Context: an optimization exercise on an open-source flow, tuned for small area, a short achievable clock period and few clock cycles per item. The choices shown serve that exercise and are no tape-out recipe. In this exercise RTL edits were held to simulation tests only and were not proved equivalent to the original. Some runs may be left out. An edit can pass the tests and still lose a function that they never use.

Run 1, wires at chosen ports, followed through buffers:
Scale bar: 50 um.
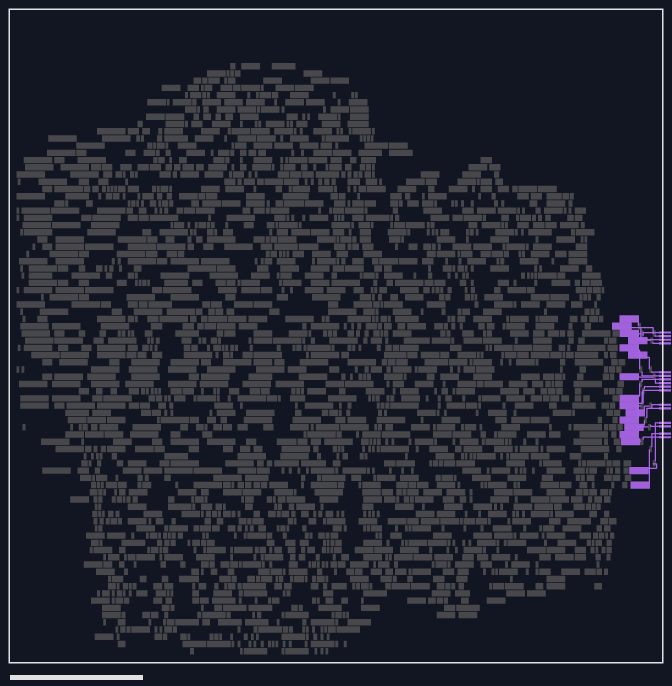
Run 1, M1 wires:
Supply wires on this layer in gray.
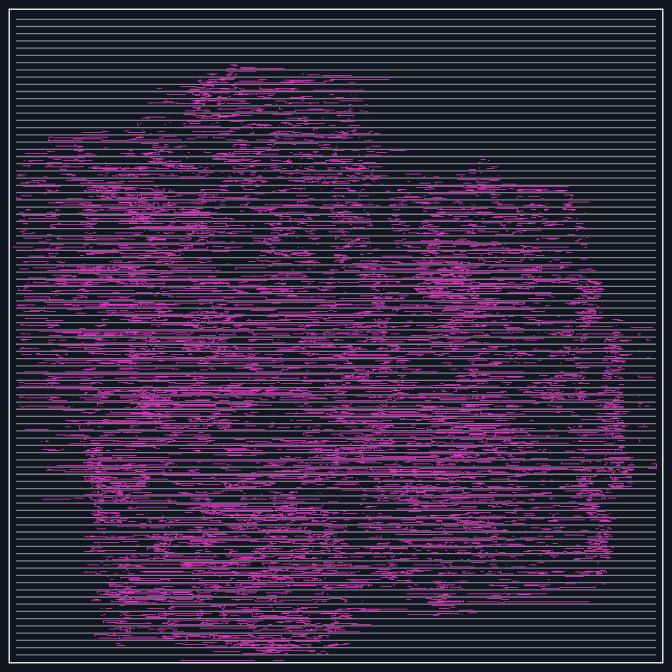
Run 1, close-up of the layout:
Scale bar: 20 um. Region (159, 36) to (209, 86) um. Cells in gray, sequential cells in the stronger gray; small squares are vias.
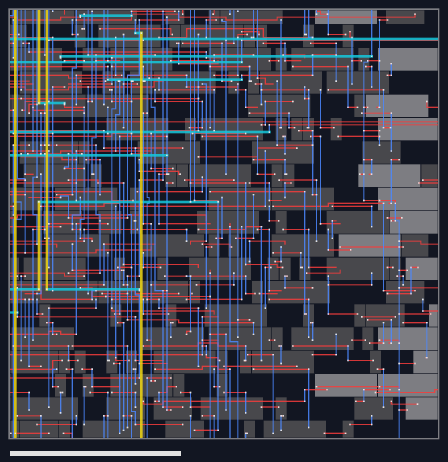
Run 1, selected gate families:
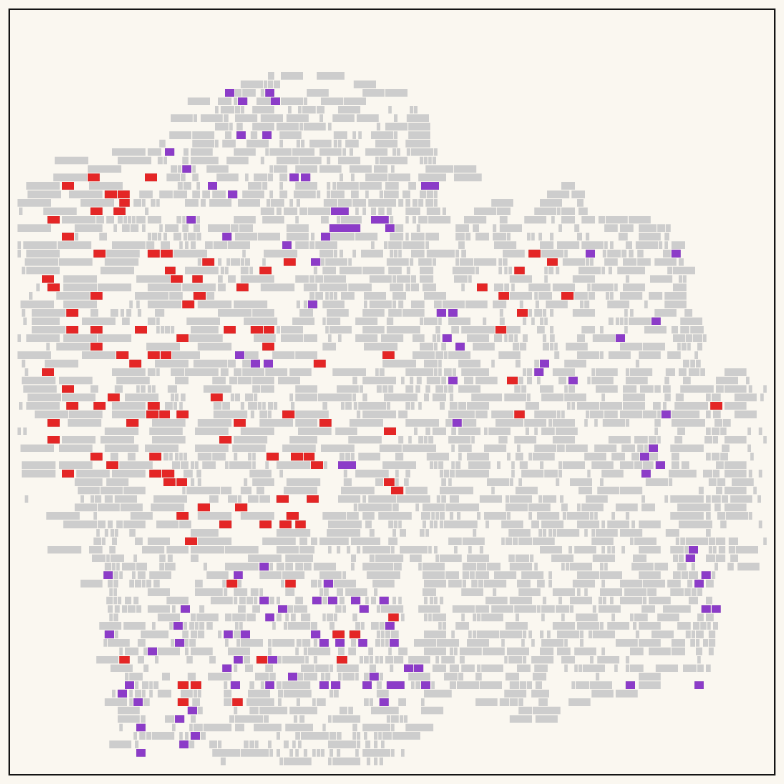
## design/flow/flow/run.sh

```bash
#!/bin/bash
set -euo pipefail
sed "s/SETUP_SLACK_MARGIN=5 /SETUP_SLACK_MARGIN=7 BUFFER_PORTS_ARGS='-buffer_cell sky130_fd_sc_hd__buf_1' /" standard.sh > standard_m.sh
grep -q 'SETUP_SLACK_MARGIN=7 ' standard_m.sh
bash standard_m.sh > standard_m.log 2>&1
```

## design/flow/standard.sh

```bash
#!/bin/bash
# synth_recipe.tcl (not shown) runs the flow's synth.tcl, then flattens the netlist and writes it again
# the make line also repeats each setting of config.mk as NAME=value (left out here)
make -C /OpenROAD-flow-scripts/flow DESIGN_CONFIG=/design/flow/config.mk WORK_HOME=/design/flow/orfs CLKGATE_MAP_FILE= SYNTH_SCRIPT=/design/flow/synth_recipe.tcl "${@:-finish}"
```

## design/flow/config.mk

```make
export PLATFORM = sky130hd
export DESIGN_NAME = milestone1
export DESIGN_NICKNAME = milestone1
export VERILOG_FILES = /design/flow/design.v
export SDC_FILE = /design/flow/constraint.sdc
export NUM_CORES = 4
export LEC_CHECK = 0
export CAP_MARGIN = 20
export CORE_MARGIN = 2
export CORE_UTILIZATION = 40
export CTS_BUF_LIST = sky130_fd_sc_hd__clkbuf_16
export CTS_CLUSTER_DIAMETER = 80
export CTS_CLUSTER_SIZE = 24
export SETUP_SLACK_MARGIN = 5
export SLEW_MARGIN = 20
export SYNTH_HIERARCHICAL = 0
```

## design/flow/constraint.sdc

```tcl
create_clock -name core_clock -period 10.5 [get_ports {CLOCK_50_I}]
set_input_delay 2.1000 -clock core_clock [delete_from_list [all_inputs] [get_ports {CLOCK_50_I}]]
set_output_delay 2.1000 -clock core_clock [all_outputs]
set_load 0.01 [all_outputs]
```

## design/flow/design.v

```verilog
`timescale 1ns/100ps
`default_nettype none
module milestone1 (
    input  logic        CLOCK_50_I,
    input  logic        resetn,
    input  logic        M1_start,
    input  logic [15:0] SRAM_read_data,
    output logic [15:0] SRAM_write_data,
    output logic [17:0] SRAM_address,
    output logic        SRAM_we_n,
    output logic        M1_done
);
localparam logic [17:0] U_BASE   = 18'd38400;
localparam logic [17:0] V_BASE   = 18'd57600;
localparam logic [17:0] RGB_BASE = 18'd146944;
logic        run;          
logic        pro_n;        
logic        wr;           
logic [4:0]  ph;           
logic [15:0] k;            
logic [7:0]  jc;           
logic [17:0] wa;           
logic [7:0] us [0:6];
logic [7:0] vs [0:6];
always_ff @(posedge CLOCK_50_I) begin
    if (ph[1]) begin
        if (!k[0]) begin
            us[0] <= us[2]; us[1] <= us[3]; us[2] <= us[4]; us[3] <= us[5]; us[4] <= us[6];
            us[5] <= SRAM_read_data[15:8]; us[6] <= SRAM_read_data[7:0];
        end else begin
            vs[0] <= vs[2]; vs[1] <= vs[3]; vs[2] <= vs[4]; vs[3] <= vs[5]; vs[4] <= vs[6];
            vs[5] <= SRAM_read_data[15:8]; vs[6] <= SRAM_read_data[7:0];
        end
    end
end
logic use_v;                        
logic c_odd;
logic sA, sB, sC, sD, sE, sF, sG, sH, sI, sJ, sK, sL;
wire j0 = (jc == 8'd0), j1 = (jc == 8'd1), j157 = (jc == 8'd157);
wire j158 = (jc == 8'd158), j159 = (jc == 8'd159);
wire ne = !jc[0] && !j0 && !j158;
wire no = jc[0] && !j1 && !j157 && !j159;
always_ff @(posedge CLOCK_50_I) begin
    use_v <= ph[0];
    c_odd <= jc[0];
    sA <= j157 | j159 | no;
    sB <= j1 | j158 | ne;
    sC <= j0;
    sD <= jc[0];
    sE <= j158 | ne;
    sF <= !jc[0];
    sG <= j159;
    sH <= j1 | j157 | no;
    sI <= j1 | j157 | j158 | no;
    sJ <= j0 | ne;
    sK <= j157 | j158;
    sL <= j1 | no;
end
wire c_j159 = sG;
wire [7:0] S0 = use_v ? vs[0] : us[0];
wire [7:0] S1 = use_v ? vs[1] : us[1];
wire [7:0] S2 = use_v ? vs[2] : us[2];
wire [7:0] S3 = use_v ? vs[3] : us[3];
wire [7:0] S4 = use_v ? vs[4] : us[4];
wire [7:0] S5 = use_v ? vs[5] : us[5];
wire [7:0] S6 = use_v ? vs[6] : us[6];
function automatic [7:0] pick(input [3:0] sel, input [7:0] a, input [7:0] b,
                              input [7:0] c, input [7:0] d);
    pick = ({8{sel[0]}} & a) | ({8{sel[1]}} & b) | ({8{sel[2]}} & c) | ({8{sel[3]}} & d);
endfunction
wire [7:0] x0 = pick({1'b0, sC, sB, sA}, S0, S1, S3, 8'd0);
wire [7:0] x1 = pick({1'b0, sC, sE, sD}, S1, S2, S3, 8'd0);
wire [7:0] x2 = pick({2'b0, sF, sD}, S2, S3, 8'd0, 8'd0);
wire [7:0] x3 = pick({1'b0, sF, sH, sG}, S2, S3, S4, 8'd0);
wire [7:0] x4 = pick({1'b0, sJ, sI, sG}, S2, S4, S5, 8'd0);
wire [7:0] x5 = pick({sJ, sL, sK, sG}, S2, S4, S5, S6);
logic [8:0] a1, a2, a3;
wire [8:0] a1_n, a2_n, a3_n;
m1_tap u_tap (.x0(x0), .x1(x1), .x2(x2), .x3(x3), .x4(x4), .x5(x5),
    .a1(a1_n), .a2(a2_n), .a3(a3_n));
always_ff @(posedge CLOCK_50_I) begin
    a1 <= a1_n;
    a2 <= a2_n;
    a3 <= a3_n;
end
logic [9:0] e1, e2, e3;
logic [8:0] fa3;
wire [9:0] e1_n, e2_n, e3_n;
m1_dif u_dif (.a1(a1), .a2(a2), .a3(a3), .e1(e1_n), .e2(e2_n), .e3(e3_n));
always_ff @(posedge CLOCK_50_I) begin
    e1  <= e1_n;
    e2  <= e2_n;
    e3  <= e3_n;
    fa3 <= a3;
end
wire [8:0] fw;                      
m1_filter u_filter (.e1(e1), .e2(e2), .e3(e3), .a3(fa3), .fs(fw));
logic [7:0] op_y, ylo;
logic [8:0] op_u, op_v;             
logic [8:0] fvr;                    
logic [8:0] w;
logic [10:0] w3;
logic isb;                          
wire [7:0] ue = c_odd ? us[2] : us[3];    
wire [7:0] ve = c_odd ? vs[2] : vs[1];    
wire [8:0] ue_w = {ue[7], ~ue[7], ue[6:0]};
wire [8:0] ve_w = {ve[7], ~ve[7], ve[6:0]};
wire [8:0] w_n = ph[2] ? ue_w : ph[3] ? op_v : ph[4] ? fvr : op_u;
always_ff @(posedge CLOCK_50_I) begin
    fvr <= fw;
    w   <= w_n;
    w3  <= {2'b0, w_n} + {1'b0, w_n, 1'b0};
    isb <= ph[2] | ph[0];
    if (ph[2]) begin
        op_y <= SRAM_read_data[15:8];
        ylo  <= SRAM_read_data[7:0];
        op_u <= ue_w;
        op_v <= ve_w;
    end
    if (ph[4]) begin
        op_y <= ylo;
        op_u <= fw;
        op_v <= fvr;
    end
end
wire [10:0] x_ha, x_hb;
wire [9:0]  g_ha, g_hb;
wire [3:0]  x_gg, x_gp, g_gg, g_gp;
m1_engine1 u_e1 (.py(op_y), .pu(op_u), .pv(op_v), .w(w), .w3(w3), .isb(isb),
    .tx_ha(x_ha), .tx_hb(x_hb), .tx_gg(x_gg), .tx_gp(x_gp),
    .tg_ha(g_ha), .tg_hb(g_hb), .tg_gg(g_gg), .tg_gp(g_gp));
logic [10:0] q_x_ha, q_x_hb;
logic [9:0]  q_g_ha, q_g_hb;
logic [3:0]  q_x_gg, q_x_gp, q_g_gg, q_g_gp;
logic        q_kx, q_kg;
always_ff @(posedge CLOCK_50_I) begin
    q_x_ha <= x_ha; q_x_hb <= x_hb; q_x_gg <= x_gg; q_x_gp <= x_gp;
    q_g_ha <= g_ha; q_g_hb <= g_hb; q_g_gg <= g_gg; q_g_gp <= g_gp;
    q_kx <= ~w[8] & ~w[7];
    q_kg <= (~op_u[8] & ~op_u[7]) | (~op_v[8] & ~op_v[7]);
end
wire [10:0] tx;
wire [9:0]  tg;
m1_final11 u_fx (.ha(q_x_ha), .hb(q_x_hb), .gg(q_x_gg), .gp(q_x_gp), .t(tx));
m1_final10 u_fg (.ha(q_g_ha), .hb(q_g_hb), .gg(q_g_gg), .gp(q_g_gp), .t(tg));
wire [7:0] cx = {8{~q_kx & tx[10]}} & ({8{tx[9] | tx[8]}} | tx[7:0]);    
wire [7:0] cg = {8{~q_kg & tg[9]}} & ({8{tg[8]}} | tg[7:0]);             
logic [7:0] b0;
always_ff @(posedge CLOCK_50_I) begin
    if (ph[4]) b0 <= cx;            
    if (ph[0])      SRAM_write_data <= {cx, cg};    
    else if (ph[1]) SRAM_write_data <= {b0, cx};    
    else            SRAM_write_data <= {cg, cx};    
end
wire [15:0] ynext = k - 16'd4;               
wire [14:0] cidx = k[15:1];                  
always_ff @(posedge CLOCK_50_I) begin
    if (!run) begin
        wr <= 1'b0;
        k <= 16'd0;
        jc <= 8'd155;
        wa <= RGB_BASE;
    end else begin
        if ((ph[0] || ph[1] || ph[2]) && wr) wa <= wa + 18'd1;
        if (ph[4]) begin
            k <= k + 16'd1;
            jc <= c_j159 ? 8'd0 : jc + 8'd1;
            wr <= pro_n;
        end
    end
end
always_ff @(posedge CLOCK_50_I or negedge resetn) begin
    if (!resetn) begin
        run <= 1'b0;
        pro_n <= 1'b0;
        ph <= 5'b10000;
        SRAM_address <= 18'd0;
        SRAM_we_n <= 1'b1;
        M1_done <= 1'b0;
    end else if (!run) begin
        if (M1_start && !M1_done) begin
            run <= 1'b1;
            SRAM_address <= V_BASE;                
        end
        pro_n <= 1'b0;
        ph <= 5'b10000;
        SRAM_we_n <= 1'b1;
    end else begin
        ph <= {ph[3:0], ph[4]};
        if (ph[0] || ph[1] || ph[2]) begin         
            SRAM_address <= wa;
            SRAM_we_n <= !wr;
        end
        if (ph[3]) begin                           
            SRAM_we_n <= 1'b1;
            if (k[0]) SRAM_address <= U_BASE + {3'd0, cidx};
            else      SRAM_address <= V_BASE + {3'd0, cidx};
            if (wr && wa == 18'd0) begin
                run <= 1'b0;
                M1_done <= 1'b1;
            end
        end
        if (ph[4]) begin                           
            SRAM_address <= {2'd0, ynext};
            SRAM_we_n <= 1'b1;
            if (c_j159) pro_n <= 1'b1;
        end
    end
end
endmodule
module m1_engine1 (
    input  wire [7:0] py,
    input  wire [8:0] pu,
    input  wire [8:0] pv,
    input  wire [8:0] w,
    input  wire [10:0] w3,
    input  wire [0:0] isb,
    output wire [10:0] tx_ha,
    output wire [10:0] tx_hb,
    output wire [3:0] tx_gg,
    output wire [3:0] tx_gp,
    output wire [9:0] tg_ha,
    output wire [9:0] tg_hb,
    output wire [3:0] tg_gg,
    output wire [3:0] tg_gp
);
wire [11:0] xa = isb ? {1'b0, w3} : {2'b0, w, 1'b0};
wire [11:0] xb = isb ? {3'b0, w} : {w3, 1'b0};
wire [10:0] xc = isb ? {w, 2'b0} : w3;
wire e_n0 = ~w3[2];
wire e_n1 = w3[3] ^ xa[0] ^ w3[2];
wire e_n2 = (w3[3] & xa[0]) | (w3[3] & w3[2]) | (xa[0] & w3[2]);
wire e_n3 = w3[4] ^ xa[1] ^ ~py[2];
wire e_n4 = (w3[4] & xa[1]) | (w3[4] & ~py[2]) | (xa[1] & ~py[2]);
wire e_n5 = w3[5] ^ xa[2] ^ ~py[3];
wire e_n6 = (w3[5] & xa[2]) | (w3[5] & ~py[3]) | (xa[2] & ~py[3]);
wire e_n7 = ~(w3[6] ^ xa[3]);
wire e_n8 = w3[6] | xa[3];
wire e_n9 = ~py[4] ^ e_n7;
wire e_n10 = ~py[4] & e_n7;
wire e_n11 = w3[7] ^ xa[4] ^ w[0];
wire e_n12 = (w3[7] & xa[4]) | (w3[7] & w[0]) | (xa[4] & w[0]);
wire e_n13 = ~py[5] ^ e_n8 ^ e_n10;
wire e_n14 = (~py[5] & e_n8) | (~py[5] & e_n10) | (e_n8 & e_n10);
wire e_n15 = ~(w3[8] ^ xa[5]);
wire e_n16 = w3[8] | xa[5];
wire e_n17 = w[1] ^ ~py[6] ^ e_n15;
wire e_n18 = (w[1] & ~py[6]) | (w[1] & e_n15) | (~py[6] & e_n15);
wire e_n19 = e_n12 ^ e_n17;
wire e_n20 = e_n12 & e_n17;
wire e_n21 = py[0] ^ w3[9] ^ xa[6];
wire e_n22 = (py[0] & w3[9]) | (py[0] & xa[6]) | (w3[9] & xa[6]);
wire e_n23 = w[2] ^ ~py[7] ^ e_n16;
wire e_n24 = (w[2] & ~py[7]) | (w[2] & e_n16) | (~py[7] & e_n16);
wire e_n25 = e_n21 ^ e_n18 ^ e_n23;
wire e_n26 = (e_n21 & e_n18) | (e_n21 & e_n23) | (e_n18 & e_n23);
wire e_n27 = py[1] ^ w3[10] ^ xa[7];
wire e_n28 = (py[1] & w3[10]) | (py[1] & xa[7]) | (w3[10] & xa[7]);
wire e_n29 = w[3] ^ xb[0] ^ e_n22;
wire e_n30 = (w[3] & xb[0]) | (w[3] & e_n22) | (xb[0] & e_n22);
wire e_n31 = e_n27 ^ e_n24 ^ e_n29;
wire e_n32 = (e_n27 & e_n24) | (e_n27 & e_n29) | (e_n24 & e_n29);
wire e_n33 = ~(py[2] ^ py[0]);
wire e_n34 = py[2] | py[0];
wire e_n35 = xa[8] ^ w[4] ^ xb[1];
wire e_n36 = (xa[8] & w[4]) | (xa[8] & xb[1]) | (w[4] & xb[1]);
wire e_n37 = isb[0] ^ e_n33 ^ e_n28;
wire e_n38 = (isb[0] & e_n33) | (isb[0] & e_n28) | (e_n33 & e_n28);
wire e_n39 = e_n35 ^ e_n30 ^ e_n37;
wire e_n40 = (e_n35 & e_n30) | (e_n35 & e_n37) | (e_n30 & e_n37);
wire e_n41 = py[3] ^ py[1] ^ xa[9];
wire e_n42 = (py[3] & py[1]) | (py[3] & xa[9]) | (py[1] & xa[9]);
wire e_n43 = w[5] ^ xb[2] ^ isb[0];
wire e_n44 = (w[5] & xb[2]) | (w[5] & isb[0]) | (xb[2] & isb[0]);
wire e_n45 = e_n34 ^ e_n36 ^ e_n41;
wire e_n46 = (e_n34 & e_n36) | (e_n34 & e_n41) | (e_n36 & e_n41);
wire e_n47 = e_n43 ^ e_n38 ^ e_n45;
wire e_n48 = (e_n43 & e_n38) | (e_n43 & e_n45) | (e_n38 & e_n45);
wire e_n49 = py[4] ^ py[2] ^ py[0];
wire e_n50 = (py[4] & py[2]) | (py[4] & py[0]) | (py[2] & py[0]);
wire e_n51 = xa[10] ^ w[6] ^ xb[3];
wire e_n52 = (xa[10] & w[6]) | (xa[10] & xb[3]) | (w[6] & xb[3]);
wire e_n53 = isb[0] ^ e_n42 ^ e_n44;
wire e_n54 = (isb[0] & e_n42) | (isb[0] & e_n44) | (e_n42 & e_n44);
wire e_n55 = e_n49 ^ e_n51 ^ e_n46;
wire e_n56 = (e_n49 & e_n51) | (e_n49 & e_n46) | (e_n51 & e_n46);
wire e_n57 = e_n53 ^ e_n48;
wire e_n58 = e_n53 & e_n48;
wire e_n59 = ~(py[5] ^ py[3]);
wire e_n60 = py[5] | py[3];
wire e_n61 = py[1] ^ xa[11] ^ w[7];
wire e_n62 = (py[1] & xa[11]) | (py[1] & w[7]) | (xa[11] & w[7]);
wire e_n63 = xb[4] ^ isb[0] ^ e_n59;
wire e_n64 = (xb[4] & isb[0]) | (xb[4] & e_n59) | (isb[0] & e_n59);
wire e_n65 = e_n50 ^ e_n52 ^ e_n61;
wire e_n66 = (e_n50 & e_n52) | (e_n50 & e_n61) | (e_n52 & e_n61);
wire e_n67 = e_n63 ^ e_n54 ^ e_n65;
wire e_n68 = (e_n63 & e_n54) | (e_n63 & e_n65) | (e_n54 & e_n65);
wire e_n69 = e_n56 ^ e_n67;
wire e_n70 = e_n56 & e_n67;
wire e_n71 = ~(py[6] ^ py[4]);
wire e_n72 = py[6] | py[4];
wire e_n73 = py[2] ^ w[8] ^ xb[5];
wire e_n74 = (py[2] & w[8]) | (py[2] & xb[5]) | (w[8] & xb[5]);
wire e_n75 = xc[0] ^ isb[0] ^ e_n60;
wire e_n76 = (xc[0] & isb[0]) | (xc[0] & e_n60) | (isb[0] & e_n60);
wire e_n77 = e_n71 ^ e_n62 ^ e_n73;
wire e_n78 = (e_n71 & e_n62) | (e_n71 & e_n73) | (e_n62 & e_n73);
wire e_n79 = e_n64 ^ e_n75 ^ e_n66;
wire e_n80 = (e_n64 & e_n75) | (e_n64 & e_n66) | (e_n75 & e_n66);
wire e_n81 = e_n77 ^ e_n68 ^ e_n79;
wire e_n82 = (e_n77 & e_n68) | (e_n77 & e_n79) | (e_n68 & e_n79);
wire e_n83 = py[7] ^ py[5] ^ py[3];
wire e_n84 = (py[7] & py[5]) | (py[7] & py[3]) | (py[5] & py[3]);
wire e_n85 = py[0] ^ xb[6] ^ xc[1];
wire e_n86 = (py[0] & xb[6]) | (py[0] & xc[1]) | (xb[6] & xc[1]);
wire e_n87 = isb[0] ^ e_n72 ^ e_n74;
wire e_n88 = (isb[0] & e_n72) | (isb[0] & e_n74) | (e_n72 & e_n74);
wire e_n89 = e_n83 ^ e_n85 ^ e_n76;
wire e_n90 = (e_n83 & e_n85) | (e_n83 & e_n76) | (e_n85 & e_n76);
wire e_n91 = e_n78 ^ e_n87 ^ e_n89;
wire e_n92 = (e_n78 & e_n87) | (e_n78 & e_n89) | (e_n87 & e_n89);
wire e_n93 = e_n80 ^ e_n91;
wire e_n94 = e_n80 & e_n91;
wire e_n95 = py[6] ^ py[4] ^ py[1];
wire e_n96 = (py[6] & py[4]) | (py[6] & py[1]) | (py[4] & py[1]);
wire e_n97 = xb[7] ^ xc[2] ^ isb[0];
wire e_n98 = (xb[7] & xc[2]) | (xb[7] & isb[0]) | (xc[2] & isb[0]);
wire e_n99 = e_n84 ^ e_n86 ^ e_n95;
wire e_n100 = (e_n84 & e_n86) | (e_n84 & e_n95) | (e_n86 & e_n95);
wire e_n101 = e_n97 ^ e_n88 ^ e_n90;
wire e_n102 = (e_n97 & e_n88) | (e_n97 & e_n90) | (e_n88 & e_n90);
wire e_n103 = e_n99 ^ e_n92 ^ e_n101;
wire e_n104 = (e_n99 & e_n92) | (e_n99 & e_n101) | (e_n92 & e_n101);
wire e_n105 = ~(py[7] ^ py[5]);
wire e_n106 = py[7] | py[5];
wire e_n107 = py[2] ^ xb[8] ^ xc[3];
wire e_n108 = (py[2] & xb[8]) | (py[2] & xc[3]) | (xb[8] & xc[3]);
wire e_n109 = e_n105 ^ e_n96 ^ e_n98;
wire e_n110 = (e_n105 & e_n96) | (e_n105 & e_n98) | (e_n96 & e_n98);
wire e_n111 = e_n107 ^ e_n100 ^ e_n109;
wire e_n112 = (e_n107 & e_n100) | (e_n107 & e_n109) | (e_n100 & e_n109);
wire e_n113 = e_n102 ^ e_n111;
wire e_n114 = e_n102 & e_n111;
wire e_n115 = py[6] ^ py[3] ^ xb[9];
wire e_n116 = (py[6] & py[3]) | (py[6] & xb[9]) | (py[3] & xb[9]);
wire e_n117 = xc[4] ^ e_n106 ^ e_n108;
wire e_n118 = (xc[4] & e_n106) | (xc[4] & e_n108) | (e_n106 & e_n108);
wire e_n119 = e_n115 ^ e_n110 ^ e_n117;
wire e_n120 = (e_n115 & e_n110) | (e_n115 & e_n117) | (e_n110 & e_n117);
wire e_n121 = e_n112 ^ e_n119;
wire e_n122 = e_n112 & e_n119;
wire e_n123 = ~(py[7] ^ py[4]);
wire e_n124 = py[7] | py[4];
wire e_n125 = xb[10] ^ xc[5] ^ isb[0];
wire e_n126 = (xb[10] & xc[5]) | (xb[10] & isb[0]) | (xc[5] & isb[0]);
wire e_n127 = e_n123 ^ e_n116 ^ e_n125;
wire e_n128 = (e_n123 & e_n116) | (e_n123 & e_n125) | (e_n116 & e_n125);
wire e_n129 = e_n118 ^ e_n127 ^ e_n120;
wire e_n130 = (e_n118 & e_n127) | (e_n118 & e_n120) | (e_n127 & e_n120);
wire e_n131 = py[5] ^ xb[11] ^ xc[6];
wire e_n132 = (py[5] & xb[11]) | (py[5] & xc[6]) | (xb[11] & xc[6]);
wire e_n133 = e_n124 ^ e_n126 ^ e_n131;
wire e_n134 = (e_n124 & e_n126) | (e_n124 & e_n131) | (e_n126 & e_n131);
wire e_n135 = e_n128 ^ e_n133;
wire e_n136 = e_n128 & e_n133;
wire e_n137 = ~(py[6] ^ xc[7]);
wire e_n138 = py[6] | xc[7];
wire e_n139 = e_n137 ^ e_n132 ^ e_n134;
wire e_n140 = (e_n137 & e_n132) | (e_n137 & e_n134) | (e_n132 & e_n134);
wire e_n141 = py[7] ^ xc[8] ^ isb[0];
wire e_n142 = (py[7] & xc[8]) | (py[7] & isb[0]) | (xc[8] & isb[0]);
wire e_n143 = e_n138 ^ e_n141;
wire e_n144 = e_n138 & e_n141;
wire e_n145 = xc[9] ^ isb[0] ^ e_n142;
wire e_n146 = (xc[9] & isb[0]) | (xc[9] & e_n142) | (isb[0] & e_n142);
wire e_n147 = ~(xc[10] ^ isb[0]);
wire e_n148 = xc[10] | isb[0];
wire [26:0] tx_a = {isb[0], e_n147, e_n144, e_n143, e_n136, e_n135, e_n122, e_n114, e_n113, e_n94, e_n82, e_n70, e_n58, e_n55, e_n40, e_n32, e_n26, e_n20, e_n14, e_n11, e_n6, e_n4, e_n2, ~py[1], ~py[0], w3[1], w3[0]};
wire [26:0] tx_b = {e_n148, e_n146, e_n145, e_n140, e_n139, e_n130, e_n129, e_n121, e_n104, e_n103, e_n93, e_n81, e_n69, e_n57, e_n47, e_n39, e_n31, e_n25, e_n19, e_n13, e_n9, e_n5, e_n3, e_n1, e_n0, 1'b0, 1'b0};
assign tx_ha = tx_a[26:16];
assign tx_hb = tx_b[26:16];
wire [15:0] tx_g = tx_a[15:0] & tx_b[15:0];
wire [15:0] tx_p = tx_a[15:0] ^ tx_b[15:0];
wire tx_b0_t0_0 = tx_g[1] | (tx_p[1] & tx_g[0]);
wire tx_b0_t0_2 = tx_g[3] | (tx_p[3] & tx_g[2]);
wire tx_b0_q0_2 = tx_p[3] & tx_p[2];
wire tx_b0_t1_0 = tx_b0_t0_2 | (tx_b0_q0_2 & tx_b0_t0_0);
assign tx_gg[0] = tx_b0_t1_0;
assign tx_gp[0] = 1'b0;
wire tx_b1_t0_0 = tx_g[5] | (tx_p[5] & tx_g[4]);
wire tx_b1_q0_0 = tx_p[5] & tx_p[4];
wire tx_b1_t0_2 = tx_g[7] | (tx_p[7] & tx_g[6]);
wire tx_b1_q0_2 = tx_p[7] & tx_p[6];
wire tx_b1_t1_0 = tx_b1_t0_2 | (tx_b1_q0_2 & tx_b1_t0_0);
wire tx_b1_q1_0 = tx_b1_q0_2 & tx_b1_q0_0;
assign tx_gg[1] = tx_b1_t1_0;
assign tx_gp[1] = tx_b1_q1_0;
wire tx_b2_t0_0 = tx_g[9] | (tx_p[9] & tx_g[8]);
wire tx_b2_q0_0 = tx_p[9] & tx_p[8];
wire tx_b2_t0_2 = tx_g[11] | (tx_p[11] & tx_g[10]);
wire tx_b2_q0_2 = tx_p[11] & tx_p[10];
wire tx_b2_t1_0 = tx_b2_t0_2 | (tx_b2_q0_2 & tx_b2_t0_0);
wire tx_b2_q1_0 = tx_b2_q0_2 & tx_b2_q0_0;
assign tx_gg[2] = tx_b2_t1_0;
assign tx_gp[2] = tx_b2_q1_0;
wire tx_b3_t0_0 = tx_g[13] | (tx_p[13] & tx_g[12]);
wire tx_b3_q0_0 = tx_p[13] & tx_p[12];
wire tx_b3_t0_2 = tx_g[15] | (tx_p[15] & tx_g[14]);
wire tx_b3_q0_2 = tx_p[15] & tx_p[14];
wire tx_b3_t1_0 = tx_b3_t0_2 | (tx_b3_q0_2 & tx_b3_t0_0);
wire tx_b3_q1_0 = tx_b3_q0_2 & tx_b3_q0_0;
assign tx_gg[3] = tx_b3_t1_0;
assign tx_gp[3] = tx_b3_q1_0;
wire e_n149 = ~~py[0];
wire e_n150 = pu[0] ^ ~py[1] ^ ~pv[3];
wire e_n151 = (pu[0] & ~py[1]) | (pu[0] & ~pv[3]) | (~py[1] & ~pv[3]);
wire e_n152 = pu[1] ^ ~py[2] ^ ~pv[4];
wire e_n153 = (pu[1] & ~py[2]) | (pu[1] & ~pv[4]) | (~py[2] & ~pv[4]);
wire e_n154 = pu[2] ^ ~py[3] ^ ~pu[0];
wire e_n155 = (pu[2] & ~py[3]) | (pu[2] & ~pu[0]) | (~py[3] & ~pu[0]);
wire e_n156 = ~pv[5] ^ ~pv[0] ^ e_n153;
wire e_n157 = (~pv[5] & ~pv[0]) | (~pv[5] & e_n153) | (~pv[0] & e_n153);
wire e_n158 = pu[3] ^ ~py[4] ^ ~pu[1];
wire e_n159 = (pu[3] & ~py[4]) | (pu[3] & ~pu[1]) | (~py[4] & ~pu[1]);
wire e_n160 = ~pv[6] ^ ~pv[1] ^ e_n155;
wire e_n161 = (~pv[6] & ~pv[1]) | (~pv[6] & e_n155) | (~pv[1] & e_n155);
wire e_n162 = e_n158 ^ e_n157;
wire e_n163 = e_n158 & e_n157;
wire e_n164 = ~(pu[4] ^ ~py[5]);
wire e_n165 = pu[4] | ~py[5];
wire e_n166 = ~pu[2] ^ ~pv[7] ^ ~pv[2];
wire e_n167 = (~pu[2] & ~pv[7]) | (~pu[2] & ~pv[2]) | (~pv[7] & ~pv[2]);
wire e_n168 = e_n164 ^ e_n159 ^ e_n166;
wire e_n169 = (e_n164 & e_n159) | (e_n164 & e_n166) | (e_n159 & e_n166);
wire e_n170 = e_n161 ^ e_n168;
wire e_n171 = e_n161 & e_n168;
wire e_n172 = ~(pu[5] ^ ~py[6]);
wire e_n173 = pu[5] | ~py[6];
wire e_n174 = ~pu[3] ^ ~pv[8] ^ ~pv[3];
wire e_n175 = (~pu[3] & ~pv[8]) | (~pu[3] & ~pv[3]) | (~pv[8] & ~pv[3]);
wire e_n176 = e_n165 ^ e_n172 ^ e_n167;
wire e_n177 = (e_n165 & e_n172) | (e_n165 & e_n167) | (e_n172 & e_n167);
wire e_n178 = e_n174 ^ e_n176 ^ e_n169;
wire e_n179 = (e_n174 & e_n176) | (e_n174 & e_n169) | (e_n176 & e_n169);
wire e_n180 = ~(py[0] ^ pu[6]);
wire e_n181 = py[0] | pu[6];
wire e_n182 = ~py[7] ^ ~pu[4] ^ ~pv[4];
wire e_n183 = (~py[7] & ~pu[4]) | (~py[7] & ~pv[4]) | (~pu[4] & ~pv[4]);
wire e_n184 = e_n173 ^ e_n180 ^ e_n175;
wire e_n185 = (e_n173 & e_n180) | (e_n173 & e_n175) | (e_n180 & e_n175);
wire e_n186 = e_n182 ^ e_n177 ^ e_n184;
wire e_n187 = (e_n182 & e_n177) | (e_n182 & e_n184) | (e_n177 & e_n184);
wire e_n188 = ~(py[1] ^ pu[7]);
wire e_n189 = py[1] | pu[7];
wire e_n190 = ~pu[5] ^ ~pu[0] ^ ~pv[5];
wire e_n191 = (~pu[5] & ~pu[0]) | (~pu[5] & ~pv[5]) | (~pu[0] & ~pv[5]);
wire e_n192 = e_n181 ^ e_n188 ^ e_n183;
wire e_n193 = (e_n181 & e_n188) | (e_n181 & e_n183) | (e_n188 & e_n183);
wire e_n194 = e_n190 ^ e_n185 ^ e_n192;
wire e_n195 = (e_n190 & e_n185) | (e_n190 & e_n192) | (e_n185 & e_n192);
wire e_n196 = py[2] ^ py[0] ^ pu[8];
wire e_n197 = (py[2] & py[0]) | (py[2] & pu[8]) | (py[0] & pu[8]);
wire e_n198 = ~pu[6] ^ ~pu[1] ^ ~pv[6];
wire e_n199 = (~pu[6] & ~pu[1]) | (~pu[6] & ~pv[6]) | (~pu[1] & ~pv[6]);
wire e_n200 = e_n189 ^ e_n191 ^ e_n196;
wire e_n201 = (e_n189 & e_n191) | (e_n189 & e_n196) | (e_n191 & e_n196);
wire e_n202 = e_n198 ^ e_n193 ^ e_n200;
wire e_n203 = (e_n198 & e_n193) | (e_n198 & e_n200) | (e_n193 & e_n200);
wire e_n204 = py[3] ^ py[1] ^ ~pu[7];
wire e_n205 = (py[3] & py[1]) | (py[3] & ~pu[7]) | (py[1] & ~pu[7]);
wire e_n206 = ~pu[2] ^ ~pv[7] ^ ~pv[0];
wire e_n207 = (~pu[2] & ~pv[7]) | (~pu[2] & ~pv[0]) | (~pv[7] & ~pv[0]);
wire e_n208 = e_n197 ^ e_n199 ^ e_n204;
wire e_n209 = (e_n197 & e_n199) | (e_n197 & e_n204) | (e_n199 & e_n204);
wire e_n210 = e_n206 ^ e_n201 ^ e_n208;
wire e_n211 = (e_n206 & e_n201) | (e_n206 & e_n208) | (e_n201 & e_n208);
wire e_n212 = ~(py[4] ^ py[2]);
wire e_n213 = py[4] | py[2];
wire e_n214 = py[0] ^ pu[0] ^ ~pu[8];
wire e_n215 = (py[0] & pu[0]) | (py[0] & ~pu[8]) | (pu[0] & ~pu[8]);
wire e_n216 = ~pu[3] ^ ~pv[8] ^ ~pv[1];
wire e_n217 = (~pu[3] & ~pv[8]) | (~pu[3] & ~pv[1]) | (~pv[8] & ~pv[1]);
wire e_n218 = e_n212 ^ e_n205 ^ e_n207;
wire e_n219 = (e_n212 & e_n205) | (e_n212 & e_n207) | (e_n205 & e_n207);
wire e_n220 = e_n214 ^ e_n216 ^ e_n218;
wire e_n221 = (e_n214 & e_n216) | (e_n214 & e_n218) | (e_n216 & e_n218);
wire e_n222 = e_n209 ^ e_n220;
wire e_n223 = e_n209 & e_n220;
wire e_n224 = py[5] ^ py[3] ^ py[1];
wire e_n225 = (py[5] & py[3]) | (py[5] & py[1]) | (py[3] & py[1]);
wire e_n226 = pu[1] ^ pv[0] ^ ~pu[4];
wire e_n227 = (pu[1] & pv[0]) | (pu[1] & ~pu[4]) | (pv[0] & ~pu[4]);
wire e_n228 = ~pv[2] ^ e_n213 ^ e_n215;
wire e_n229 = (~pv[2] & e_n213) | (~pv[2] & e_n215) | (e_n213 & e_n215);
wire e_n230 = e_n217 ^ e_n224 ^ e_n226;
wire e_n231 = (e_n217 & e_n224) | (e_n217 & e_n226) | (e_n224 & e_n226);
wire e_n232 = e_n219 ^ e_n228 ^ e_n230;
wire e_n233 = (e_n219 & e_n228) | (e_n219 & e_n230) | (e_n228 & e_n230);
wire e_n234 = e_n221 ^ e_n232;
wire e_n235 = e_n221 & e_n232;
wire e_n236 = ~(py[6] ^ py[4]);
wire e_n237 = py[6] | py[4];
wire e_n238 = py[2] ^ pu[2] ^ pv[1];
wire e_n239 = (py[2] & pu[2]) | (py[2] & pv[1]) | (pu[2] & pv[1]);
wire e_n240 = ~pu[5] ^ ~pu[0] ^ ~pv[3];
wire e_n241 = (~pu[5] & ~pu[0]) | (~pu[5] & ~pv[3]) | (~pu[0] & ~pv[3]);
wire e_n242 = e_n236 ^ e_n225 ^ e_n227;
wire e_n243 = (e_n236 & e_n225) | (e_n236 & e_n227) | (e_n225 & e_n227);
wire e_n244 = e_n238 ^ e_n240 ^ e_n229;
wire e_n245 = (e_n238 & e_n240) | (e_n238 & e_n229) | (e_n240 & e_n229);
wire e_n246 = e_n242 ^ e_n231 ^ e_n244;
wire e_n247 = (e_n242 & e_n231) | (e_n242 & e_n244) | (e_n231 & e_n244);
wire e_n248 = e_n233 ^ e_n235;
wire e_n249 = e_n233 & e_n235;
wire e_n250 = py[7] ^ py[5] ^ py[3];
wire e_n251 = (py[7] & py[5]) | (py[7] & py[3]) | (py[5] & py[3]);
wire e_n252 = py[0] ^ pu[3] ^ pv[2];
wire e_n253 = (py[0] & pu[3]) | (py[0] & pv[2]) | (pu[3] & pv[2]);
wire e_n254 = ~pu[6] ^ ~pu[1] ^ ~pv[4];
wire e_n255 = (~pu[6] & ~pu[1]) | (~pu[6] & ~pv[4]) | (~pu[1] & ~pv[4]);
wire e_n256 = ~pv[0] ^ e_n237 ^ e_n239;
wire e_n257 = (~pv[0] & e_n237) | (~pv[0] & e_n239) | (e_n237 & e_n239);
wire e_n258 = e_n241 ^ e_n250 ^ e_n252;
wire e_n259 = (e_n241 & e_n250) | (e_n241 & e_n252) | (e_n250 & e_n252);
wire e_n260 = e_n254 ^ e_n243 ^ e_n256;
wire e_n261 = (e_n254 & e_n243) | (e_n254 & e_n256) | (e_n243 & e_n256);
wire e_n262 = e_n258 ^ e_n245 ^ e_n260;
wire e_n263 = (e_n258 & e_n245) | (e_n258 & e_n260) | (e_n245 & e_n260);
wire e_n264 = e_n247 ^ e_n262;
wire e_n265 = e_n247 & e_n262;
wire e_n266 = ~(py[6] ^ py[4]);
wire e_n267 = py[6] | py[4];
wire e_n268 = py[1] ^ pu[4] ^ pv[3];
wire e_n269 = (py[1] & pu[4]) | (py[1] & pv[3]) | (pu[4] & pv[3]);
wire e_n270 = ~pu[7] ^ ~pu[2] ^ ~pv[5];
wire e_n271 = (~pu[7] & ~pu[2]) | (~pu[7] & ~pv[5]) | (~pu[2] & ~pv[5]);
wire e_n272 = ~pv[1] ^ e_n266 ^ e_n251;
wire e_n273 = (~pv[1] & e_n266) | (~pv[1] & e_n251) | (e_n266 & e_n251);
wire e_n274 = e_n253 ^ e_n255 ^ e_n268;
wire e_n275 = (e_n253 & e_n255) | (e_n253 & e_n268) | (e_n255 & e_n268);
wire e_n276 = e_n270 ^ e_n257 ^ e_n259;
wire e_n277 = (e_n270 & e_n257) | (e_n270 & e_n259) | (e_n257 & e_n259);
wire e_n278 = e_n272 ^ e_n274 ^ e_n261;
wire e_n279 = (e_n272 & e_n274) | (e_n272 & e_n261) | (e_n274 & e_n261);
wire e_n280 = e_n276 ^ e_n263 ^ e_n278;
wire e_n281 = (e_n276 & e_n263) | (e_n276 & e_n278) | (e_n263 & e_n278);
wire e_n282 = py[7] ^ py[5] ^ py[2];
wire e_n283 = (py[7] & py[5]) | (py[7] & py[2]) | (py[5] & py[2]);
wire e_n284 = pu[5] ^ pv[4] ^ ~pu[8];
wire e_n285 = (pu[5] & pv[4]) | (pu[5] & ~pu[8]) | (pv[4] & ~pu[8]);
wire e_n286 = ~pu[3] ^ ~pv[6] ^ ~pv[2];
wire e_n287 = (~pu[3] & ~pv[6]) | (~pu[3] & ~pv[2]) | (~pv[6] & ~pv[2]);
wire e_n288 = e_n267 ^ e_n269 ^ e_n271;
wire e_n289 = (e_n267 & e_n269) | (e_n267 & e_n271) | (e_n269 & e_n271);
wire e_n290 = e_n282 ^ e_n284 ^ e_n286;
wire e_n291 = (e_n282 & e_n284) | (e_n282 & e_n286) | (e_n284 & e_n286);
wire e_n292 = e_n273 ^ e_n275 ^ e_n288;
wire e_n293 = (e_n273 & e_n275) | (e_n273 & e_n288) | (e_n275 & e_n288);
wire e_n294 = e_n290 ^ e_n277 ^ e_n292;
wire e_n295 = (e_n290 & e_n277) | (e_n290 & e_n292) | (e_n277 & e_n292);
wire e_n296 = e_n279 ^ e_n294;
wire e_n297 = e_n279 & e_n294;
wire e_n298 = ~(py[6] ^ py[3]);
wire e_n299 = py[6] | py[3];
wire e_n300 = pu[6] ^ pv[5] ^ ~pu[4];
wire e_n301 = (pu[6] & pv[5]) | (pu[6] & ~pu[4]) | (pv[5] & ~pu[4]);
wire e_n302 = ~pv[7] ^ ~pv[3] ^ e_n298;
wire e_n303 = (~pv[7] & ~pv[3]) | (~pv[7] & e_n298) | (~pv[3] & e_n298);
wire e_n304 = e_n283 ^ e_n285 ^ e_n287;
wire e_n305 = (e_n283 & e_n285) | (e_n283 & e_n287) | (e_n285 & e_n287);
wire e_n306 = e_n300 ^ e_n302 ^ e_n289;
wire e_n307 = (e_n300 & e_n302) | (e_n300 & e_n289) | (e_n302 & e_n289);
wire e_n308 = e_n304 ^ e_n291 ^ e_n293;
wire e_n309 = (e_n304 & e_n291) | (e_n304 & e_n293) | (e_n291 & e_n293);
wire e_n310 = e_n306 ^ e_n295 ^ e_n308;
wire e_n311 = (e_n306 & e_n295) | (e_n306 & e_n308) | (e_n295 & e_n308);
wire e_n312 = ~(py[7] ^ py[4]);
wire e_n313 = py[7] | py[4];
wire e_n314 = pu[7] ^ pv[6] ^ ~pu[5];
wire e_n315 = (pu[7] & pv[6]) | (pu[7] & ~pu[5]) | (pv[6] & ~pu[5]);
wire e_n316 = ~pv[8] ^ ~pv[4] ^ e_n299;
wire e_n317 = (~pv[8] & ~pv[4]) | (~pv[8] & e_n299) | (~pv[4] & e_n299);
wire e_n318 = e_n312 ^ e_n301 ^ e_n314;
wire e_n319 = (e_n312 & e_n301) | (e_n312 & e_n314) | (e_n301 & e_n314);
wire e_n320 = e_n303 ^ e_n316 ^ e_n305;
wire e_n321 = (e_n303 & e_n316) | (e_n303 & e_n305) | (e_n316 & e_n305);
wire e_n322 = e_n318 ^ e_n307 ^ e_n320;
wire e_n323 = (e_n318 & e_n307) | (e_n318 & e_n320) | (e_n307 & e_n320);
wire e_n324 = e_n309 ^ e_n322;
wire e_n325 = e_n309 & e_n322;
wire e_n326 = ~(py[5] ^ pu[8]);
wire e_n327 = py[5] | pu[8];
wire e_n328 = pv[7] ^ ~pu[6] ^ ~pv[5];
wire e_n329 = (pv[7] & ~pu[6]) | (pv[7] & ~pv[5]) | (~pu[6] & ~pv[5]);
wire e_n330 = e_n313 ^ e_n326 ^ e_n315;
wire e_n331 = (e_n313 & e_n326) | (e_n313 & e_n315) | (e_n326 & e_n315);
wire e_n332 = e_n317 ^ e_n328 ^ e_n330;
wire e_n333 = (e_n317 & e_n328) | (e_n317 & e_n330) | (e_n328 & e_n330);
wire e_n334 = e_n319 ^ e_n321 ^ e_n332;
wire e_n335 = (e_n319 & e_n321) | (e_n319 & e_n332) | (e_n321 & e_n332);
wire e_n336 = e_n323 ^ e_n334;
wire e_n337 = e_n323 & e_n334;
wire e_n338 = ~(py[6] ^ pv[8]);
wire e_n339 = py[6] | pv[8];
wire e_n340 = ~pu[7] ^ ~pv[6] ^ e_n327;
wire e_n341 = (~pu[7] & ~pv[6]) | (~pu[7] & e_n327) | (~pv[6] & e_n327);
wire e_n342 = e_n338 ^ e_n329 ^ e_n340;
wire e_n343 = (e_n338 & e_n329) | (e_n338 & e_n340) | (e_n329 & e_n340);
wire e_n344 = e_n331 ^ e_n342 ^ e_n333;
wire e_n345 = (e_n331 & e_n342) | (e_n331 & e_n333) | (e_n342 & e_n333);
wire e_n346 = e_n335 ^ e_n344;
wire e_n347 = e_n335 & e_n344;
wire e_n348 = ~(py[7] ^ ~pu[8]);
wire e_n349 = py[7] | ~pu[8];
wire e_n350 = ~pv[7] ^ e_n339 ^ e_n348;
wire e_n351 = (~pv[7] & e_n339) | (~pv[7] & e_n348) | (e_n339 & e_n348);
wire e_n352 = e_n341 ^ e_n350 ^ e_n343;
wire e_n353 = (e_n341 & e_n350) | (e_n341 & e_n343) | (e_n350 & e_n343);
wire e_n354 = e_n352 ^ e_n345;
wire e_n355 = e_n352 & e_n345;
wire e_n356 = ~(~pv[8] ^ e_n349);
wire e_n357 = ~pv[8] | e_n349;
wire e_n358 = e_n356 ^ e_n351 ^ e_n353;
wire e_n359 = (e_n356 & e_n351) | (e_n356 & e_n353) | (e_n351 & e_n353);
wire e_n360 = ~e_n357;
wire [25:0] tg_a = {e_n360, e_n358, e_n354, e_n346, e_n325, e_n324, e_n297, e_n281, e_n265, e_n249, e_n246, e_n223, e_n211, e_n203, e_n195, e_n187, e_n179, e_n171, e_n163, e_n160, e_n154, e_n151, ~py[0], ~pv[2], ~pv[1], 1'b1};
wire [25:0] tg_b = {e_n359, e_n355, e_n347, e_n337, e_n336, e_n311, e_n310, e_n296, e_n280, e_n264, e_n248, e_n234, e_n222, e_n210, e_n202, e_n194, e_n186, e_n178, e_n170, e_n162, e_n156, e_n152, e_n150, e_n149, 1'b0, ~pv[0]};
assign tg_ha = tg_a[25:16];
assign tg_hb = tg_b[25:16];
wire [15:0] tg_g = tg_a[15:0] & tg_b[15:0];
wire [15:0] tg_p = tg_a[15:0] ^ tg_b[15:0];
wire tg_b0_t0_0 = tg_g[1] | (tg_p[1] & tg_g[0]);
wire tg_b0_t0_2 = tg_g[3] | (tg_p[3] & tg_g[2]);
wire tg_b0_q0_2 = tg_p[3] & tg_p[2];
wire tg_b0_t1_0 = tg_b0_t0_2 | (tg_b0_q0_2 & tg_b0_t0_0);
assign tg_gg[0] = tg_b0_t1_0;
assign tg_gp[0] = 1'b0;
wire tg_b1_t0_0 = tg_g[5] | (tg_p[5] & tg_g[4]);
wire tg_b1_q0_0 = tg_p[5] & tg_p[4];
wire tg_b1_t0_2 = tg_g[7] | (tg_p[7] & tg_g[6]);
wire tg_b1_q0_2 = tg_p[7] & tg_p[6];
wire tg_b1_t1_0 = tg_b1_t0_2 | (tg_b1_q0_2 & tg_b1_t0_0);
wire tg_b1_q1_0 = tg_b1_q0_2 & tg_b1_q0_0;
assign tg_gg[1] = tg_b1_t1_0;
assign tg_gp[1] = tg_b1_q1_0;
wire tg_b2_t0_0 = tg_g[9] | (tg_p[9] & tg_g[8]);
wire tg_b2_q0_0 = tg_p[9] & tg_p[8];
wire tg_b2_t0_2 = tg_g[11] | (tg_p[11] & tg_g[10]);
wire tg_b2_q0_2 = tg_p[11] & tg_p[10];
wire tg_b2_t1_0 = tg_b2_t0_2 | (tg_b2_q0_2 & tg_b2_t0_0);
wire tg_b2_q1_0 = tg_b2_q0_2 & tg_b2_q0_0;
assign tg_gg[2] = tg_b2_t1_0;
assign tg_gp[2] = tg_b2_q1_0;
wire tg_b3_t0_0 = tg_g[13] | (tg_p[13] & tg_g[12]);
wire tg_b3_q0_0 = tg_p[13] & tg_p[12];
wire tg_b3_t0_2 = tg_g[15] | (tg_p[15] & tg_g[14]);
wire tg_b3_q0_2 = tg_p[15] & tg_p[14];
wire tg_b3_t1_0 = tg_b3_t0_2 | (tg_b3_q0_2 & tg_b3_t0_0);
wire tg_b3_q1_0 = tg_b3_q0_2 & tg_b3_q0_0;
assign tg_gg[3] = tg_b3_t1_0;
assign tg_gp[3] = tg_b3_q1_0;
endmodule
module m1_final10 (
    input  wire [9:0] ha,
    input  wire [9:0] hb,
    input  wire [3:0] gg,
    input  wire [3:0] gp,
    output wire [9:0] t
);
wire c_t0_0 = gg[1] | (gp[1] & gg[0]);
wire c_t0_2 = gg[3] | (gp[3] & gg[2]);
wire c_q0_2 = gp[3] & gp[2];
wire c_t1_0 = c_t0_2 | (c_q0_2 & c_t0_0);
wire cin = c_t1_0;
wire [9:0] hg = ha & hb;
wire [9:0] hp = ha ^ hb;
wire s0 = hp[0] ^ cin;
wire s1 = hp[1] ^ (hg[0] | (hp[0] & cin));
wire u2_t0_0 = hg[1] | (hp[1] & hg[0]);
wire u2_q0_0 = hp[1] & hp[0];
wire s2 = hp[2] ^ (u2_t0_0 | (u2_q0_0 & cin));
wire u3_t0_0 = hg[1] | (hp[1] & hg[0]);
wire u3_q0_0 = hp[1] & hp[0];
wire u3_t1_0 = hg[2] | (hp[2] & u3_t0_0);
wire u3_q1_0 = hp[2] & u3_q0_0;
wire s3 = hp[3] ^ (u3_t1_0 | (u3_q1_0 & cin));
wire u4_t0_0 = hg[1] | (hp[1] & hg[0]);
wire u4_q0_0 = hp[1] & hp[0];
wire u4_t0_2 = hg[3] | (hp[3] & hg[2]);
wire u4_q0_2 = hp[3] & hp[2];
wire u4_t1_0 = u4_t0_2 | (u4_q0_2 & u4_t0_0);
wire u4_q1_0 = u4_q0_2 & u4_q0_0;
wire s4 = hp[4] ^ (u4_t1_0 | (u4_q1_0 & cin));
wire u5_t0_0 = hg[1] | (hp[1] & hg[0]);
wire u5_q0_0 = hp[1] & hp[0];
wire u5_t0_2 = hg[3] | (hp[3] & hg[2]);
wire u5_q0_2 = hp[3] & hp[2];
wire u5_t1_0 = u5_t0_2 | (u5_q0_2 & u5_t0_0);
wire u5_q1_0 = u5_q0_2 & u5_q0_0;
wire u5_t2_0 = hg[4] | (hp[4] & u5_t1_0);
wire u5_q2_0 = hp[4] & u5_q1_0;
wire s5 = hp[5] ^ (u5_t2_0 | (u5_q2_0 & cin));
wire u6_t0_0 = hg[1] | (hp[1] & hg[0]);
wire u6_q0_0 = hp[1] & hp[0];
wire u6_t0_2 = hg[3] | (hp[3] & hg[2]);
wire u6_q0_2 = hp[3] & hp[2];
wire u6_t0_4 = hg[5] | (hp[5] & hg[4]);
wire u6_q0_4 = hp[5] & hp[4];
wire u6_t1_0 = u6_t0_2 | (u6_q0_2 & u6_t0_0);
wire u6_q1_0 = u6_q0_2 & u6_q0_0;
wire u6_t2_0 = u6_t0_4 | (u6_q0_4 & u6_t1_0);
wire u6_q2_0 = u6_q0_4 & u6_q1_0;
wire s6 = hp[6] ^ (u6_t2_0 | (u6_q2_0 & cin));
wire u7_t0_0 = hg[1] | (hp[1] & hg[0]);
wire u7_q0_0 = hp[1] & hp[0];
wire u7_t0_2 = hg[3] | (hp[3] & hg[2]);
wire u7_q0_2 = hp[3] & hp[2];
wire u7_t0_4 = hg[5] | (hp[5] & hg[4]);
wire u7_q0_4 = hp[5] & hp[4];
wire u7_t1_0 = u7_t0_2 | (u7_q0_2 & u7_t0_0);
wire u7_q1_0 = u7_q0_2 & u7_q0_0;
wire u7_t1_2 = hg[6] | (hp[6] & u7_t0_4);
wire u7_q1_2 = hp[6] & u7_q0_4;
wire u7_t2_0 = u7_t1_2 | (u7_q1_2 & u7_t1_0);
wire u7_q2_0 = u7_q1_2 & u7_q1_0;
wire s7 = hp[7] ^ (u7_t2_0 | (u7_q2_0 & cin));
wire u8_t0_0 = hg[1] | (hp[1] & hg[0]);
wire u8_q0_0 = hp[1] & hp[0];
wire u8_t0_2 = hg[3] | (hp[3] & hg[2]);
wire u8_q0_2 = hp[3] & hp[2];
wire u8_t0_4 = hg[5] | (hp[5] & hg[4]);
wire u8_q0_4 = hp[5] & hp[4];
wire u8_t0_6 = hg[7] | (hp[7] & hg[6]);
wire u8_q0_6 = hp[7] & hp[6];
wire u8_t1_0 = u8_t0_2 | (u8_q0_2 & u8_t0_0);
wire u8_q1_0 = u8_q0_2 & u8_q0_0;
wire u8_t1_2 = u8_t0_6 | (u8_q0_6 & u8_t0_4);
wire u8_q1_2 = u8_q0_6 & u8_q0_4;
wire u8_t2_0 = u8_t1_2 | (u8_q1_2 & u8_t1_0);
wire u8_q2_0 = u8_q1_2 & u8_q1_0;
wire s8 = hp[8] ^ (u8_t2_0 | (u8_q2_0 & cin));
wire u9_t0_0 = hg[1] | (hp[1] & hg[0]);
wire u9_q0_0 = hp[1] & hp[0];
wire u9_t0_2 = hg[3] | (hp[3] & hg[2]);
wire u9_q0_2 = hp[3] & hp[2];
wire u9_t0_4 = hg[5] | (hp[5] & hg[4]);
wire u9_q0_4 = hp[5] & hp[4];
wire u9_t0_6 = hg[7] | (hp[7] & hg[6]);
wire u9_q0_6 = hp[7] & hp[6];
wire u9_t1_0 = u9_t0_2 | (u9_q0_2 & u9_t0_0);
wire u9_q1_0 = u9_q0_2 & u9_q0_0;
wire u9_t1_2 = u9_t0_6 | (u9_q0_6 & u9_t0_4);
wire u9_q1_2 = u9_q0_6 & u9_q0_4;
wire u9_t2_0 = u9_t1_2 | (u9_q1_2 & u9_t1_0);
wire u9_q2_0 = u9_q1_2 & u9_q1_0;
wire u9_t3_0 = hg[8] | (hp[8] & u9_t2_0);
wire u9_q3_0 = hp[8] & u9_q2_0;
wire s9 = hp[9] ^ (u9_t3_0 | (u9_q3_0 & cin));
assign t = {s9, s8, s7, s6, s5, s4, s3, s2, s1, s0};
endmodule
module m1_final11 (
    input  wire [10:0] ha,
    input  wire [10:0] hb,
    input  wire [3:0] gg,
    input  wire [3:0] gp,
    output wire [10:0] t
);
wire c_t0_0 = gg[1] | (gp[1] & gg[0]);
wire c_t0_2 = gg[3] | (gp[3] & gg[2]);
wire c_q0_2 = gp[3] & gp[2];
wire c_t1_0 = c_t0_2 | (c_q0_2 & c_t0_0);
wire cin = c_t1_0;
wire [10:0] hg = ha & hb;
wire [10:0] hp = ha ^ hb;
wire s0 = hp[0] ^ cin;
wire s1 = hp[1] ^ (hg[0] | (hp[0] & cin));
wire u2_t0_0 = hg[1] | (hp[1] & hg[0]);
wire u2_q0_0 = hp[1] & hp[0];
wire s2 = hp[2] ^ (u2_t0_0 | (u2_q0_0 & cin));
wire u3_t0_0 = hg[1] | (hp[1] & hg[0]);
wire u3_q0_0 = hp[1] & hp[0];
wire u3_t1_0 = hg[2] | (hp[2] & u3_t0_0);
wire u3_q1_0 = hp[2] & u3_q0_0;
wire s3 = hp[3] ^ (u3_t1_0 | (u3_q1_0 & cin));
wire u4_t0_0 = hg[1] | (hp[1] & hg[0]);
wire u4_q0_0 = hp[1] & hp[0];
wire u4_t0_2 = hg[3] | (hp[3] & hg[2]);
wire u4_q0_2 = hp[3] & hp[2];
wire u4_t1_0 = u4_t0_2 | (u4_q0_2 & u4_t0_0);
wire u4_q1_0 = u4_q0_2 & u4_q0_0;
wire s4 = hp[4] ^ (u4_t1_0 | (u4_q1_0 & cin));
wire u5_t0_0 = hg[1] | (hp[1] & hg[0]);
wire u5_q0_0 = hp[1] & hp[0];
wire u5_t0_2 = hg[3] | (hp[3] & hg[2]);
wire u5_q0_2 = hp[3] & hp[2];
wire u5_t1_0 = u5_t0_2 | (u5_q0_2 & u5_t0_0);
wire u5_q1_0 = u5_q0_2 & u5_q0_0;
wire u5_t2_0 = hg[4] | (hp[4] & u5_t1_0);
wire u5_q2_0 = hp[4] & u5_q1_0;
wire s5 = hp[5] ^ (u5_t2_0 | (u5_q2_0 & cin));
wire u6_t0_0 = hg[1] | (hp[1] & hg[0]);
wire u6_q0_0 = hp[1] & hp[0];
wire u6_t0_2 = hg[3] | (hp[3] & hg[2]);
wire u6_q0_2 = hp[3] & hp[2];
wire u6_t0_4 = hg[5] | (hp[5] & hg[4]);
wire u6_q0_4 = hp[5] & hp[4];
wire u6_t1_0 = u6_t0_2 | (u6_q0_2 & u6_t0_0);
wire u6_q1_0 = u6_q0_2 & u6_q0_0;
wire u6_t2_0 = u6_t0_4 | (u6_q0_4 & u6_t1_0);
wire u6_q2_0 = u6_q0_4 & u6_q1_0;
wire s6 = hp[6] ^ (u6_t2_0 | (u6_q2_0 & cin));
wire u7_t0_0 = hg[1] | (hp[1] & hg[0]);
wire u7_q0_0 = hp[1] & hp[0];
wire u7_t0_2 = hg[3] | (hp[3] & hg[2]);
wire u7_q0_2 = hp[3] & hp[2];
wire u7_t0_4 = hg[5] | (hp[5] & hg[4]);
wire u7_q0_4 = hp[5] & hp[4];
wire u7_t1_0 = u7_t0_2 | (u7_q0_2 & u7_t0_0);
wire u7_q1_0 = u7_q0_2 & u7_q0_0;
wire u7_t1_2 = hg[6] | (hp[6] & u7_t0_4);
wire u7_q1_2 = hp[6] & u7_q0_4;
wire u7_t2_0 = u7_t1_2 | (u7_q1_2 & u7_t1_0);
wire u7_q2_0 = u7_q1_2 & u7_q1_0;
wire s7 = hp[7] ^ (u7_t2_0 | (u7_q2_0 & cin));
wire u8_t0_0 = hg[1] | (hp[1] & hg[0]);
wire u8_q0_0 = hp[1] & hp[0];
wire u8_t0_2 = hg[3] | (hp[3] & hg[2]);
wire u8_q0_2 = hp[3] & hp[2];
wire u8_t0_4 = hg[5] | (hp[5] & hg[4]);
wire u8_q0_4 = hp[5] & hp[4];
wire u8_t0_6 = hg[7] | (hp[7] & hg[6]);
wire u8_q0_6 = hp[7] & hp[6];
wire u8_t1_0 = u8_t0_2 | (u8_q0_2 & u8_t0_0);
wire u8_q1_0 = u8_q0_2 & u8_q0_0;
wire u8_t1_2 = u8_t0_6 | (u8_q0_6 & u8_t0_4);
wire u8_q1_2 = u8_q0_6 & u8_q0_4;
wire u8_t2_0 = u8_t1_2 | (u8_q1_2 & u8_t1_0);
wire u8_q2_0 = u8_q1_2 & u8_q1_0;
wire s8 = hp[8] ^ (u8_t2_0 | (u8_q2_0 & cin));
wire u9_t0_0 = hg[1] | (hp[1] & hg[0]);
wire u9_q0_0 = hp[1] & hp[0];
wire u9_t0_2 = hg[3] | (hp[3] & hg[2]);
wire u9_q0_2 = hp[3] & hp[2];
wire u9_t0_4 = hg[5] | (hp[5] & hg[4]);
wire u9_q0_4 = hp[5] & hp[4];
wire u9_t0_6 = hg[7] | (hp[7] & hg[6]);
wire u9_q0_6 = hp[7] & hp[6];
wire u9_t1_0 = u9_t0_2 | (u9_q0_2 & u9_t0_0);
wire u9_q1_0 = u9_q0_2 & u9_q0_0;
wire u9_t1_2 = u9_t0_6 | (u9_q0_6 & u9_t0_4);
wire u9_q1_2 = u9_q0_6 & u9_q0_4;
wire u9_t2_0 = u9_t1_2 | (u9_q1_2 & u9_t1_0);
wire u9_q2_0 = u9_q1_2 & u9_q1_0;
wire u9_t3_0 = hg[8] | (hp[8] & u9_t2_0);
wire u9_q3_0 = hp[8] & u9_q2_0;
wire s9 = hp[9] ^ (u9_t3_0 | (u9_q3_0 & cin));
wire u10_t0_0 = hg[1] | (hp[1] & hg[0]);
wire u10_q0_0 = hp[1] & hp[0];
wire u10_t0_2 = hg[3] | (hp[3] & hg[2]);
wire u10_q0_2 = hp[3] & hp[2];
wire u10_t0_4 = hg[5] | (hp[5] & hg[4]);
wire u10_q0_4 = hp[5] & hp[4];
wire u10_t0_6 = hg[7] | (hp[7] & hg[6]);
wire u10_q0_6 = hp[7] & hp[6];
wire u10_t0_8 = hg[9] | (hp[9] & hg[8]);
wire u10_q0_8 = hp[9] & hp[8];
wire u10_t1_0 = u10_t0_2 | (u10_q0_2 & u10_t0_0);
wire u10_q1_0 = u10_q0_2 & u10_q0_0;
wire u10_t1_2 = u10_t0_6 | (u10_q0_6 & u10_t0_4);
wire u10_q1_2 = u10_q0_6 & u10_q0_4;
wire u10_t2_0 = u10_t1_2 | (u10_q1_2 & u10_t1_0);
wire u10_q2_0 = u10_q1_2 & u10_q1_0;
wire u10_t3_0 = u10_t0_8 | (u10_q0_8 & u10_t2_0);
wire u10_q3_0 = u10_q0_8 & u10_q2_0;
wire s10 = hp[10] ^ (u10_t3_0 | (u10_q3_0 & cin));
assign t = {s10, s9, s8, s7, s6, s5, s4, s3, s2, s1, s0};
endmodule
module m1_tap (
    input  wire [7:0] x0,
    input  wire [7:0] x1,
    input  wire [7:0] x2,
    input  wire [7:0] x3,
    input  wire [7:0] x4,
    input  wire [7:0] x5,
    output wire [8:0] a1,
    output wire [8:0] a2,
    output wire [8:0] a3
);
wire [8:0] a1_a = {1'b0, x0[7], x0[6], x0[5], x0[4], x0[3], x0[2], x0[1], x0[0]};
wire [8:0] a1_b = {1'b0, x5[7], x5[6], x5[5], x5[4], x5[3], x5[2], x5[1], x5[0]};
wire [8:0] a1_g = a1_a & a1_b;
wire [8:0] a1_p = a1_a ^ a1_b;
wire a1_G0_1 = a1_g[1] | (a1_p[1] & a1_g[0]);
wire a1_P0_1 = a1_p[1] & a1_p[0];
wire a1_G0_3 = a1_g[3] | (a1_p[3] & a1_g[2]);
wire a1_P0_3 = a1_p[3] & a1_p[2];
wire a1_G0_5 = a1_g[5] | (a1_p[5] & a1_g[4]);
wire a1_P0_5 = a1_p[5] & a1_p[4];
wire a1_G0_7 = a1_g[7] | (a1_p[7] & a1_g[6]);
wire a1_P0_7 = a1_p[7] & a1_p[6];
wire a1_G1_2 = a1_g[2] | (a1_p[2] & a1_G0_1);
wire a1_P1_2 = a1_p[2] & a1_P0_1;
wire a1_G1_3 = a1_G0_3 | (a1_P0_3 & a1_G0_1);
wire a1_P1_3 = a1_P0_3 & a1_P0_1;
wire a1_G1_6 = a1_g[6] | (a1_p[6] & a1_G0_5);
wire a1_P1_6 = a1_p[6] & a1_P0_5;
wire a1_G1_7 = a1_G0_7 | (a1_P0_7 & a1_G0_5);
wire a1_P1_7 = a1_P0_7 & a1_P0_5;
wire a1_G2_4 = a1_g[4] | (a1_p[4] & a1_G1_3);
wire a1_P2_4 = a1_p[4] & a1_P1_3;
wire a1_G2_5 = a1_G0_5 | (a1_P0_5 & a1_G1_3);
wire a1_P2_5 = a1_P0_5 & a1_P1_3;
wire a1_G2_6 = a1_G1_6 | (a1_P1_6 & a1_G1_3);
wire a1_P2_6 = a1_P1_6 & a1_P1_3;
wire a1_G2_7 = a1_G1_7 | (a1_P1_7 & a1_G1_3);
wire a1_P2_7 = a1_P1_7 & a1_P1_3;
wire a1_G3_8 = a1_g[8] | (a1_p[8] & a1_G2_7);
wire a1_P3_8 = a1_p[8] & a1_P2_7;
wire [8:0] a1_c = {a1_G2_7, a1_G2_6, a1_G2_5, a1_G2_4, a1_G1_3, a1_G1_2, a1_G0_1, a1_g[0], 1'b0};
assign a1 = a1_p ^ a1_c;
wire [8:0] a2_a = {1'b0, x1[7], x1[6], x1[5], x1[4], x1[3], x1[2], x1[1], x1[0]};
wire [8:0] a2_b = {1'b0, x4[7], x4[6], x4[5], x4[4], x4[3], x4[2], x4[1], x4[0]};
wire [8:0] a2_g = a2_a & a2_b;
wire [8:0] a2_p = a2_a ^ a2_b;
wire a2_G0_1 = a2_g[1] | (a2_p[1] & a2_g[0]);
wire a2_P0_1 = a2_p[1] & a2_p[0];
wire a2_G0_3 = a2_g[3] | (a2_p[3] & a2_g[2]);
wire a2_P0_3 = a2_p[3] & a2_p[2];
wire a2_G0_5 = a2_g[5] | (a2_p[5] & a2_g[4]);
wire a2_P0_5 = a2_p[5] & a2_p[4];
wire a2_G0_7 = a2_g[7] | (a2_p[7] & a2_g[6]);
wire a2_P0_7 = a2_p[7] & a2_p[6];
wire a2_G1_2 = a2_g[2] | (a2_p[2] & a2_G0_1);
wire a2_P1_2 = a2_p[2] & a2_P0_1;
wire a2_G1_3 = a2_G0_3 | (a2_P0_3 & a2_G0_1);
wire a2_P1_3 = a2_P0_3 & a2_P0_1;
wire a2_G1_6 = a2_g[6] | (a2_p[6] & a2_G0_5);
wire a2_P1_6 = a2_p[6] & a2_P0_5;
wire a2_G1_7 = a2_G0_7 | (a2_P0_7 & a2_G0_5);
wire a2_P1_7 = a2_P0_7 & a2_P0_5;
wire a2_G2_4 = a2_g[4] | (a2_p[4] & a2_G1_3);
wire a2_P2_4 = a2_p[4] & a2_P1_3;
wire a2_G2_5 = a2_G0_5 | (a2_P0_5 & a2_G1_3);
wire a2_P2_5 = a2_P0_5 & a2_P1_3;
wire a2_G2_6 = a2_G1_6 | (a2_P1_6 & a2_G1_3);
wire a2_P2_6 = a2_P1_6 & a2_P1_3;
wire a2_G2_7 = a2_G1_7 | (a2_P1_7 & a2_G1_3);
wire a2_P2_7 = a2_P1_7 & a2_P1_3;
wire a2_G3_8 = a2_g[8] | (a2_p[8] & a2_G2_7);
wire a2_P3_8 = a2_p[8] & a2_P2_7;
wire [8:0] a2_c = {a2_G2_7, a2_G2_6, a2_G2_5, a2_G2_4, a2_G1_3, a2_G1_2, a2_G0_1, a2_g[0], 1'b0};
assign a2 = a2_p ^ a2_c;
wire [8:0] a3_a = {1'b0, x2[7], x2[6], x2[5], x2[4], x2[3], x2[2], x2[1], x2[0]};
wire [8:0] a3_b = {1'b0, x3[7], x3[6], x3[5], x3[4], x3[3], x3[2], x3[1], x3[0]};
wire [8:0] a3_g = a3_a & a3_b;
wire [8:0] a3_p = a3_a ^ a3_b;
wire a3_G0_1 = a3_g[1] | (a3_p[1] & a3_g[0]);
wire a3_P0_1 = a3_p[1] & a3_p[0];
wire a3_G0_3 = a3_g[3] | (a3_p[3] & a3_g[2]);
wire a3_P0_3 = a3_p[3] & a3_p[2];
wire a3_G0_5 = a3_g[5] | (a3_p[5] & a3_g[4]);
wire a3_P0_5 = a3_p[5] & a3_p[4];
wire a3_G0_7 = a3_g[7] | (a3_p[7] & a3_g[6]);
wire a3_P0_7 = a3_p[7] & a3_p[6];
wire a3_G1_2 = a3_g[2] | (a3_p[2] & a3_G0_1);
wire a3_P1_2 = a3_p[2] & a3_P0_1;
wire a3_G1_3 = a3_G0_3 | (a3_P0_3 & a3_G0_1);
wire a3_P1_3 = a3_P0_3 & a3_P0_1;
wire a3_G1_6 = a3_g[6] | (a3_p[6] & a3_G0_5);
wire a3_P1_6 = a3_p[6] & a3_P0_5;
wire a3_G1_7 = a3_G0_7 | (a3_P0_7 & a3_G0_5);
wire a3_P1_7 = a3_P0_7 & a3_P0_5;
wire a3_G2_4 = a3_g[4] | (a3_p[4] & a3_G1_3);
wire a3_P2_4 = a3_p[4] & a3_P1_3;
wire a3_G2_5 = a3_G0_5 | (a3_P0_5 & a3_G1_3);
wire a3_P2_5 = a3_P0_5 & a3_P1_3;
wire a3_G2_6 = a3_G1_6 | (a3_P1_6 & a3_G1_3);
wire a3_P2_6 = a3_P1_6 & a3_P1_3;
wire a3_G2_7 = a3_G1_7 | (a3_P1_7 & a3_G1_3);
wire a3_P2_7 = a3_P1_7 & a3_P1_3;
wire a3_G3_8 = a3_g[8] | (a3_p[8] & a3_G2_7);
wire a3_P3_8 = a3_p[8] & a3_P2_7;
wire [8:0] a3_c = {a3_G2_7, a3_G2_6, a3_G2_5, a3_G2_4, a3_G1_3, a3_G1_2, a3_G0_1, a3_g[0], 1'b0};
assign a3 = a3_p ^ a3_c;
endmodule
module m1_dif (
    input  wire [8:0] a1,
    input  wire [8:0] a2,
    input  wire [8:0] a3,
    output wire [9:0] e1,
    output wire [9:0] e2,
    output wire [9:0] e3
);
wire [8:0] a2n = ~a2;
wire [8:0] a3n = ~a3;
wire [9:0] e1_a = {1'b0, a1[8], a1[7], a1[6], a1[5], a1[4], a1[3], a1[2], a1[1], a1[0]};
wire [9:0] e1_b = {1'b0, a2n[8], a2n[7], a2n[6], a2n[5], a2n[4], a2n[3], a2n[2], a2n[1], a2n[0]};
wire [9:0] e1_g = e1_a & e1_b;
wire [9:0] e1_p = e1_a ^ e1_b;
wire e1_G0_1 = e1_g[1] | (e1_p[1] & e1_g[0]);
wire e1_P0_1 = e1_p[1] & e1_p[0];
wire e1_G0_3 = e1_g[3] | (e1_p[3] & e1_g[2]);
wire e1_P0_3 = e1_p[3] & e1_p[2];
wire e1_G0_5 = e1_g[5] | (e1_p[5] & e1_g[4]);
wire e1_P0_5 = e1_p[5] & e1_p[4];
wire e1_G0_7 = e1_g[7] | (e1_p[7] & e1_g[6]);
wire e1_P0_7 = e1_p[7] & e1_p[6];
wire e1_G0_9 = e1_g[9] | (e1_p[9] & e1_g[8]);
wire e1_P0_9 = e1_p[9] & e1_p[8];
wire e1_G1_2 = e1_g[2] | (e1_p[2] & e1_G0_1);
wire e1_P1_2 = e1_p[2] & e1_P0_1;
wire e1_G1_3 = e1_G0_3 | (e1_P0_3 & e1_G0_1);
wire e1_P1_3 = e1_P0_3 & e1_P0_1;
wire e1_G1_6 = e1_g[6] | (e1_p[6] & e1_G0_5);
wire e1_P1_6 = e1_p[6] & e1_P0_5;
wire e1_G1_7 = e1_G0_7 | (e1_P0_7 & e1_G0_5);
wire e1_P1_7 = e1_P0_7 & e1_P0_5;
wire e1_G2_4 = e1_g[4] | (e1_p[4] & e1_G1_3);
wire e1_P2_4 = e1_p[4] & e1_P1_3;
wire e1_G2_5 = e1_G0_5 | (e1_P0_5 & e1_G1_3);
wire e1_P2_5 = e1_P0_5 & e1_P1_3;
wire e1_G2_6 = e1_G1_6 | (e1_P1_6 & e1_G1_3);
wire e1_P2_6 = e1_P1_6 & e1_P1_3;
wire e1_G2_7 = e1_G1_7 | (e1_P1_7 & e1_G1_3);
wire e1_P2_7 = e1_P1_7 & e1_P1_3;
wire e1_G3_8 = e1_g[8] | (e1_p[8] & e1_G2_7);
wire e1_P3_8 = e1_p[8] & e1_P2_7;
wire e1_G3_9 = e1_G0_9 | (e1_P0_9 & e1_G2_7);
wire e1_P3_9 = e1_P0_9 & e1_P2_7;
wire [9:0] e1_c = {e1_G3_8, e1_G2_7, e1_G2_6, e1_G2_5, e1_G2_4, e1_G1_3, e1_G1_2, e1_G0_1, e1_g[0], 1'b0};
assign e1 = e1_p ^ e1_c;
wire [9:0] e2_a = {1'b0, a3[8], a3[7], a3[6], a3[5], a3[4], a3[3], a3[2], a3[1], a3[0]};
wire [9:0] e2_b = {1'b0, a2n[8], a2n[7], a2n[6], a2n[5], a2n[4], a2n[3], a2n[2], a2n[1], a2n[0]};
wire [9:0] e2_g = e2_a & e2_b;
wire [9:0] e2_p = e2_a ^ e2_b;
wire e2_G0_1 = e2_g[1] | (e2_p[1] & e2_g[0]);
wire e2_P0_1 = e2_p[1] & e2_p[0];
wire e2_G0_3 = e2_g[3] | (e2_p[3] & e2_g[2]);
wire e2_P0_3 = e2_p[3] & e2_p[2];
wire e2_G0_5 = e2_g[5] | (e2_p[5] & e2_g[4]);
wire e2_P0_5 = e2_p[5] & e2_p[4];
wire e2_G0_7 = e2_g[7] | (e2_p[7] & e2_g[6]);
wire e2_P0_7 = e2_p[7] & e2_p[6];
wire e2_G0_9 = e2_g[9] | (e2_p[9] & e2_g[8]);
wire e2_P0_9 = e2_p[9] & e2_p[8];
wire e2_G1_2 = e2_g[2] | (e2_p[2] & e2_G0_1);
wire e2_P1_2 = e2_p[2] & e2_P0_1;
wire e2_G1_3 = e2_G0_3 | (e2_P0_3 & e2_G0_1);
wire e2_P1_3 = e2_P0_3 & e2_P0_1;
wire e2_G1_6 = e2_g[6] | (e2_p[6] & e2_G0_5);
wire e2_P1_6 = e2_p[6] & e2_P0_5;
wire e2_G1_7 = e2_G0_7 | (e2_P0_7 & e2_G0_5);
wire e2_P1_7 = e2_P0_7 & e2_P0_5;
wire e2_G2_4 = e2_g[4] | (e2_p[4] & e2_G1_3);
wire e2_P2_4 = e2_p[4] & e2_P1_3;
wire e2_G2_5 = e2_G0_5 | (e2_P0_5 & e2_G1_3);
wire e2_P2_5 = e2_P0_5 & e2_P1_3;
wire e2_G2_6 = e2_G1_6 | (e2_P1_6 & e2_G1_3);
wire e2_P2_6 = e2_P1_6 & e2_P1_3;
wire e2_G2_7 = e2_G1_7 | (e2_P1_7 & e2_G1_3);
wire e2_P2_7 = e2_P1_7 & e2_P1_3;
wire e2_G3_8 = e2_g[8] | (e2_p[8] & e2_G2_7);
wire e2_P3_8 = e2_p[8] & e2_P2_7;
wire e2_G3_9 = e2_G0_9 | (e2_P0_9 & e2_G2_7);
wire e2_P3_9 = e2_P0_9 & e2_P2_7;
wire [9:0] e2_c = {e2_G3_8, e2_G2_7, e2_G2_6, e2_G2_5, e2_G2_4, e2_G1_3, e2_G1_2, e2_G0_1, e2_g[0], 1'b0};
assign e2 = e2_p ^ e2_c;
wire [9:0] e3_a = {1'b0, a1[8], a1[7], a1[6], a1[5], a1[4], a1[3], a1[2], a1[1], a1[0]};
wire [9:0] e3_b = {1'b0, a3n[8], a3n[7], a3n[6], a3n[5], a3n[4], a3n[3], a3n[2], a3n[1], a3n[0]};
wire [9:0] e3_g = e3_a & e3_b;
wire [9:0] e3_p = e3_a ^ e3_b;
wire e3_G0_1 = e3_g[1] | (e3_p[1] & e3_g[0]);
wire e3_P0_1 = e3_p[1] & e3_p[0];
wire e3_G0_3 = e3_g[3] | (e3_p[3] & e3_g[2]);
wire e3_P0_3 = e3_p[3] & e3_p[2];
wire e3_G0_5 = e3_g[5] | (e3_p[5] & e3_g[4]);
wire e3_P0_5 = e3_p[5] & e3_p[4];
wire e3_G0_7 = e3_g[7] | (e3_p[7] & e3_g[6]);
wire e3_P0_7 = e3_p[7] & e3_p[6];
wire e3_G0_9 = e3_g[9] | (e3_p[9] & e3_g[8]);
wire e3_P0_9 = e3_p[9] & e3_p[8];
wire e3_G1_2 = e3_g[2] | (e3_p[2] & e3_G0_1);
wire e3_P1_2 = e3_p[2] & e3_P0_1;
wire e3_G1_3 = e3_G0_3 | (e3_P0_3 & e3_G0_1);
wire e3_P1_3 = e3_P0_3 & e3_P0_1;
wire e3_G1_6 = e3_g[6] | (e3_p[6] & e3_G0_5);
wire e3_P1_6 = e3_p[6] & e3_P0_5;
wire e3_G1_7 = e3_G0_7 | (e3_P0_7 & e3_G0_5);
wire e3_P1_7 = e3_P0_7 & e3_P0_5;
wire e3_G2_4 = e3_g[4] | (e3_p[4] & e3_G1_3);
wire e3_P2_4 = e3_p[4] & e3_P1_3;
wire e3_G2_5 = e3_G0_5 | (e3_P0_5 & e3_G1_3);
wire e3_P2_5 = e3_P0_5 & e3_P1_3;
wire e3_G2_6 = e3_G1_6 | (e3_P1_6 & e3_G1_3);
wire e3_P2_6 = e3_P1_6 & e3_P1_3;
wire e3_G2_7 = e3_G1_7 | (e3_P1_7 & e3_G1_3);
wire e3_P2_7 = e3_P1_7 & e3_P1_3;
wire e3_G3_8 = e3_g[8] | (e3_p[8] & e3_G2_7);
wire e3_P3_8 = e3_p[8] & e3_P2_7;
wire e3_G3_9 = e3_G0_9 | (e3_P0_9 & e3_G2_7);
wire e3_P3_9 = e3_P0_9 & e3_P2_7;
wire [9:0] e3_c = {e3_G3_8, e3_G2_7, e3_G2_6, e3_G2_5, e3_G2_4, e3_G1_3, e3_G1_2, e3_G0_1, e3_g[0], 1'b0};
assign e3 = e3_p ^ e3_c;
endmodule
module m1_filter (
    input  wire [9:0] e1,
    input  wire [9:0] e2,
    input  wire [9:0] e3,
    input  wire [8:0] a3,
    output wire [8:0] fs
);
wire f_n0 = ~e1[0];
wire f_n1 = e1[1] ^ e3[3];
wire f_n2 = e1[1] & e3[3];
wire f_n3 = ~(e1[0] ^ e1[2]);
wire f_n4 = e1[0] | e1[2];
wire f_n5 = e3[4] ^ f_n3;
wire f_n6 = e3[4] & f_n3;
wire f_n7 = ~(e1[1] ^ e1[3]);
wire f_n8 = e1[1] | e1[3];
wire f_n9 = e3[5] ^ e2[0] ^ f_n4;
wire f_n10 = (e3[5] & e2[0]) | (e3[5] & f_n4) | (e2[0] & f_n4);
wire f_n11 = f_n7 ^ f_n6;
wire f_n12 = f_n7 & f_n6;
wire f_n13 = e1[2] ^ e1[4] ^ e3[6];
wire f_n14 = (e1[2] & e1[4]) | (e1[2] & e3[6]) | (e1[4] & e3[6]);
wire f_n15 = e2[1] ^ f_n8 ^ f_n13;
wire f_n16 = (e2[1] & f_n8) | (e2[1] & f_n13) | (f_n8 & f_n13);
wire f_n17 = f_n10 ^ f_n12;
wire f_n18 = f_n10 & f_n12;
wire f_n19 = ~(e1[3] ^ e1[5]);
wire f_n20 = e1[3] | e1[5];
wire f_n21 = e3[7] ^ e2[2] ^ a3[0];
wire f_n22 = (e3[7] & e2[2]) | (e3[7] & a3[0]) | (e2[2] & a3[0]);
wire f_n23 = f_n19 ^ f_n14 ^ f_n21;
wire f_n24 = (f_n19 & f_n14) | (f_n19 & f_n21) | (f_n14 & f_n21);
wire f_n25 = f_n16 ^ f_n18;
wire f_n26 = f_n16 & f_n18;
wire f_n27 = e1[4] ^ e1[6] ^ e3[8];
wire f_n28 = (e1[4] & e1[6]) | (e1[4] & e3[8]) | (e1[6] & e3[8]);
wire f_n29 = e2[3] ^ a3[1] ^ f_n20;
wire f_n30 = (e2[3] & a3[1]) | (e2[3] & f_n20) | (a3[1] & f_n20);
wire f_n31 = f_n22 ^ f_n27 ^ f_n29;
wire f_n32 = (f_n22 & f_n27) | (f_n22 & f_n29) | (f_n27 & f_n29);
wire f_n33 = f_n24 ^ f_n31;
wire f_n34 = f_n24 & f_n31;
wire f_n35 = ~(e1[5] ^ e1[7]);
wire f_n36 = e1[5] | e1[7];
wire f_n37 = e3[9] ^ e2[4] ^ a3[2];
wire f_n38 = (e3[9] & e2[4]) | (e3[9] & a3[2]) | (e2[4] & a3[2]);
wire f_n39 = f_n35 ^ f_n28 ^ f_n37;
wire f_n40 = (f_n35 & f_n28) | (f_n35 & f_n37) | (f_n28 & f_n37);
wire f_n41 = f_n30 ^ f_n39 ^ f_n32;
wire f_n42 = (f_n30 & f_n39) | (f_n30 & f_n32) | (f_n39 & f_n32);
wire f_n43 = ~(e1[6] ^ e1[8]);
wire f_n44 = e1[6] | e1[8];
wire f_n45 = e2[5] ^ a3[3] ^ f_n36;
wire f_n46 = (e2[5] & a3[3]) | (e2[5] & f_n36) | (a3[3] & f_n36);
wire f_n47 = f_n43 ^ f_n38 ^ f_n45;
wire f_n48 = (f_n43 & f_n38) | (f_n43 & f_n45) | (f_n38 & f_n45);
wire f_n49 = f_n40 ^ f_n47;
wire f_n50 = f_n40 & f_n47;
wire f_n51 = e1[7] ^ e1[9] ^ e2[6];
wire f_n52 = (e1[7] & e1[9]) | (e1[7] & e2[6]) | (e1[9] & e2[6]);
wire f_n53 = a3[4] ^ f_n44 ^ f_n51;
wire f_n54 = (a3[4] & f_n44) | (a3[4] & f_n51) | (f_n44 & f_n51);
wire f_n55 = f_n46 ^ f_n53 ^ f_n48;
wire f_n56 = (f_n46 & f_n53) | (f_n46 & f_n48) | (f_n53 & f_n48);
wire f_n57 = ~(e1[8] ^ e2[7]);
wire f_n58 = e1[8] | e2[7];
wire f_n59 = a3[5] ^ f_n57 ^ f_n52;
wire f_n60 = (a3[5] & f_n57) | (a3[5] & f_n52) | (f_n57 & f_n52);
wire f_n61 = f_n54 ^ f_n59;
wire f_n62 = f_n54 & f_n59;
wire f_n63 = e1[9] ^ e2[8] ^ a3[6];
wire f_n64 = (e1[9] & e2[8]) | (e1[9] & a3[6]) | (e2[8] & a3[6]);
wire f_n65 = f_n58 ^ f_n63 ^ f_n60;
wire f_n66 = (f_n58 & f_n63) | (f_n58 & f_n60) | (f_n63 & f_n60);
wire f_n67 = e2[9] ^ a3[7] ^ f_n64;
wire f_n68 = (e2[9] & a3[7]) | (e2[9] & f_n64) | (a3[7] & f_n64);
wire [16:0] fs_a = {1'b0, a3[8], f_n67, f_n62, f_n61, f_n50, f_n49, f_n34, f_n26, f_n23, f_n15, f_n9, f_n2, e1[0], e3[2], e3[1], 1'b1};
wire [16:0] fs_b = {1'b0, f_n68, f_n66, f_n65, f_n56, f_n55, f_n42, f_n41, f_n33, f_n25, f_n17, f_n11, f_n5, f_n1, f_n0, 1'b0, e3[0]};
wire [16:0] fs_g = fs_a & fs_b;
wire [16:0] fs_p = fs_a ^ fs_b;
wire fs_lo_t0_0 = fs_g[1] | (fs_p[1] & fs_g[0]);
wire fs_lo_t0_2 = fs_g[3] | (fs_p[3] & fs_g[2]);
wire fs_lo_q0_2 = fs_p[3] & fs_p[2];
wire fs_lo_t0_4 = fs_g[5] | (fs_p[5] & fs_g[4]);
wire fs_lo_q0_4 = fs_p[5] & fs_p[4];
wire fs_lo_t0_6 = fs_g[7] | (fs_p[7] & fs_g[6]);
wire fs_lo_q0_6 = fs_p[7] & fs_p[6];
wire fs_lo_t1_0 = fs_lo_t0_2 | (fs_lo_q0_2 & fs_lo_t0_0);
wire fs_lo_t1_2 = fs_lo_t0_6 | (fs_lo_q0_6 & fs_lo_t0_4);
wire fs_lo_q1_2 = fs_lo_q0_6 & fs_lo_q0_4;
wire fs_lo_t2_0 = fs_lo_t1_2 | (fs_lo_q1_2 & fs_lo_t1_0);
wire fs_cl = fs_lo_t2_0;
wire fs_s8 = fs_p[8] ^ fs_cl;
wire fs_s9 = fs_p[9] ^ (fs_g[8] | (fs_p[8] & fs_cl));
wire fs_u10_t0_0 = fs_g[9] | (fs_p[9] & fs_g[8]);
wire fs_u10_q0_0 = fs_p[9] & fs_p[8];
wire fs_s10 = fs_p[10] ^ (fs_u10_t0_0 | (fs_u10_q0_0 & fs_cl));
wire fs_u11_t0_0 = fs_g[9] | (fs_p[9] & fs_g[8]);
wire fs_u11_q0_0 = fs_p[9] & fs_p[8];
wire fs_u11_t1_0 = fs_g[10] | (fs_p[10] & fs_u11_t0_0);
wire fs_u11_q1_0 = fs_p[10] & fs_u11_q0_0;
wire fs_s11 = fs_p[11] ^ (fs_u11_t1_0 | (fs_u11_q1_0 & fs_cl));
wire fs_u12_t0_0 = fs_g[9] | (fs_p[9] & fs_g[8]);
wire fs_u12_q0_0 = fs_p[9] & fs_p[8];
wire fs_u12_t0_2 = fs_g[11] | (fs_p[11] & fs_g[10]);
wire fs_u12_q0_2 = fs_p[11] & fs_p[10];
wire fs_u12_t1_0 = fs_u12_t0_2 | (fs_u12_q0_2 & fs_u12_t0_0);
wire fs_u12_q1_0 = fs_u12_q0_2 & fs_u12_q0_0;
wire fs_s12 = fs_p[12] ^ (fs_u12_t1_0 | (fs_u12_q1_0 & fs_cl));
wire fs_u13_t0_0 = fs_g[9] | (fs_p[9] & fs_g[8]);
wire fs_u13_q0_0 = fs_p[9] & fs_p[8];
wire fs_u13_t0_2 = fs_g[11] | (fs_p[11] & fs_g[10]);
wire fs_u13_q0_2 = fs_p[11] & fs_p[10];
wire fs_u13_t1_0 = fs_u13_t0_2 | (fs_u13_q0_2 & fs_u13_t0_0);
wire fs_u13_q1_0 = fs_u13_q0_2 & fs_u13_q0_0;
wire fs_u13_t2_0 = fs_g[12] | (fs_p[12] & fs_u13_t1_0);
wire fs_u13_q2_0 = fs_p[12] & fs_u13_q1_0;
wire fs_s13 = fs_p[13] ^ (fs_u13_t2_0 | (fs_u13_q2_0 & fs_cl));
wire fs_u14_t0_0 = fs_g[9] | (fs_p[9] & fs_g[8]);
wire fs_u14_q0_0 = fs_p[9] & fs_p[8];
wire fs_u14_t0_2 = fs_g[11] | (fs_p[11] & fs_g[10]);
wire fs_u14_q0_2 = fs_p[11] & fs_p[10];
wire fs_u14_t0_4 = fs_g[13] | (fs_p[13] & fs_g[12]);
wire fs_u14_q0_4 = fs_p[13] & fs_p[12];
wire fs_u14_t1_0 = fs_u14_t0_2 | (fs_u14_q0_2 & fs_u14_t0_0);
wire fs_u14_q1_0 = fs_u14_q0_2 & fs_u14_q0_0;
wire fs_u14_t2_0 = fs_u14_t0_4 | (fs_u14_q0_4 & fs_u14_t1_0);
wire fs_u14_q2_0 = fs_u14_q0_4 & fs_u14_q1_0;
wire fs_s14 = fs_p[14] ^ (fs_u14_t2_0 | (fs_u14_q2_0 & fs_cl));
wire fs_u15_t0_0 = fs_g[9] | (fs_p[9] & fs_g[8]);
wire fs_u15_q0_0 = fs_p[9] & fs_p[8];
wire fs_u15_t0_2 = fs_g[11] | (fs_p[11] & fs_g[10]);
wire fs_u15_q0_2 = fs_p[11] & fs_p[10];
wire fs_u15_t0_4 = fs_g[13] | (fs_p[13] & fs_g[12]);
wire fs_u15_q0_4 = fs_p[13] & fs_p[12];
wire fs_u15_t1_0 = fs_u15_t0_2 | (fs_u15_q0_2 & fs_u15_t0_0);
wire fs_u15_q1_0 = fs_u15_q0_2 & fs_u15_q0_0;
wire fs_u15_t1_2 = fs_g[14] | (fs_p[14] & fs_u15_t0_4);
wire fs_u15_q1_2 = fs_p[14] & fs_u15_q0_4;
wire fs_u15_t2_0 = fs_u15_t1_2 | (fs_u15_q1_2 & fs_u15_t1_0);
wire fs_u15_q2_0 = fs_u15_q1_2 & fs_u15_q1_0;
wire fs_s15 = fs_p[15] ^ (fs_u15_t2_0 | (fs_u15_q2_0 & fs_cl));
wire fs_u16_t0_0 = fs_g[9] | (fs_p[9] & fs_g[8]);
wire fs_u16_q0_0 = fs_p[9] & fs_p[8];
wire fs_u16_t0_2 = fs_g[11] | (fs_p[11] & fs_g[10]);
wire fs_u16_q0_2 = fs_p[11] & fs_p[10];
wire fs_u16_t0_4 = fs_g[13] | (fs_p[13] & fs_g[12]);
wire fs_u16_q0_4 = fs_p[13] & fs_p[12];
wire fs_u16_t0_6 = fs_g[15] | (fs_p[15] & fs_g[14]);
wire fs_u16_q0_6 = fs_p[15] & fs_p[14];
wire fs_u16_t1_0 = fs_u16_t0_2 | (fs_u16_q0_2 & fs_u16_t0_0);
wire fs_u16_q1_0 = fs_u16_q0_2 & fs_u16_q0_0;
wire fs_u16_t1_2 = fs_u16_t0_6 | (fs_u16_q0_6 & fs_u16_t0_4);
wire fs_u16_q1_2 = fs_u16_q0_6 & fs_u16_q0_4;
wire fs_u16_t2_0 = fs_u16_t1_2 | (fs_u16_q1_2 & fs_u16_t1_0);
wire fs_u16_q2_0 = fs_u16_q1_2 & fs_u16_q1_0;
wire fs_s16 = fs_p[16] ^ (fs_u16_t2_0 | (fs_u16_q2_0 & fs_cl));
assign fs = {fs_s16, fs_s15, fs_s14, fs_s13, fs_s12, fs_s11, fs_s10, fs_s9, fs_s8};
endmodule
```

==> impl_results.md, run 1 <==
* Run status: timing/DRC/antenna clean
* Final clock-cell share at 0.0323
* Clock transition at path regs at 90 ps
* Worst setup path class: register to register
* Max incr delay on CP at 520 ps
* Adder-Cell Fraction of Synth Area at 0.247
* 1st-iter DRT viols at 851
* Post-synthesis mux area share at 0.0501
* Starting density of the core at 0.405
* Fin util at 0.442
* Initial antenna violation count at 4
* WL met3 at 2500 um
* # DRC at 0
* Most area-hungry cell type in the Yosys netlist: edfxtp_1
* Hold Vio Cnt, Final at 0
* Worst Hold End: fa3[6]$_DFF_P_
* #FFs+latches synth at 406
* Top Usage Layer GRT: met2
* Dpl hpwl at 40,600 um
* Area-dominant class: multi-input combinational cells
* Buffers, non-clock at 81
* Count of multi-input gates at 1,332
* Layout cells sized above 1 at 0.0895
* Sequential cell area share at 0.385
* Fill count at 5,393
* Most numerous cell in the Yosys netlist: inv_1
* Tmin final at 3660 ps
* Hold_sp: a3[6]$_DFF_P_
* RSZ-0062 raised after global routing: true
* FF-to-FF setup slack at 6840 ps
* Total routed wirelength at 53,600 um
* Worst skew pair latency at 590 ps
* Post-synthesis compound-gate area fraction at 0.0908
* Syn nets at 2,511
* Pre-CTS setup slack at 6220 ps
Testbench counts for the RTL of run 1, summed over its fixed seeds: cycles 1,152,162, pixels 460,800.
Notes on 'wires at chosen ports, followed through buffers' above:
[purple] `SRAM_write_data` | direction: output | end cells: 16 | buffers: 16 | wire: 201 um
io pins: 55
number of port buffers: 54

Notes on 'M1 wires' above:
share of all routed wire: 44%
main direction: horizontal
met1 Use GR: 0.235
Vias: 14,900

Notes on 'close-up of the layout' above:
[red] M1
[yellow] M4
[cyan] M3
[blue] M2
sequential cells in the window: 13
most frequent: inv_1 (65), fa_1 (48), ha_1 (14)
netlist names of flops here include: `q_g_hb` (7), `q_g_ha` (5)
cells with their middle in the window: 147

Notes on 'selected gate families' above:
[purple] xor and xnor cells | cells: 102 | most used: xnor2_1 | where: all over the die
[red] mux cells | cells: 107 | most used: mux2_2
multi-input combinational area share: 0.478
fin cells: 2,956

==> run 1 -> run 2 <==
==> design/flow/flow/run.sh (replaced) <==
#!/bin/bash
set -euo pipefail
sed "s/SETUP_SLACK_MARGIN=5 /SETUP_SLACK_MARGIN=7.4 BUFFER_PORTS_ARGS='-buffer_cell sky130_fd_sc_hd__buf_1' /" standard.sh > standard_m.sh
grep -q 'SETUP_SLACK_MARGIN=7.4 ' standard_m.sh
bash standard_m.sh > standard_m.log 2>&1
Run 2, selected gate families:
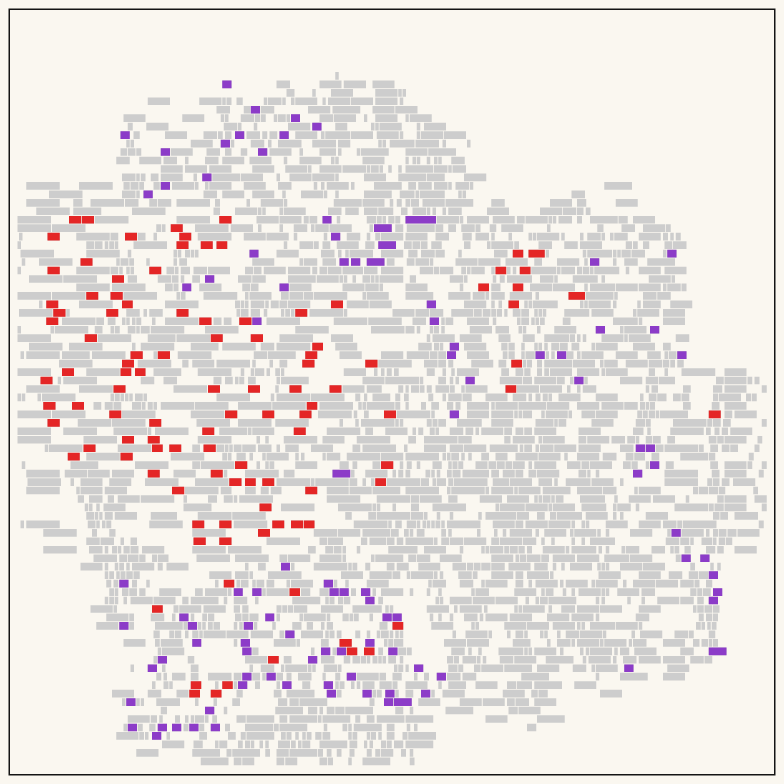
[purple] xor and xnor cells | cells: 102 | most used: xnor2_1 | where: all over the die
[red] mux cells | cells: 107 | most used: mux2_2
multi-input combinational area share: 0.471
most common cell after layout, fill and taps aside: inv_1
fin cells: 3,031

Run 2, signal routing as the flow saved it:
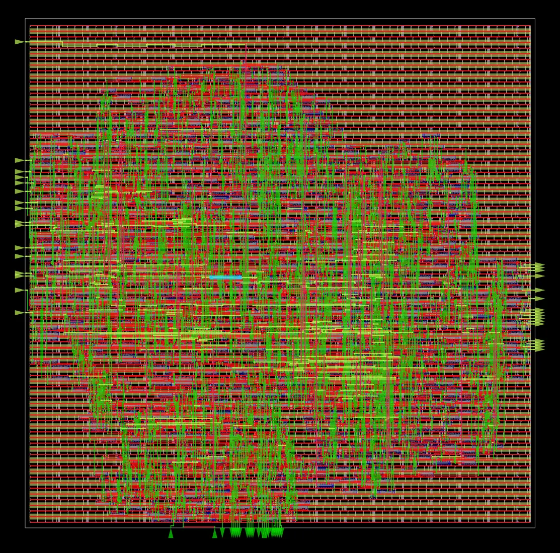
total routed wirelength: 56,500 um
WL met3: 2830 um
M1 wire length: 23,900 um
Global Route Usage Sum: 0.185

Run 2, close-up of the layout:
Scale bar: 20 um. Region (159, 36) to (209, 86) um. Cells in gray, sequential cells in the stronger gray; small squares are vias.
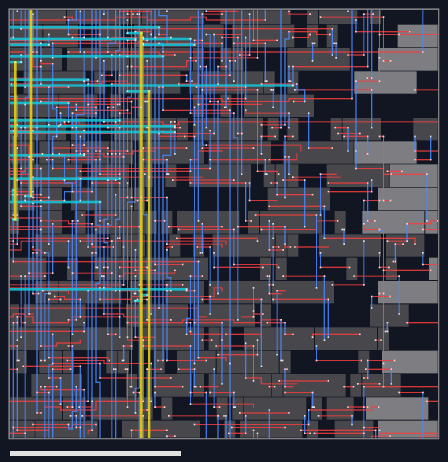
[yellow] M4
[cyan] M3
[blue] M2
[red] M1
most frequent: inv_1 (62), fa_1 (42), ha_1 (14)
sequential cells in the window: 11
netlist names of flops here include: `q_g_hb` (6), `q_g_ha` (5)
cells with their middle in the window: 162

Run 2, M1 wires:
Supply wires on this layer in gray.
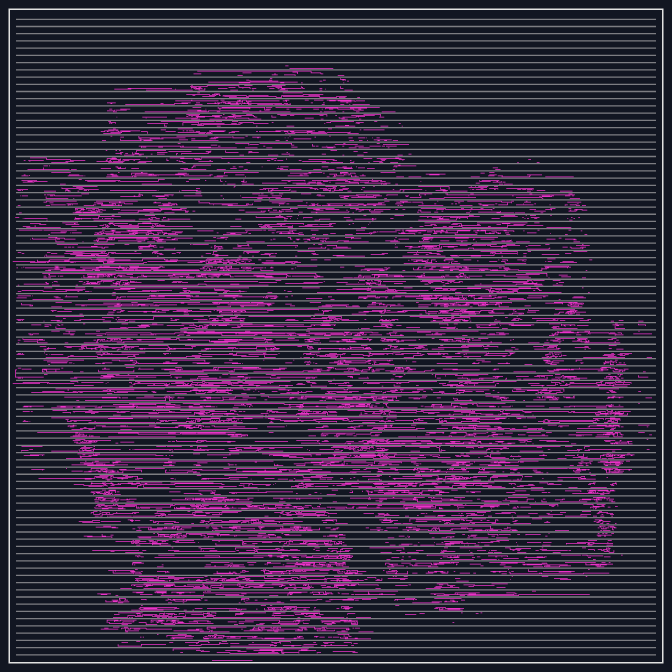
met1 Use GR: 0.238
Vias: 15,400

==> run 2 against run 1 <==
Compared with the run above: final area is 4.5% higher; clock skew shrank 12 ps; hold slack worse by 4.9 ps; still clean on timing, DRC and antenna; cell count grew 2.5%; highest routed layer is now met5; first-iteration DRC count is 8.8% higher; critical path depth is the same; utilization grew 2.0 points; non-clock buffer count up 77; register-to-register slack is essentially flat.
==> impl_results.md, run 2 <==
* Hold_sp: a3[6]$_DFF_P_
* Post-synthesis compound-gate area fraction at 0.0908
* Initial antenna violation count at 5
* ANT nets after route at 0
* Worst skew pair latency at 590 ps
* #FFs+latches synth at 406
* Most area-hungry cell type in the Yosys netlist: edfxtp_1
* Pre-CTS setup slack at 6420 ps
* Buffers, non-clock at 158
* Count of multi-input gates at 1,332
* Area-dominant class: multi-input combinational cells
* Hold Vio Cnt, Final at 0
* Worst setup path class: register to register
* Starting density of the core at 0.405
* Syn nets at 2,511
* # DRC at 0
* Max incr delay on CP at 520 ps
* Synth Flop Type: dfxtp_1
* Fin util at 0.462
* Clock transition at path regs at 100 ps
* Number of port buffers at 54
* 1st-iter DRT viols at 926
* Tmin final at 3660 ps
* FF-to-FF setup slack at 6840 ps
* Sequential cell area share at 0.369
* RSZ-0062 raised after global routing: true
* Adder-Cell Fraction of Synth Area at 0.247
* Top Usage Layer GRT: met2
* Cell Area, Synth at 23,300 sq um
* Layout clock buffers at 24
* Worst Hold End: fa3[6]$_DFF_P_
* Critical path endpoint category: register
* Final setup violation count at 0
* Run status: timing/DRC/antenna clean
* Most numerous cell in the Yosys netlist: inv_1
* Post-synthesis mux area share at 0.0501
* Layout cells sized above 1 at 0.176
==> run 2 -> run 3 <==
--- a/design/flow/design.v
+++ b/design/flow/design.v
@@ -20,60 +20,51 @@
 logic [15:0] k;            
 logic [7:0]  jc;           
 logic [17:0] wa;           
-logic [7:0] us [0:6];
-logic [7:0] vs [0:6];
+logic [7:0] us [0:5];
+logic [7:0] vs [0:5];
+logic [7:0] ubuf, vbuf;
+wire u_in = !k[0];                  
 always_ff @(posedge CLOCK_50_I) begin
     if (ph[1]) begin
-        if (!k[0]) begin
-            us[0] <= us[2]; us[1] <= us[3]; us[2] <= us[4]; us[3] <= us[5]; us[4] <= us[6];
-            us[5] <= SRAM_read_data[15:8]; us[6] <= SRAM_read_data[7:0];
-        end else begin
-            vs[0] <= vs[2]; vs[1] <= vs[3]; vs[2] <= vs[4]; vs[3] <= vs[5]; vs[4] <= vs[6];
-            vs[5] <= SRAM_read_data[15:8]; vs[6] <= SRAM_read_data[7:0];
-        end
+        us[0] <= us[1]; us[1] <= us[2]; us[2] <= us[3]; us[3] <= us[4]; us[4] <= us[5];
+        us[5] <= u_in ? SRAM_read_data[15:8] : ubuf;
+        if (u_in) ubuf <= SRAM_read_data[7:0];
+        vs[0] <= vs[1]; vs[1] <= vs[2]; vs[2] <= vs[3]; vs[3] <= vs[4]; vs[4] <= vs[5];
+        vs[5] <= !u_in ? SRAM_read_data[15:8] : vbuf;
+        if (!u_in) vbuf <= SRAM_read_data[7:0];
     end
 end
 logic use_v;                        
-logic c_odd;
-logic sA, sB, sC, sD, sE, sF, sG, sH, sI, sJ, sK, sL;
+logic c_j0, c_j1, c_j157, c_j158, c_j159, c_n01, c_n89, c_n789;    
 wire j0 = (jc == 8'd0), j1 = (jc == 8'd1), j157 = (jc == 8'd157);
 wire j158 = (jc == 8'd158), j159 = (jc == 8'd159);
-wire ne = !jc[0] && !j0 && !j158;
-wire no = jc[0] && !j1 && !j157 && !j159;
 always_ff @(posedge CLOCK_50_I) begin
-    use_v <= ph[0];
-    c_odd <= jc[0];
-    sA <= j157 | j159 | no;
-    sB <= j1 | j158 | ne;
-    sC <= j0;
-    sD <= jc[0];
-    sE <= j158 | ne;
-    sF <= !jc[0];
-    sG <= j159;
-    sH <= j1 | j157 | no;
-    sI <= j1 | j157 | j158 | no;
-    sJ <= j0 | ne;
-    sK <= j157 | j158;
-    sL <= j1 | no;
+    use_v  <= ph[0];
+    c_j0   <= j0;
+    c_j1   <= j1;
+    c_j157 <= j157;
+    c_j158 <= j158;
+    c_j159 <= j159;
+    c_n01  <= !(j0 | j1);
+    c_n89  <= !(j158 | j159);
+    c_n789 <= !(j157 | j158 | j159);
 end
-wire c_j159 = sG;
 wire [7:0] S0 = use_v ? vs[0] : us[0];
 wire [7:0] S1 = use_v ? vs[1] : us[1];
 wire [7:0] S2 = use_v ? vs[2] : us[2];
 wire [7:0] S3 = use_v ? vs[3] : us[3];
 wire [7:0] S4 = use_v ? vs[4] : us[4];
 wire [7:0] S5 = use_v ? vs[5] : us[5];
-wire [7:0] S6 = use_v ? vs[6] : us[6];
 function automatic [7:0] pick(input [3:0] sel, input [7:0] a, input [7:0] b,
                               input [7:0] c, input [7:0] d);
     pick = ({8{sel[0]}} & a) | ({8{sel[1]}} & b) | ({8{sel[2]}} & c) | ({8{sel[3]}} & d);
 endfunction
-wire [7:0] x0 = pick({1'b0, sC, sB, sA}, S0, S1, S3, 8'd0);
-wire [7:0] x1 = pick({1'b0, sC, sE, sD}, S1, S2, S3, 8'd0);
-wire [7:0] x2 = pick({2'b0, sF, sD}, S2, S3, 8'd0, 8'd0);
-wire [7:0] x3 = pick({1'b0, sF, sH, sG}, S2, S3, S4, 8'd0);
-wire [7:0] x4 = pick({1'b0, sJ, sI, sG}, S2, S4, S5, 8'd0);
-wire [7:0] x5 = pick({sJ, sL, sK, sG}, S2, S4, S5, S6);
+wire [7:0] x0 = pick({1'b0, c_j0, c_j1, c_n01}, S0, S1, S2, 8'd0);
+wire [7:0] x1 = c_j0 ? S2 : S1;
+wire [7:0] x2 = S2;
+wire [7:0] x3 = c_j159 ? S2 : S3;
+wire [7:0] x4 = pick({1'b0, c_j159, c_j158, c_n89}, S4, S3, S2, 8'd0);
+wire [7:0] x5 = pick({c_j159, c_j158, c_j157, c_n789}, S5, S4, S3, S2);
 logic [8:0] a1, a2, a3;
 wire [8:0] a1_n, a2_n, a3_n;
 m1_tap u_tap (.x0(x0), .x1(x1), .x2(x2), .x3(x3), .x4(x4), .x5(x5),
@@ -101,8 +92,8 @@
 logic [8:0] w;
 logic [10:0] w3;
 logic isb;                          
-wire [7:0] ue = c_odd ? us[2] : us[3];    
-wire [7:0] ve = c_odd ? vs[2] : vs[1];    
+wire [7:0] ue = us[2];              
+wire [7:0] ve = vs[1];              
 wire [8:0] ue_w = {ue[7], ~ue[7], ue[6:0]};
 wire [8:0] ve_w = {ve[7], ~ve[7], ve[6:0]};
 wire [8:0] w_n = ph[2] ? ue_w : ph[3] ? op_v : ph[4] ? fvr : op_u;
==> design/flow/flow/run.sh (replaced) <==
#!/bin/bash
set -euo pipefail
sed "s/SETUP_SLACK_MARGIN=5 /SETUP_SLACK_MARGIN=7 BUFFER_PORTS_ARGS='-buffer_cell sky130_fd_sc_hd__buf_1' /" standard.sh > standard_m.sh
grep -q 'SETUP_SLACK_MARGIN=7 ' standard_m.sh
bash standard_m.sh > standard_m.log 2>&1
--- a/design/flow/config.mk
+++ b/design/flow/config.mk
@@ -13,4 +13,5 @@
 export CTS_CLUSTER_SIZE = 24
 export SETUP_SLACK_MARGIN = 5
 export SLEW_MARGIN = 20
-export SYNTH_HIERARCHICAL = 0
+export SYNTH_HIERARCHICAL = 1
+export SYNTH_MINIMUM_KEEP_SIZE = 0
Run 3, signal routing as the flow saved it:
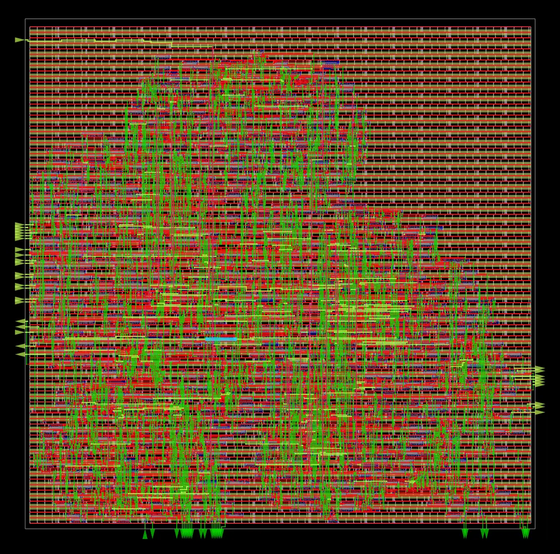
WL met3: 2390 um
total routed wirelength: 53,800 um
met2 wire len: 25,700 um

Run 3, full-chip view from the flow's report step:
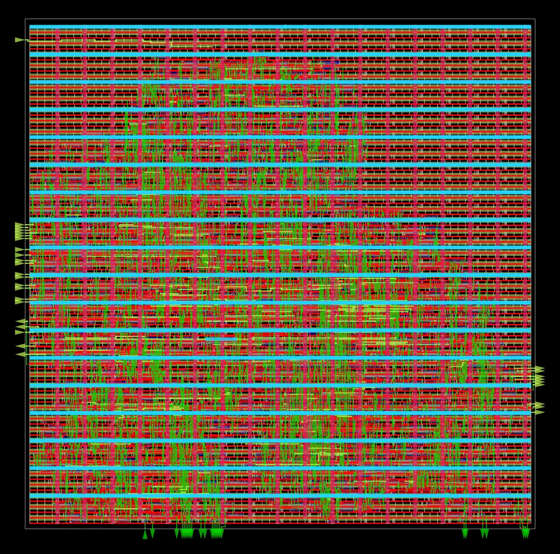
Die H: 251 um
Rows: 90
Die X: 251 um
final instance area: 25,900 sq um
fin util: 0.429

Run 3, selected gate families:
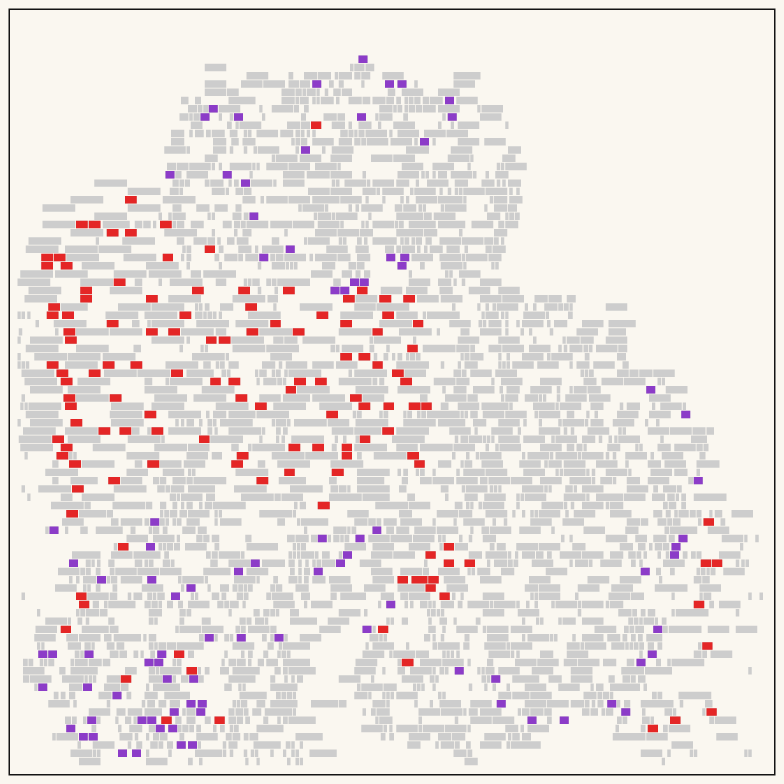
[purple] xor and xnor cells | cells: 90 | most used: xnor2_1 | where: all over the die
[red] mux cells | cells: 129 | most used: mux2_2
fin cells: 3,022
multi-input combinational area share: 0.480

Run 3, close-up of the layout:
Scale bar: 20 um. Region (164, 38) to (214, 88) um. Cells in gray, sequential cells in the stronger gray; small squares are vias.
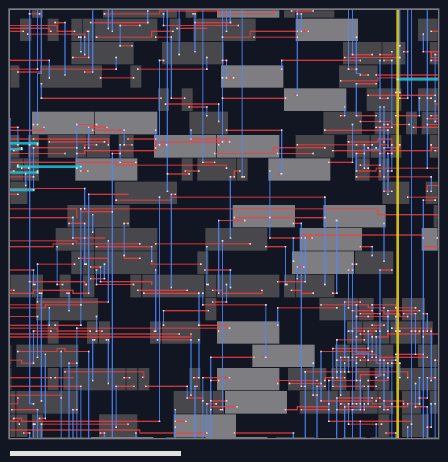
[cyan] M3
[blue] M2
[yellow] M4
[red] M1
most frequent: inv_1 (33), dfxtp_1 (18)
netlist names of flops here include: `q_x_hb` (5), `q_x_ha` (4), `q_g_ha` (3)
sequential cells in the window: 18
cells with their middle in the window: 126

==> run 3 against run 2 <==
Compared with the run above: hold slack gained 20 ps; clock skew hardly changed; fmax grew 4.1%; critical path depth fell by 2; final area shrank 2.7%.
==> impl_results.md, run 3 <==
* Layout clock buffers at 28
* RSZ-0062 raised after global routing: true
* Layout cells sized above 1 at 0.0978
* FF/Latch Area at 9740 sq um
* Global Route Usage Sum at 0.171
* M1 wire length at 24,100 um
* Final clock-cell share at 0.0366
* Hold_sp: a3[5]$_DFF_P_
* Clock root buffer master: clkbuf_16
* Area-dominant class: multi-input combinational cells
* Met1 Use GR at 0.228
* Clock transition at path regs at 100 ps
* Critical Path Start: e1[5]$_DFF_P_
* Vias at 15,300
* Worst Hold End: fa3[5]$_DFF_P_
* Hold Vio Cnt, Final at 0
* Pre-CTS setup slack at 6690 ps
* Syn nets at 2,642
* Initial antenna violation count at 5
* FF-to-FF setup slack at 6980 ps
* Worst skew pair latency at 610 ps
* DIE AREA at 63,200 sq um
* Fill count at 5,728
* Crit path to: op_u[8]$_DFFE_PP_
* Io pins at 55
* Worst setup path class: register to register
* Critical path endpoint category: register
* 1st-iter DRT viols at 1,066
* Cell Area, Synth at 24,500 sq um
* Fin crit share at 0.335
* H-Tree Depth at 1
* ANT nets after route at 0
* Starting density of the core at 0.405
* Max Used Layer: met5
* Avg WL per Cell at 17.8 um
* Top Usage Layer GRT: met2
* Dpl hpwl at 42,000 um
* Area growth syn-to-layout at 5.88%
* Signal buf overhead at 0.0166
* RePlAce Congestion at 0.941
* Sequential cell area share at 0.376
* Number of port buffers at 54
* Final setup violation count at 0
* Count of multi-input gates at 1,339
* Run status: timing/DRC/antenna clean
* # DRC at 0
* Buffers, non-clock at 80
* Max incr delay on CP at 480 ps
* Most common cell after layout, fill and taps aside: inv_1
* Tapcell count at 782
* Levels on crit path at 16
* Tmin final at 3520 ps
Testbench counts for the RTL of run 3, summed over its fixed seeds: cycles 1,152,162, pixels 460,800.
==> run 3 -> run 4 <==
--- a/design/flow/config.mk
+++ b/design/flow/config.mk
@@ -5,6 +5,7 @@
 export SDC_FILE = /design/flow/constraint.sdc
 export NUM_CORES = 4
 export LEC_CHECK = 0
+export ABC_AREA = 1
 export CAP_MARGIN = 20
 export CORE_MARGIN = 2
 export CORE_UTILIZATION = 40
Run 4, wires at chosen ports, followed through buffers:
Scale bar: 100 um.
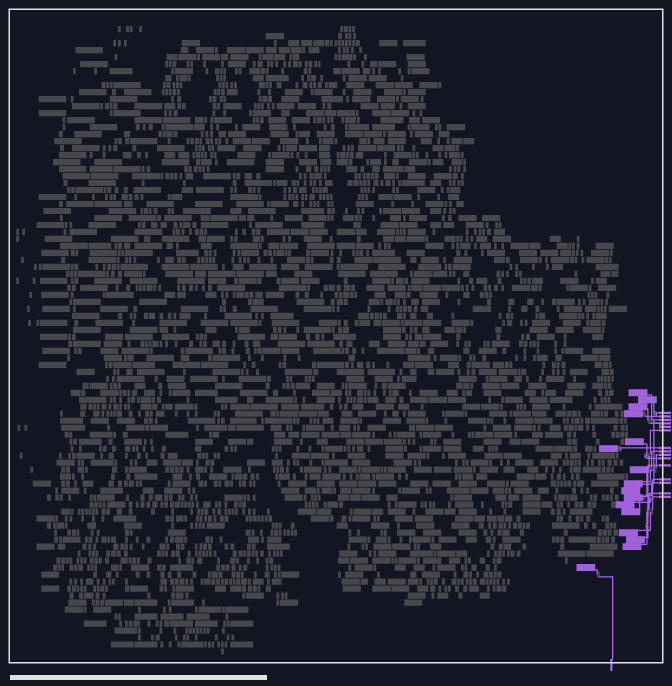
[purple] `SRAM_write_data` | direction: output | end cells: 16 | buffers: 16 | wire: 321 um

Run 4, signal routing as the flow saved it:
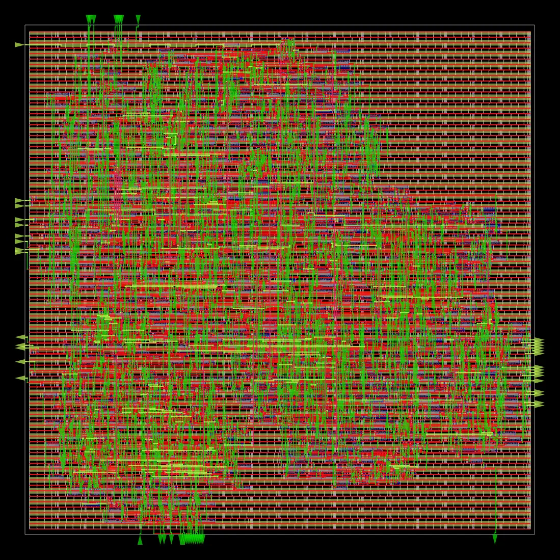
Max Used Layer: met4
Avg WL per Cell: 16.1 um

Run 4, selected gate families:
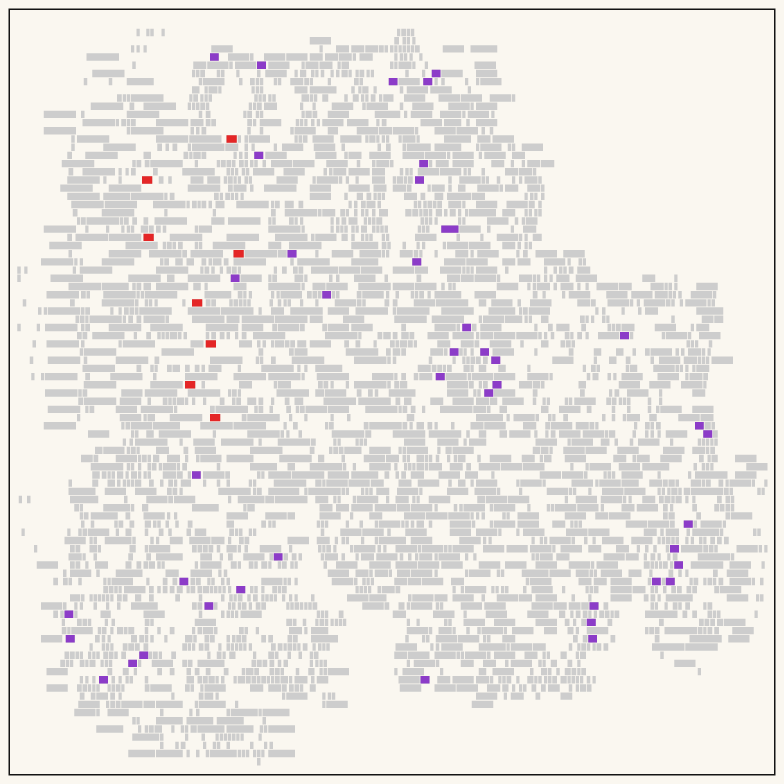
multi-input combinational area share: 0.458
most common cell after layout, fill and taps aside: nand2_1
fin cells: 3,625

Run 4, full-chip view from the flow's report step:
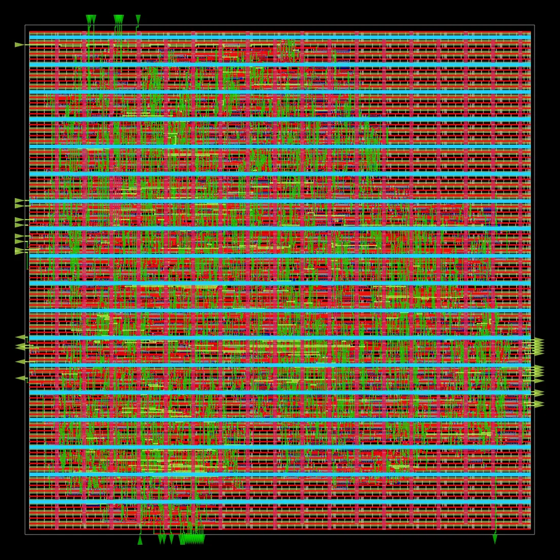
DIE AREA: 64,300 sq um
Rows: 91

==> run 4 against run 3 <==
Compared with the run above: setup slack improved by 120 ps; first-iteration DRC count up 8.7%; still clean; cell count grew 20%.
==> impl_results.md, run 4 <==
* Run status: timing/DRC/antenna clean
* Vias at 17,600
* Starting density of the core at 0.404
* Critical Path Start: SRAM_we_n$_DFFE_PN1P_
* Area growth syn-to-layout at 6.40%
* ANT nets after route at 0
* Clock root buffer master: clkbuf_16
* Met2 wire len at 28,000 um
* Worst skew pair latency at 600 ps
* Buffers, non-clock at 83
* Signal buf overhead at 0.0168
* Number of port buffers at 54
* Total routed wirelength at 58,400 um
* Tapcell count at 837
* M1 wire length at 26,600 um
* Global Route Usage Sum at 0.184
* Final setup violation count at 0
* Fin crit share at 0.323
* RSZ-0062 raised after global routing: true
* Area-dominant class: multi-input combinational cells
* H-Tree Depth at 1
* Worst Hold End: fa3[7]$_DFF_P_
* # DRC at 0
* Biggest regs: us: 48 flops, vs: 48 flops
* Worst setup path class: register to primary output
* 1st-iter DRT viols at 1,159
* Tmin final at 3390 ps
* Critical path endpoint category: primary output
* Clock transition at path regs at 90 ps
* Fin util at 0.430
* Syn nets at 3,176
* Dpl hpwl at 46,500 um
* Die H at 254 um
* FF/Latch Area at 9740 sq um
* Fill count at 6,158
* Top Usage Layer GRT: met2
* CP top delay family: flip-flops
* Io pins at 55
* RePlAce Congestion at 0.921
* Cell Area, Synth at 24,900 sq um
* WL met3 at 2350 um
* Count of multi-input gates at 1,681
* Layout cells sized above 1 at 0.0614
* Hold_sp: a3[7]$_DFF_P_
* Final clock-cell share at 0.0371
* Crit path to: SRAM_we_n
* Levels on crit path at 1

==> re-timing with driven ports <==
No port has a modelled driver above. Below, the same layouts with a new extraction and two added sets of constraints.
Step 1, drivers: a clkbuf_16 drives CLOCK_50_I and a buf_2 each remaining input, both assumed.
Step 2 times the ports against the registers' clock, not the clock port: input delays grow and output delays shrink by t, the midpoint of the rising clock arrivals with the driver on.
Three values: no drivers, after step 1, after step 2; two values: the first two.
| run | shift t [ns] | setup slack, ns | latest minus earliest clock arrival (ns) | worst data-port slew with drivers (ns) | pins driven straight from the clock port |
|---|---|---|---|---|---|
| run 1 | 0.631 | 6.838 / 6.838 / 6.675 | 0.044 / 0.044 | 0.07 | 1 |
| run 2 | 0.635 | 6.835 / 6.835 / 6.835 | 0.033 / 0.033 | 0.07 | 1 |
| run 3 | 0.656 | 6.981 / 6.981 / 6.788 | 0.030 / 0.030 | 0.04 | 1 |
| run 4 | 0.643 | 7.106 / 7.046 / 7.140 | 0.032 / 0.032 | 0.06 | 1 |
After both steps every run listed still meets setup and hold. For run 3, which loses most, drivers alone change the setup slack by 0.000 ns; drivers and shift together by -0.193 ns.
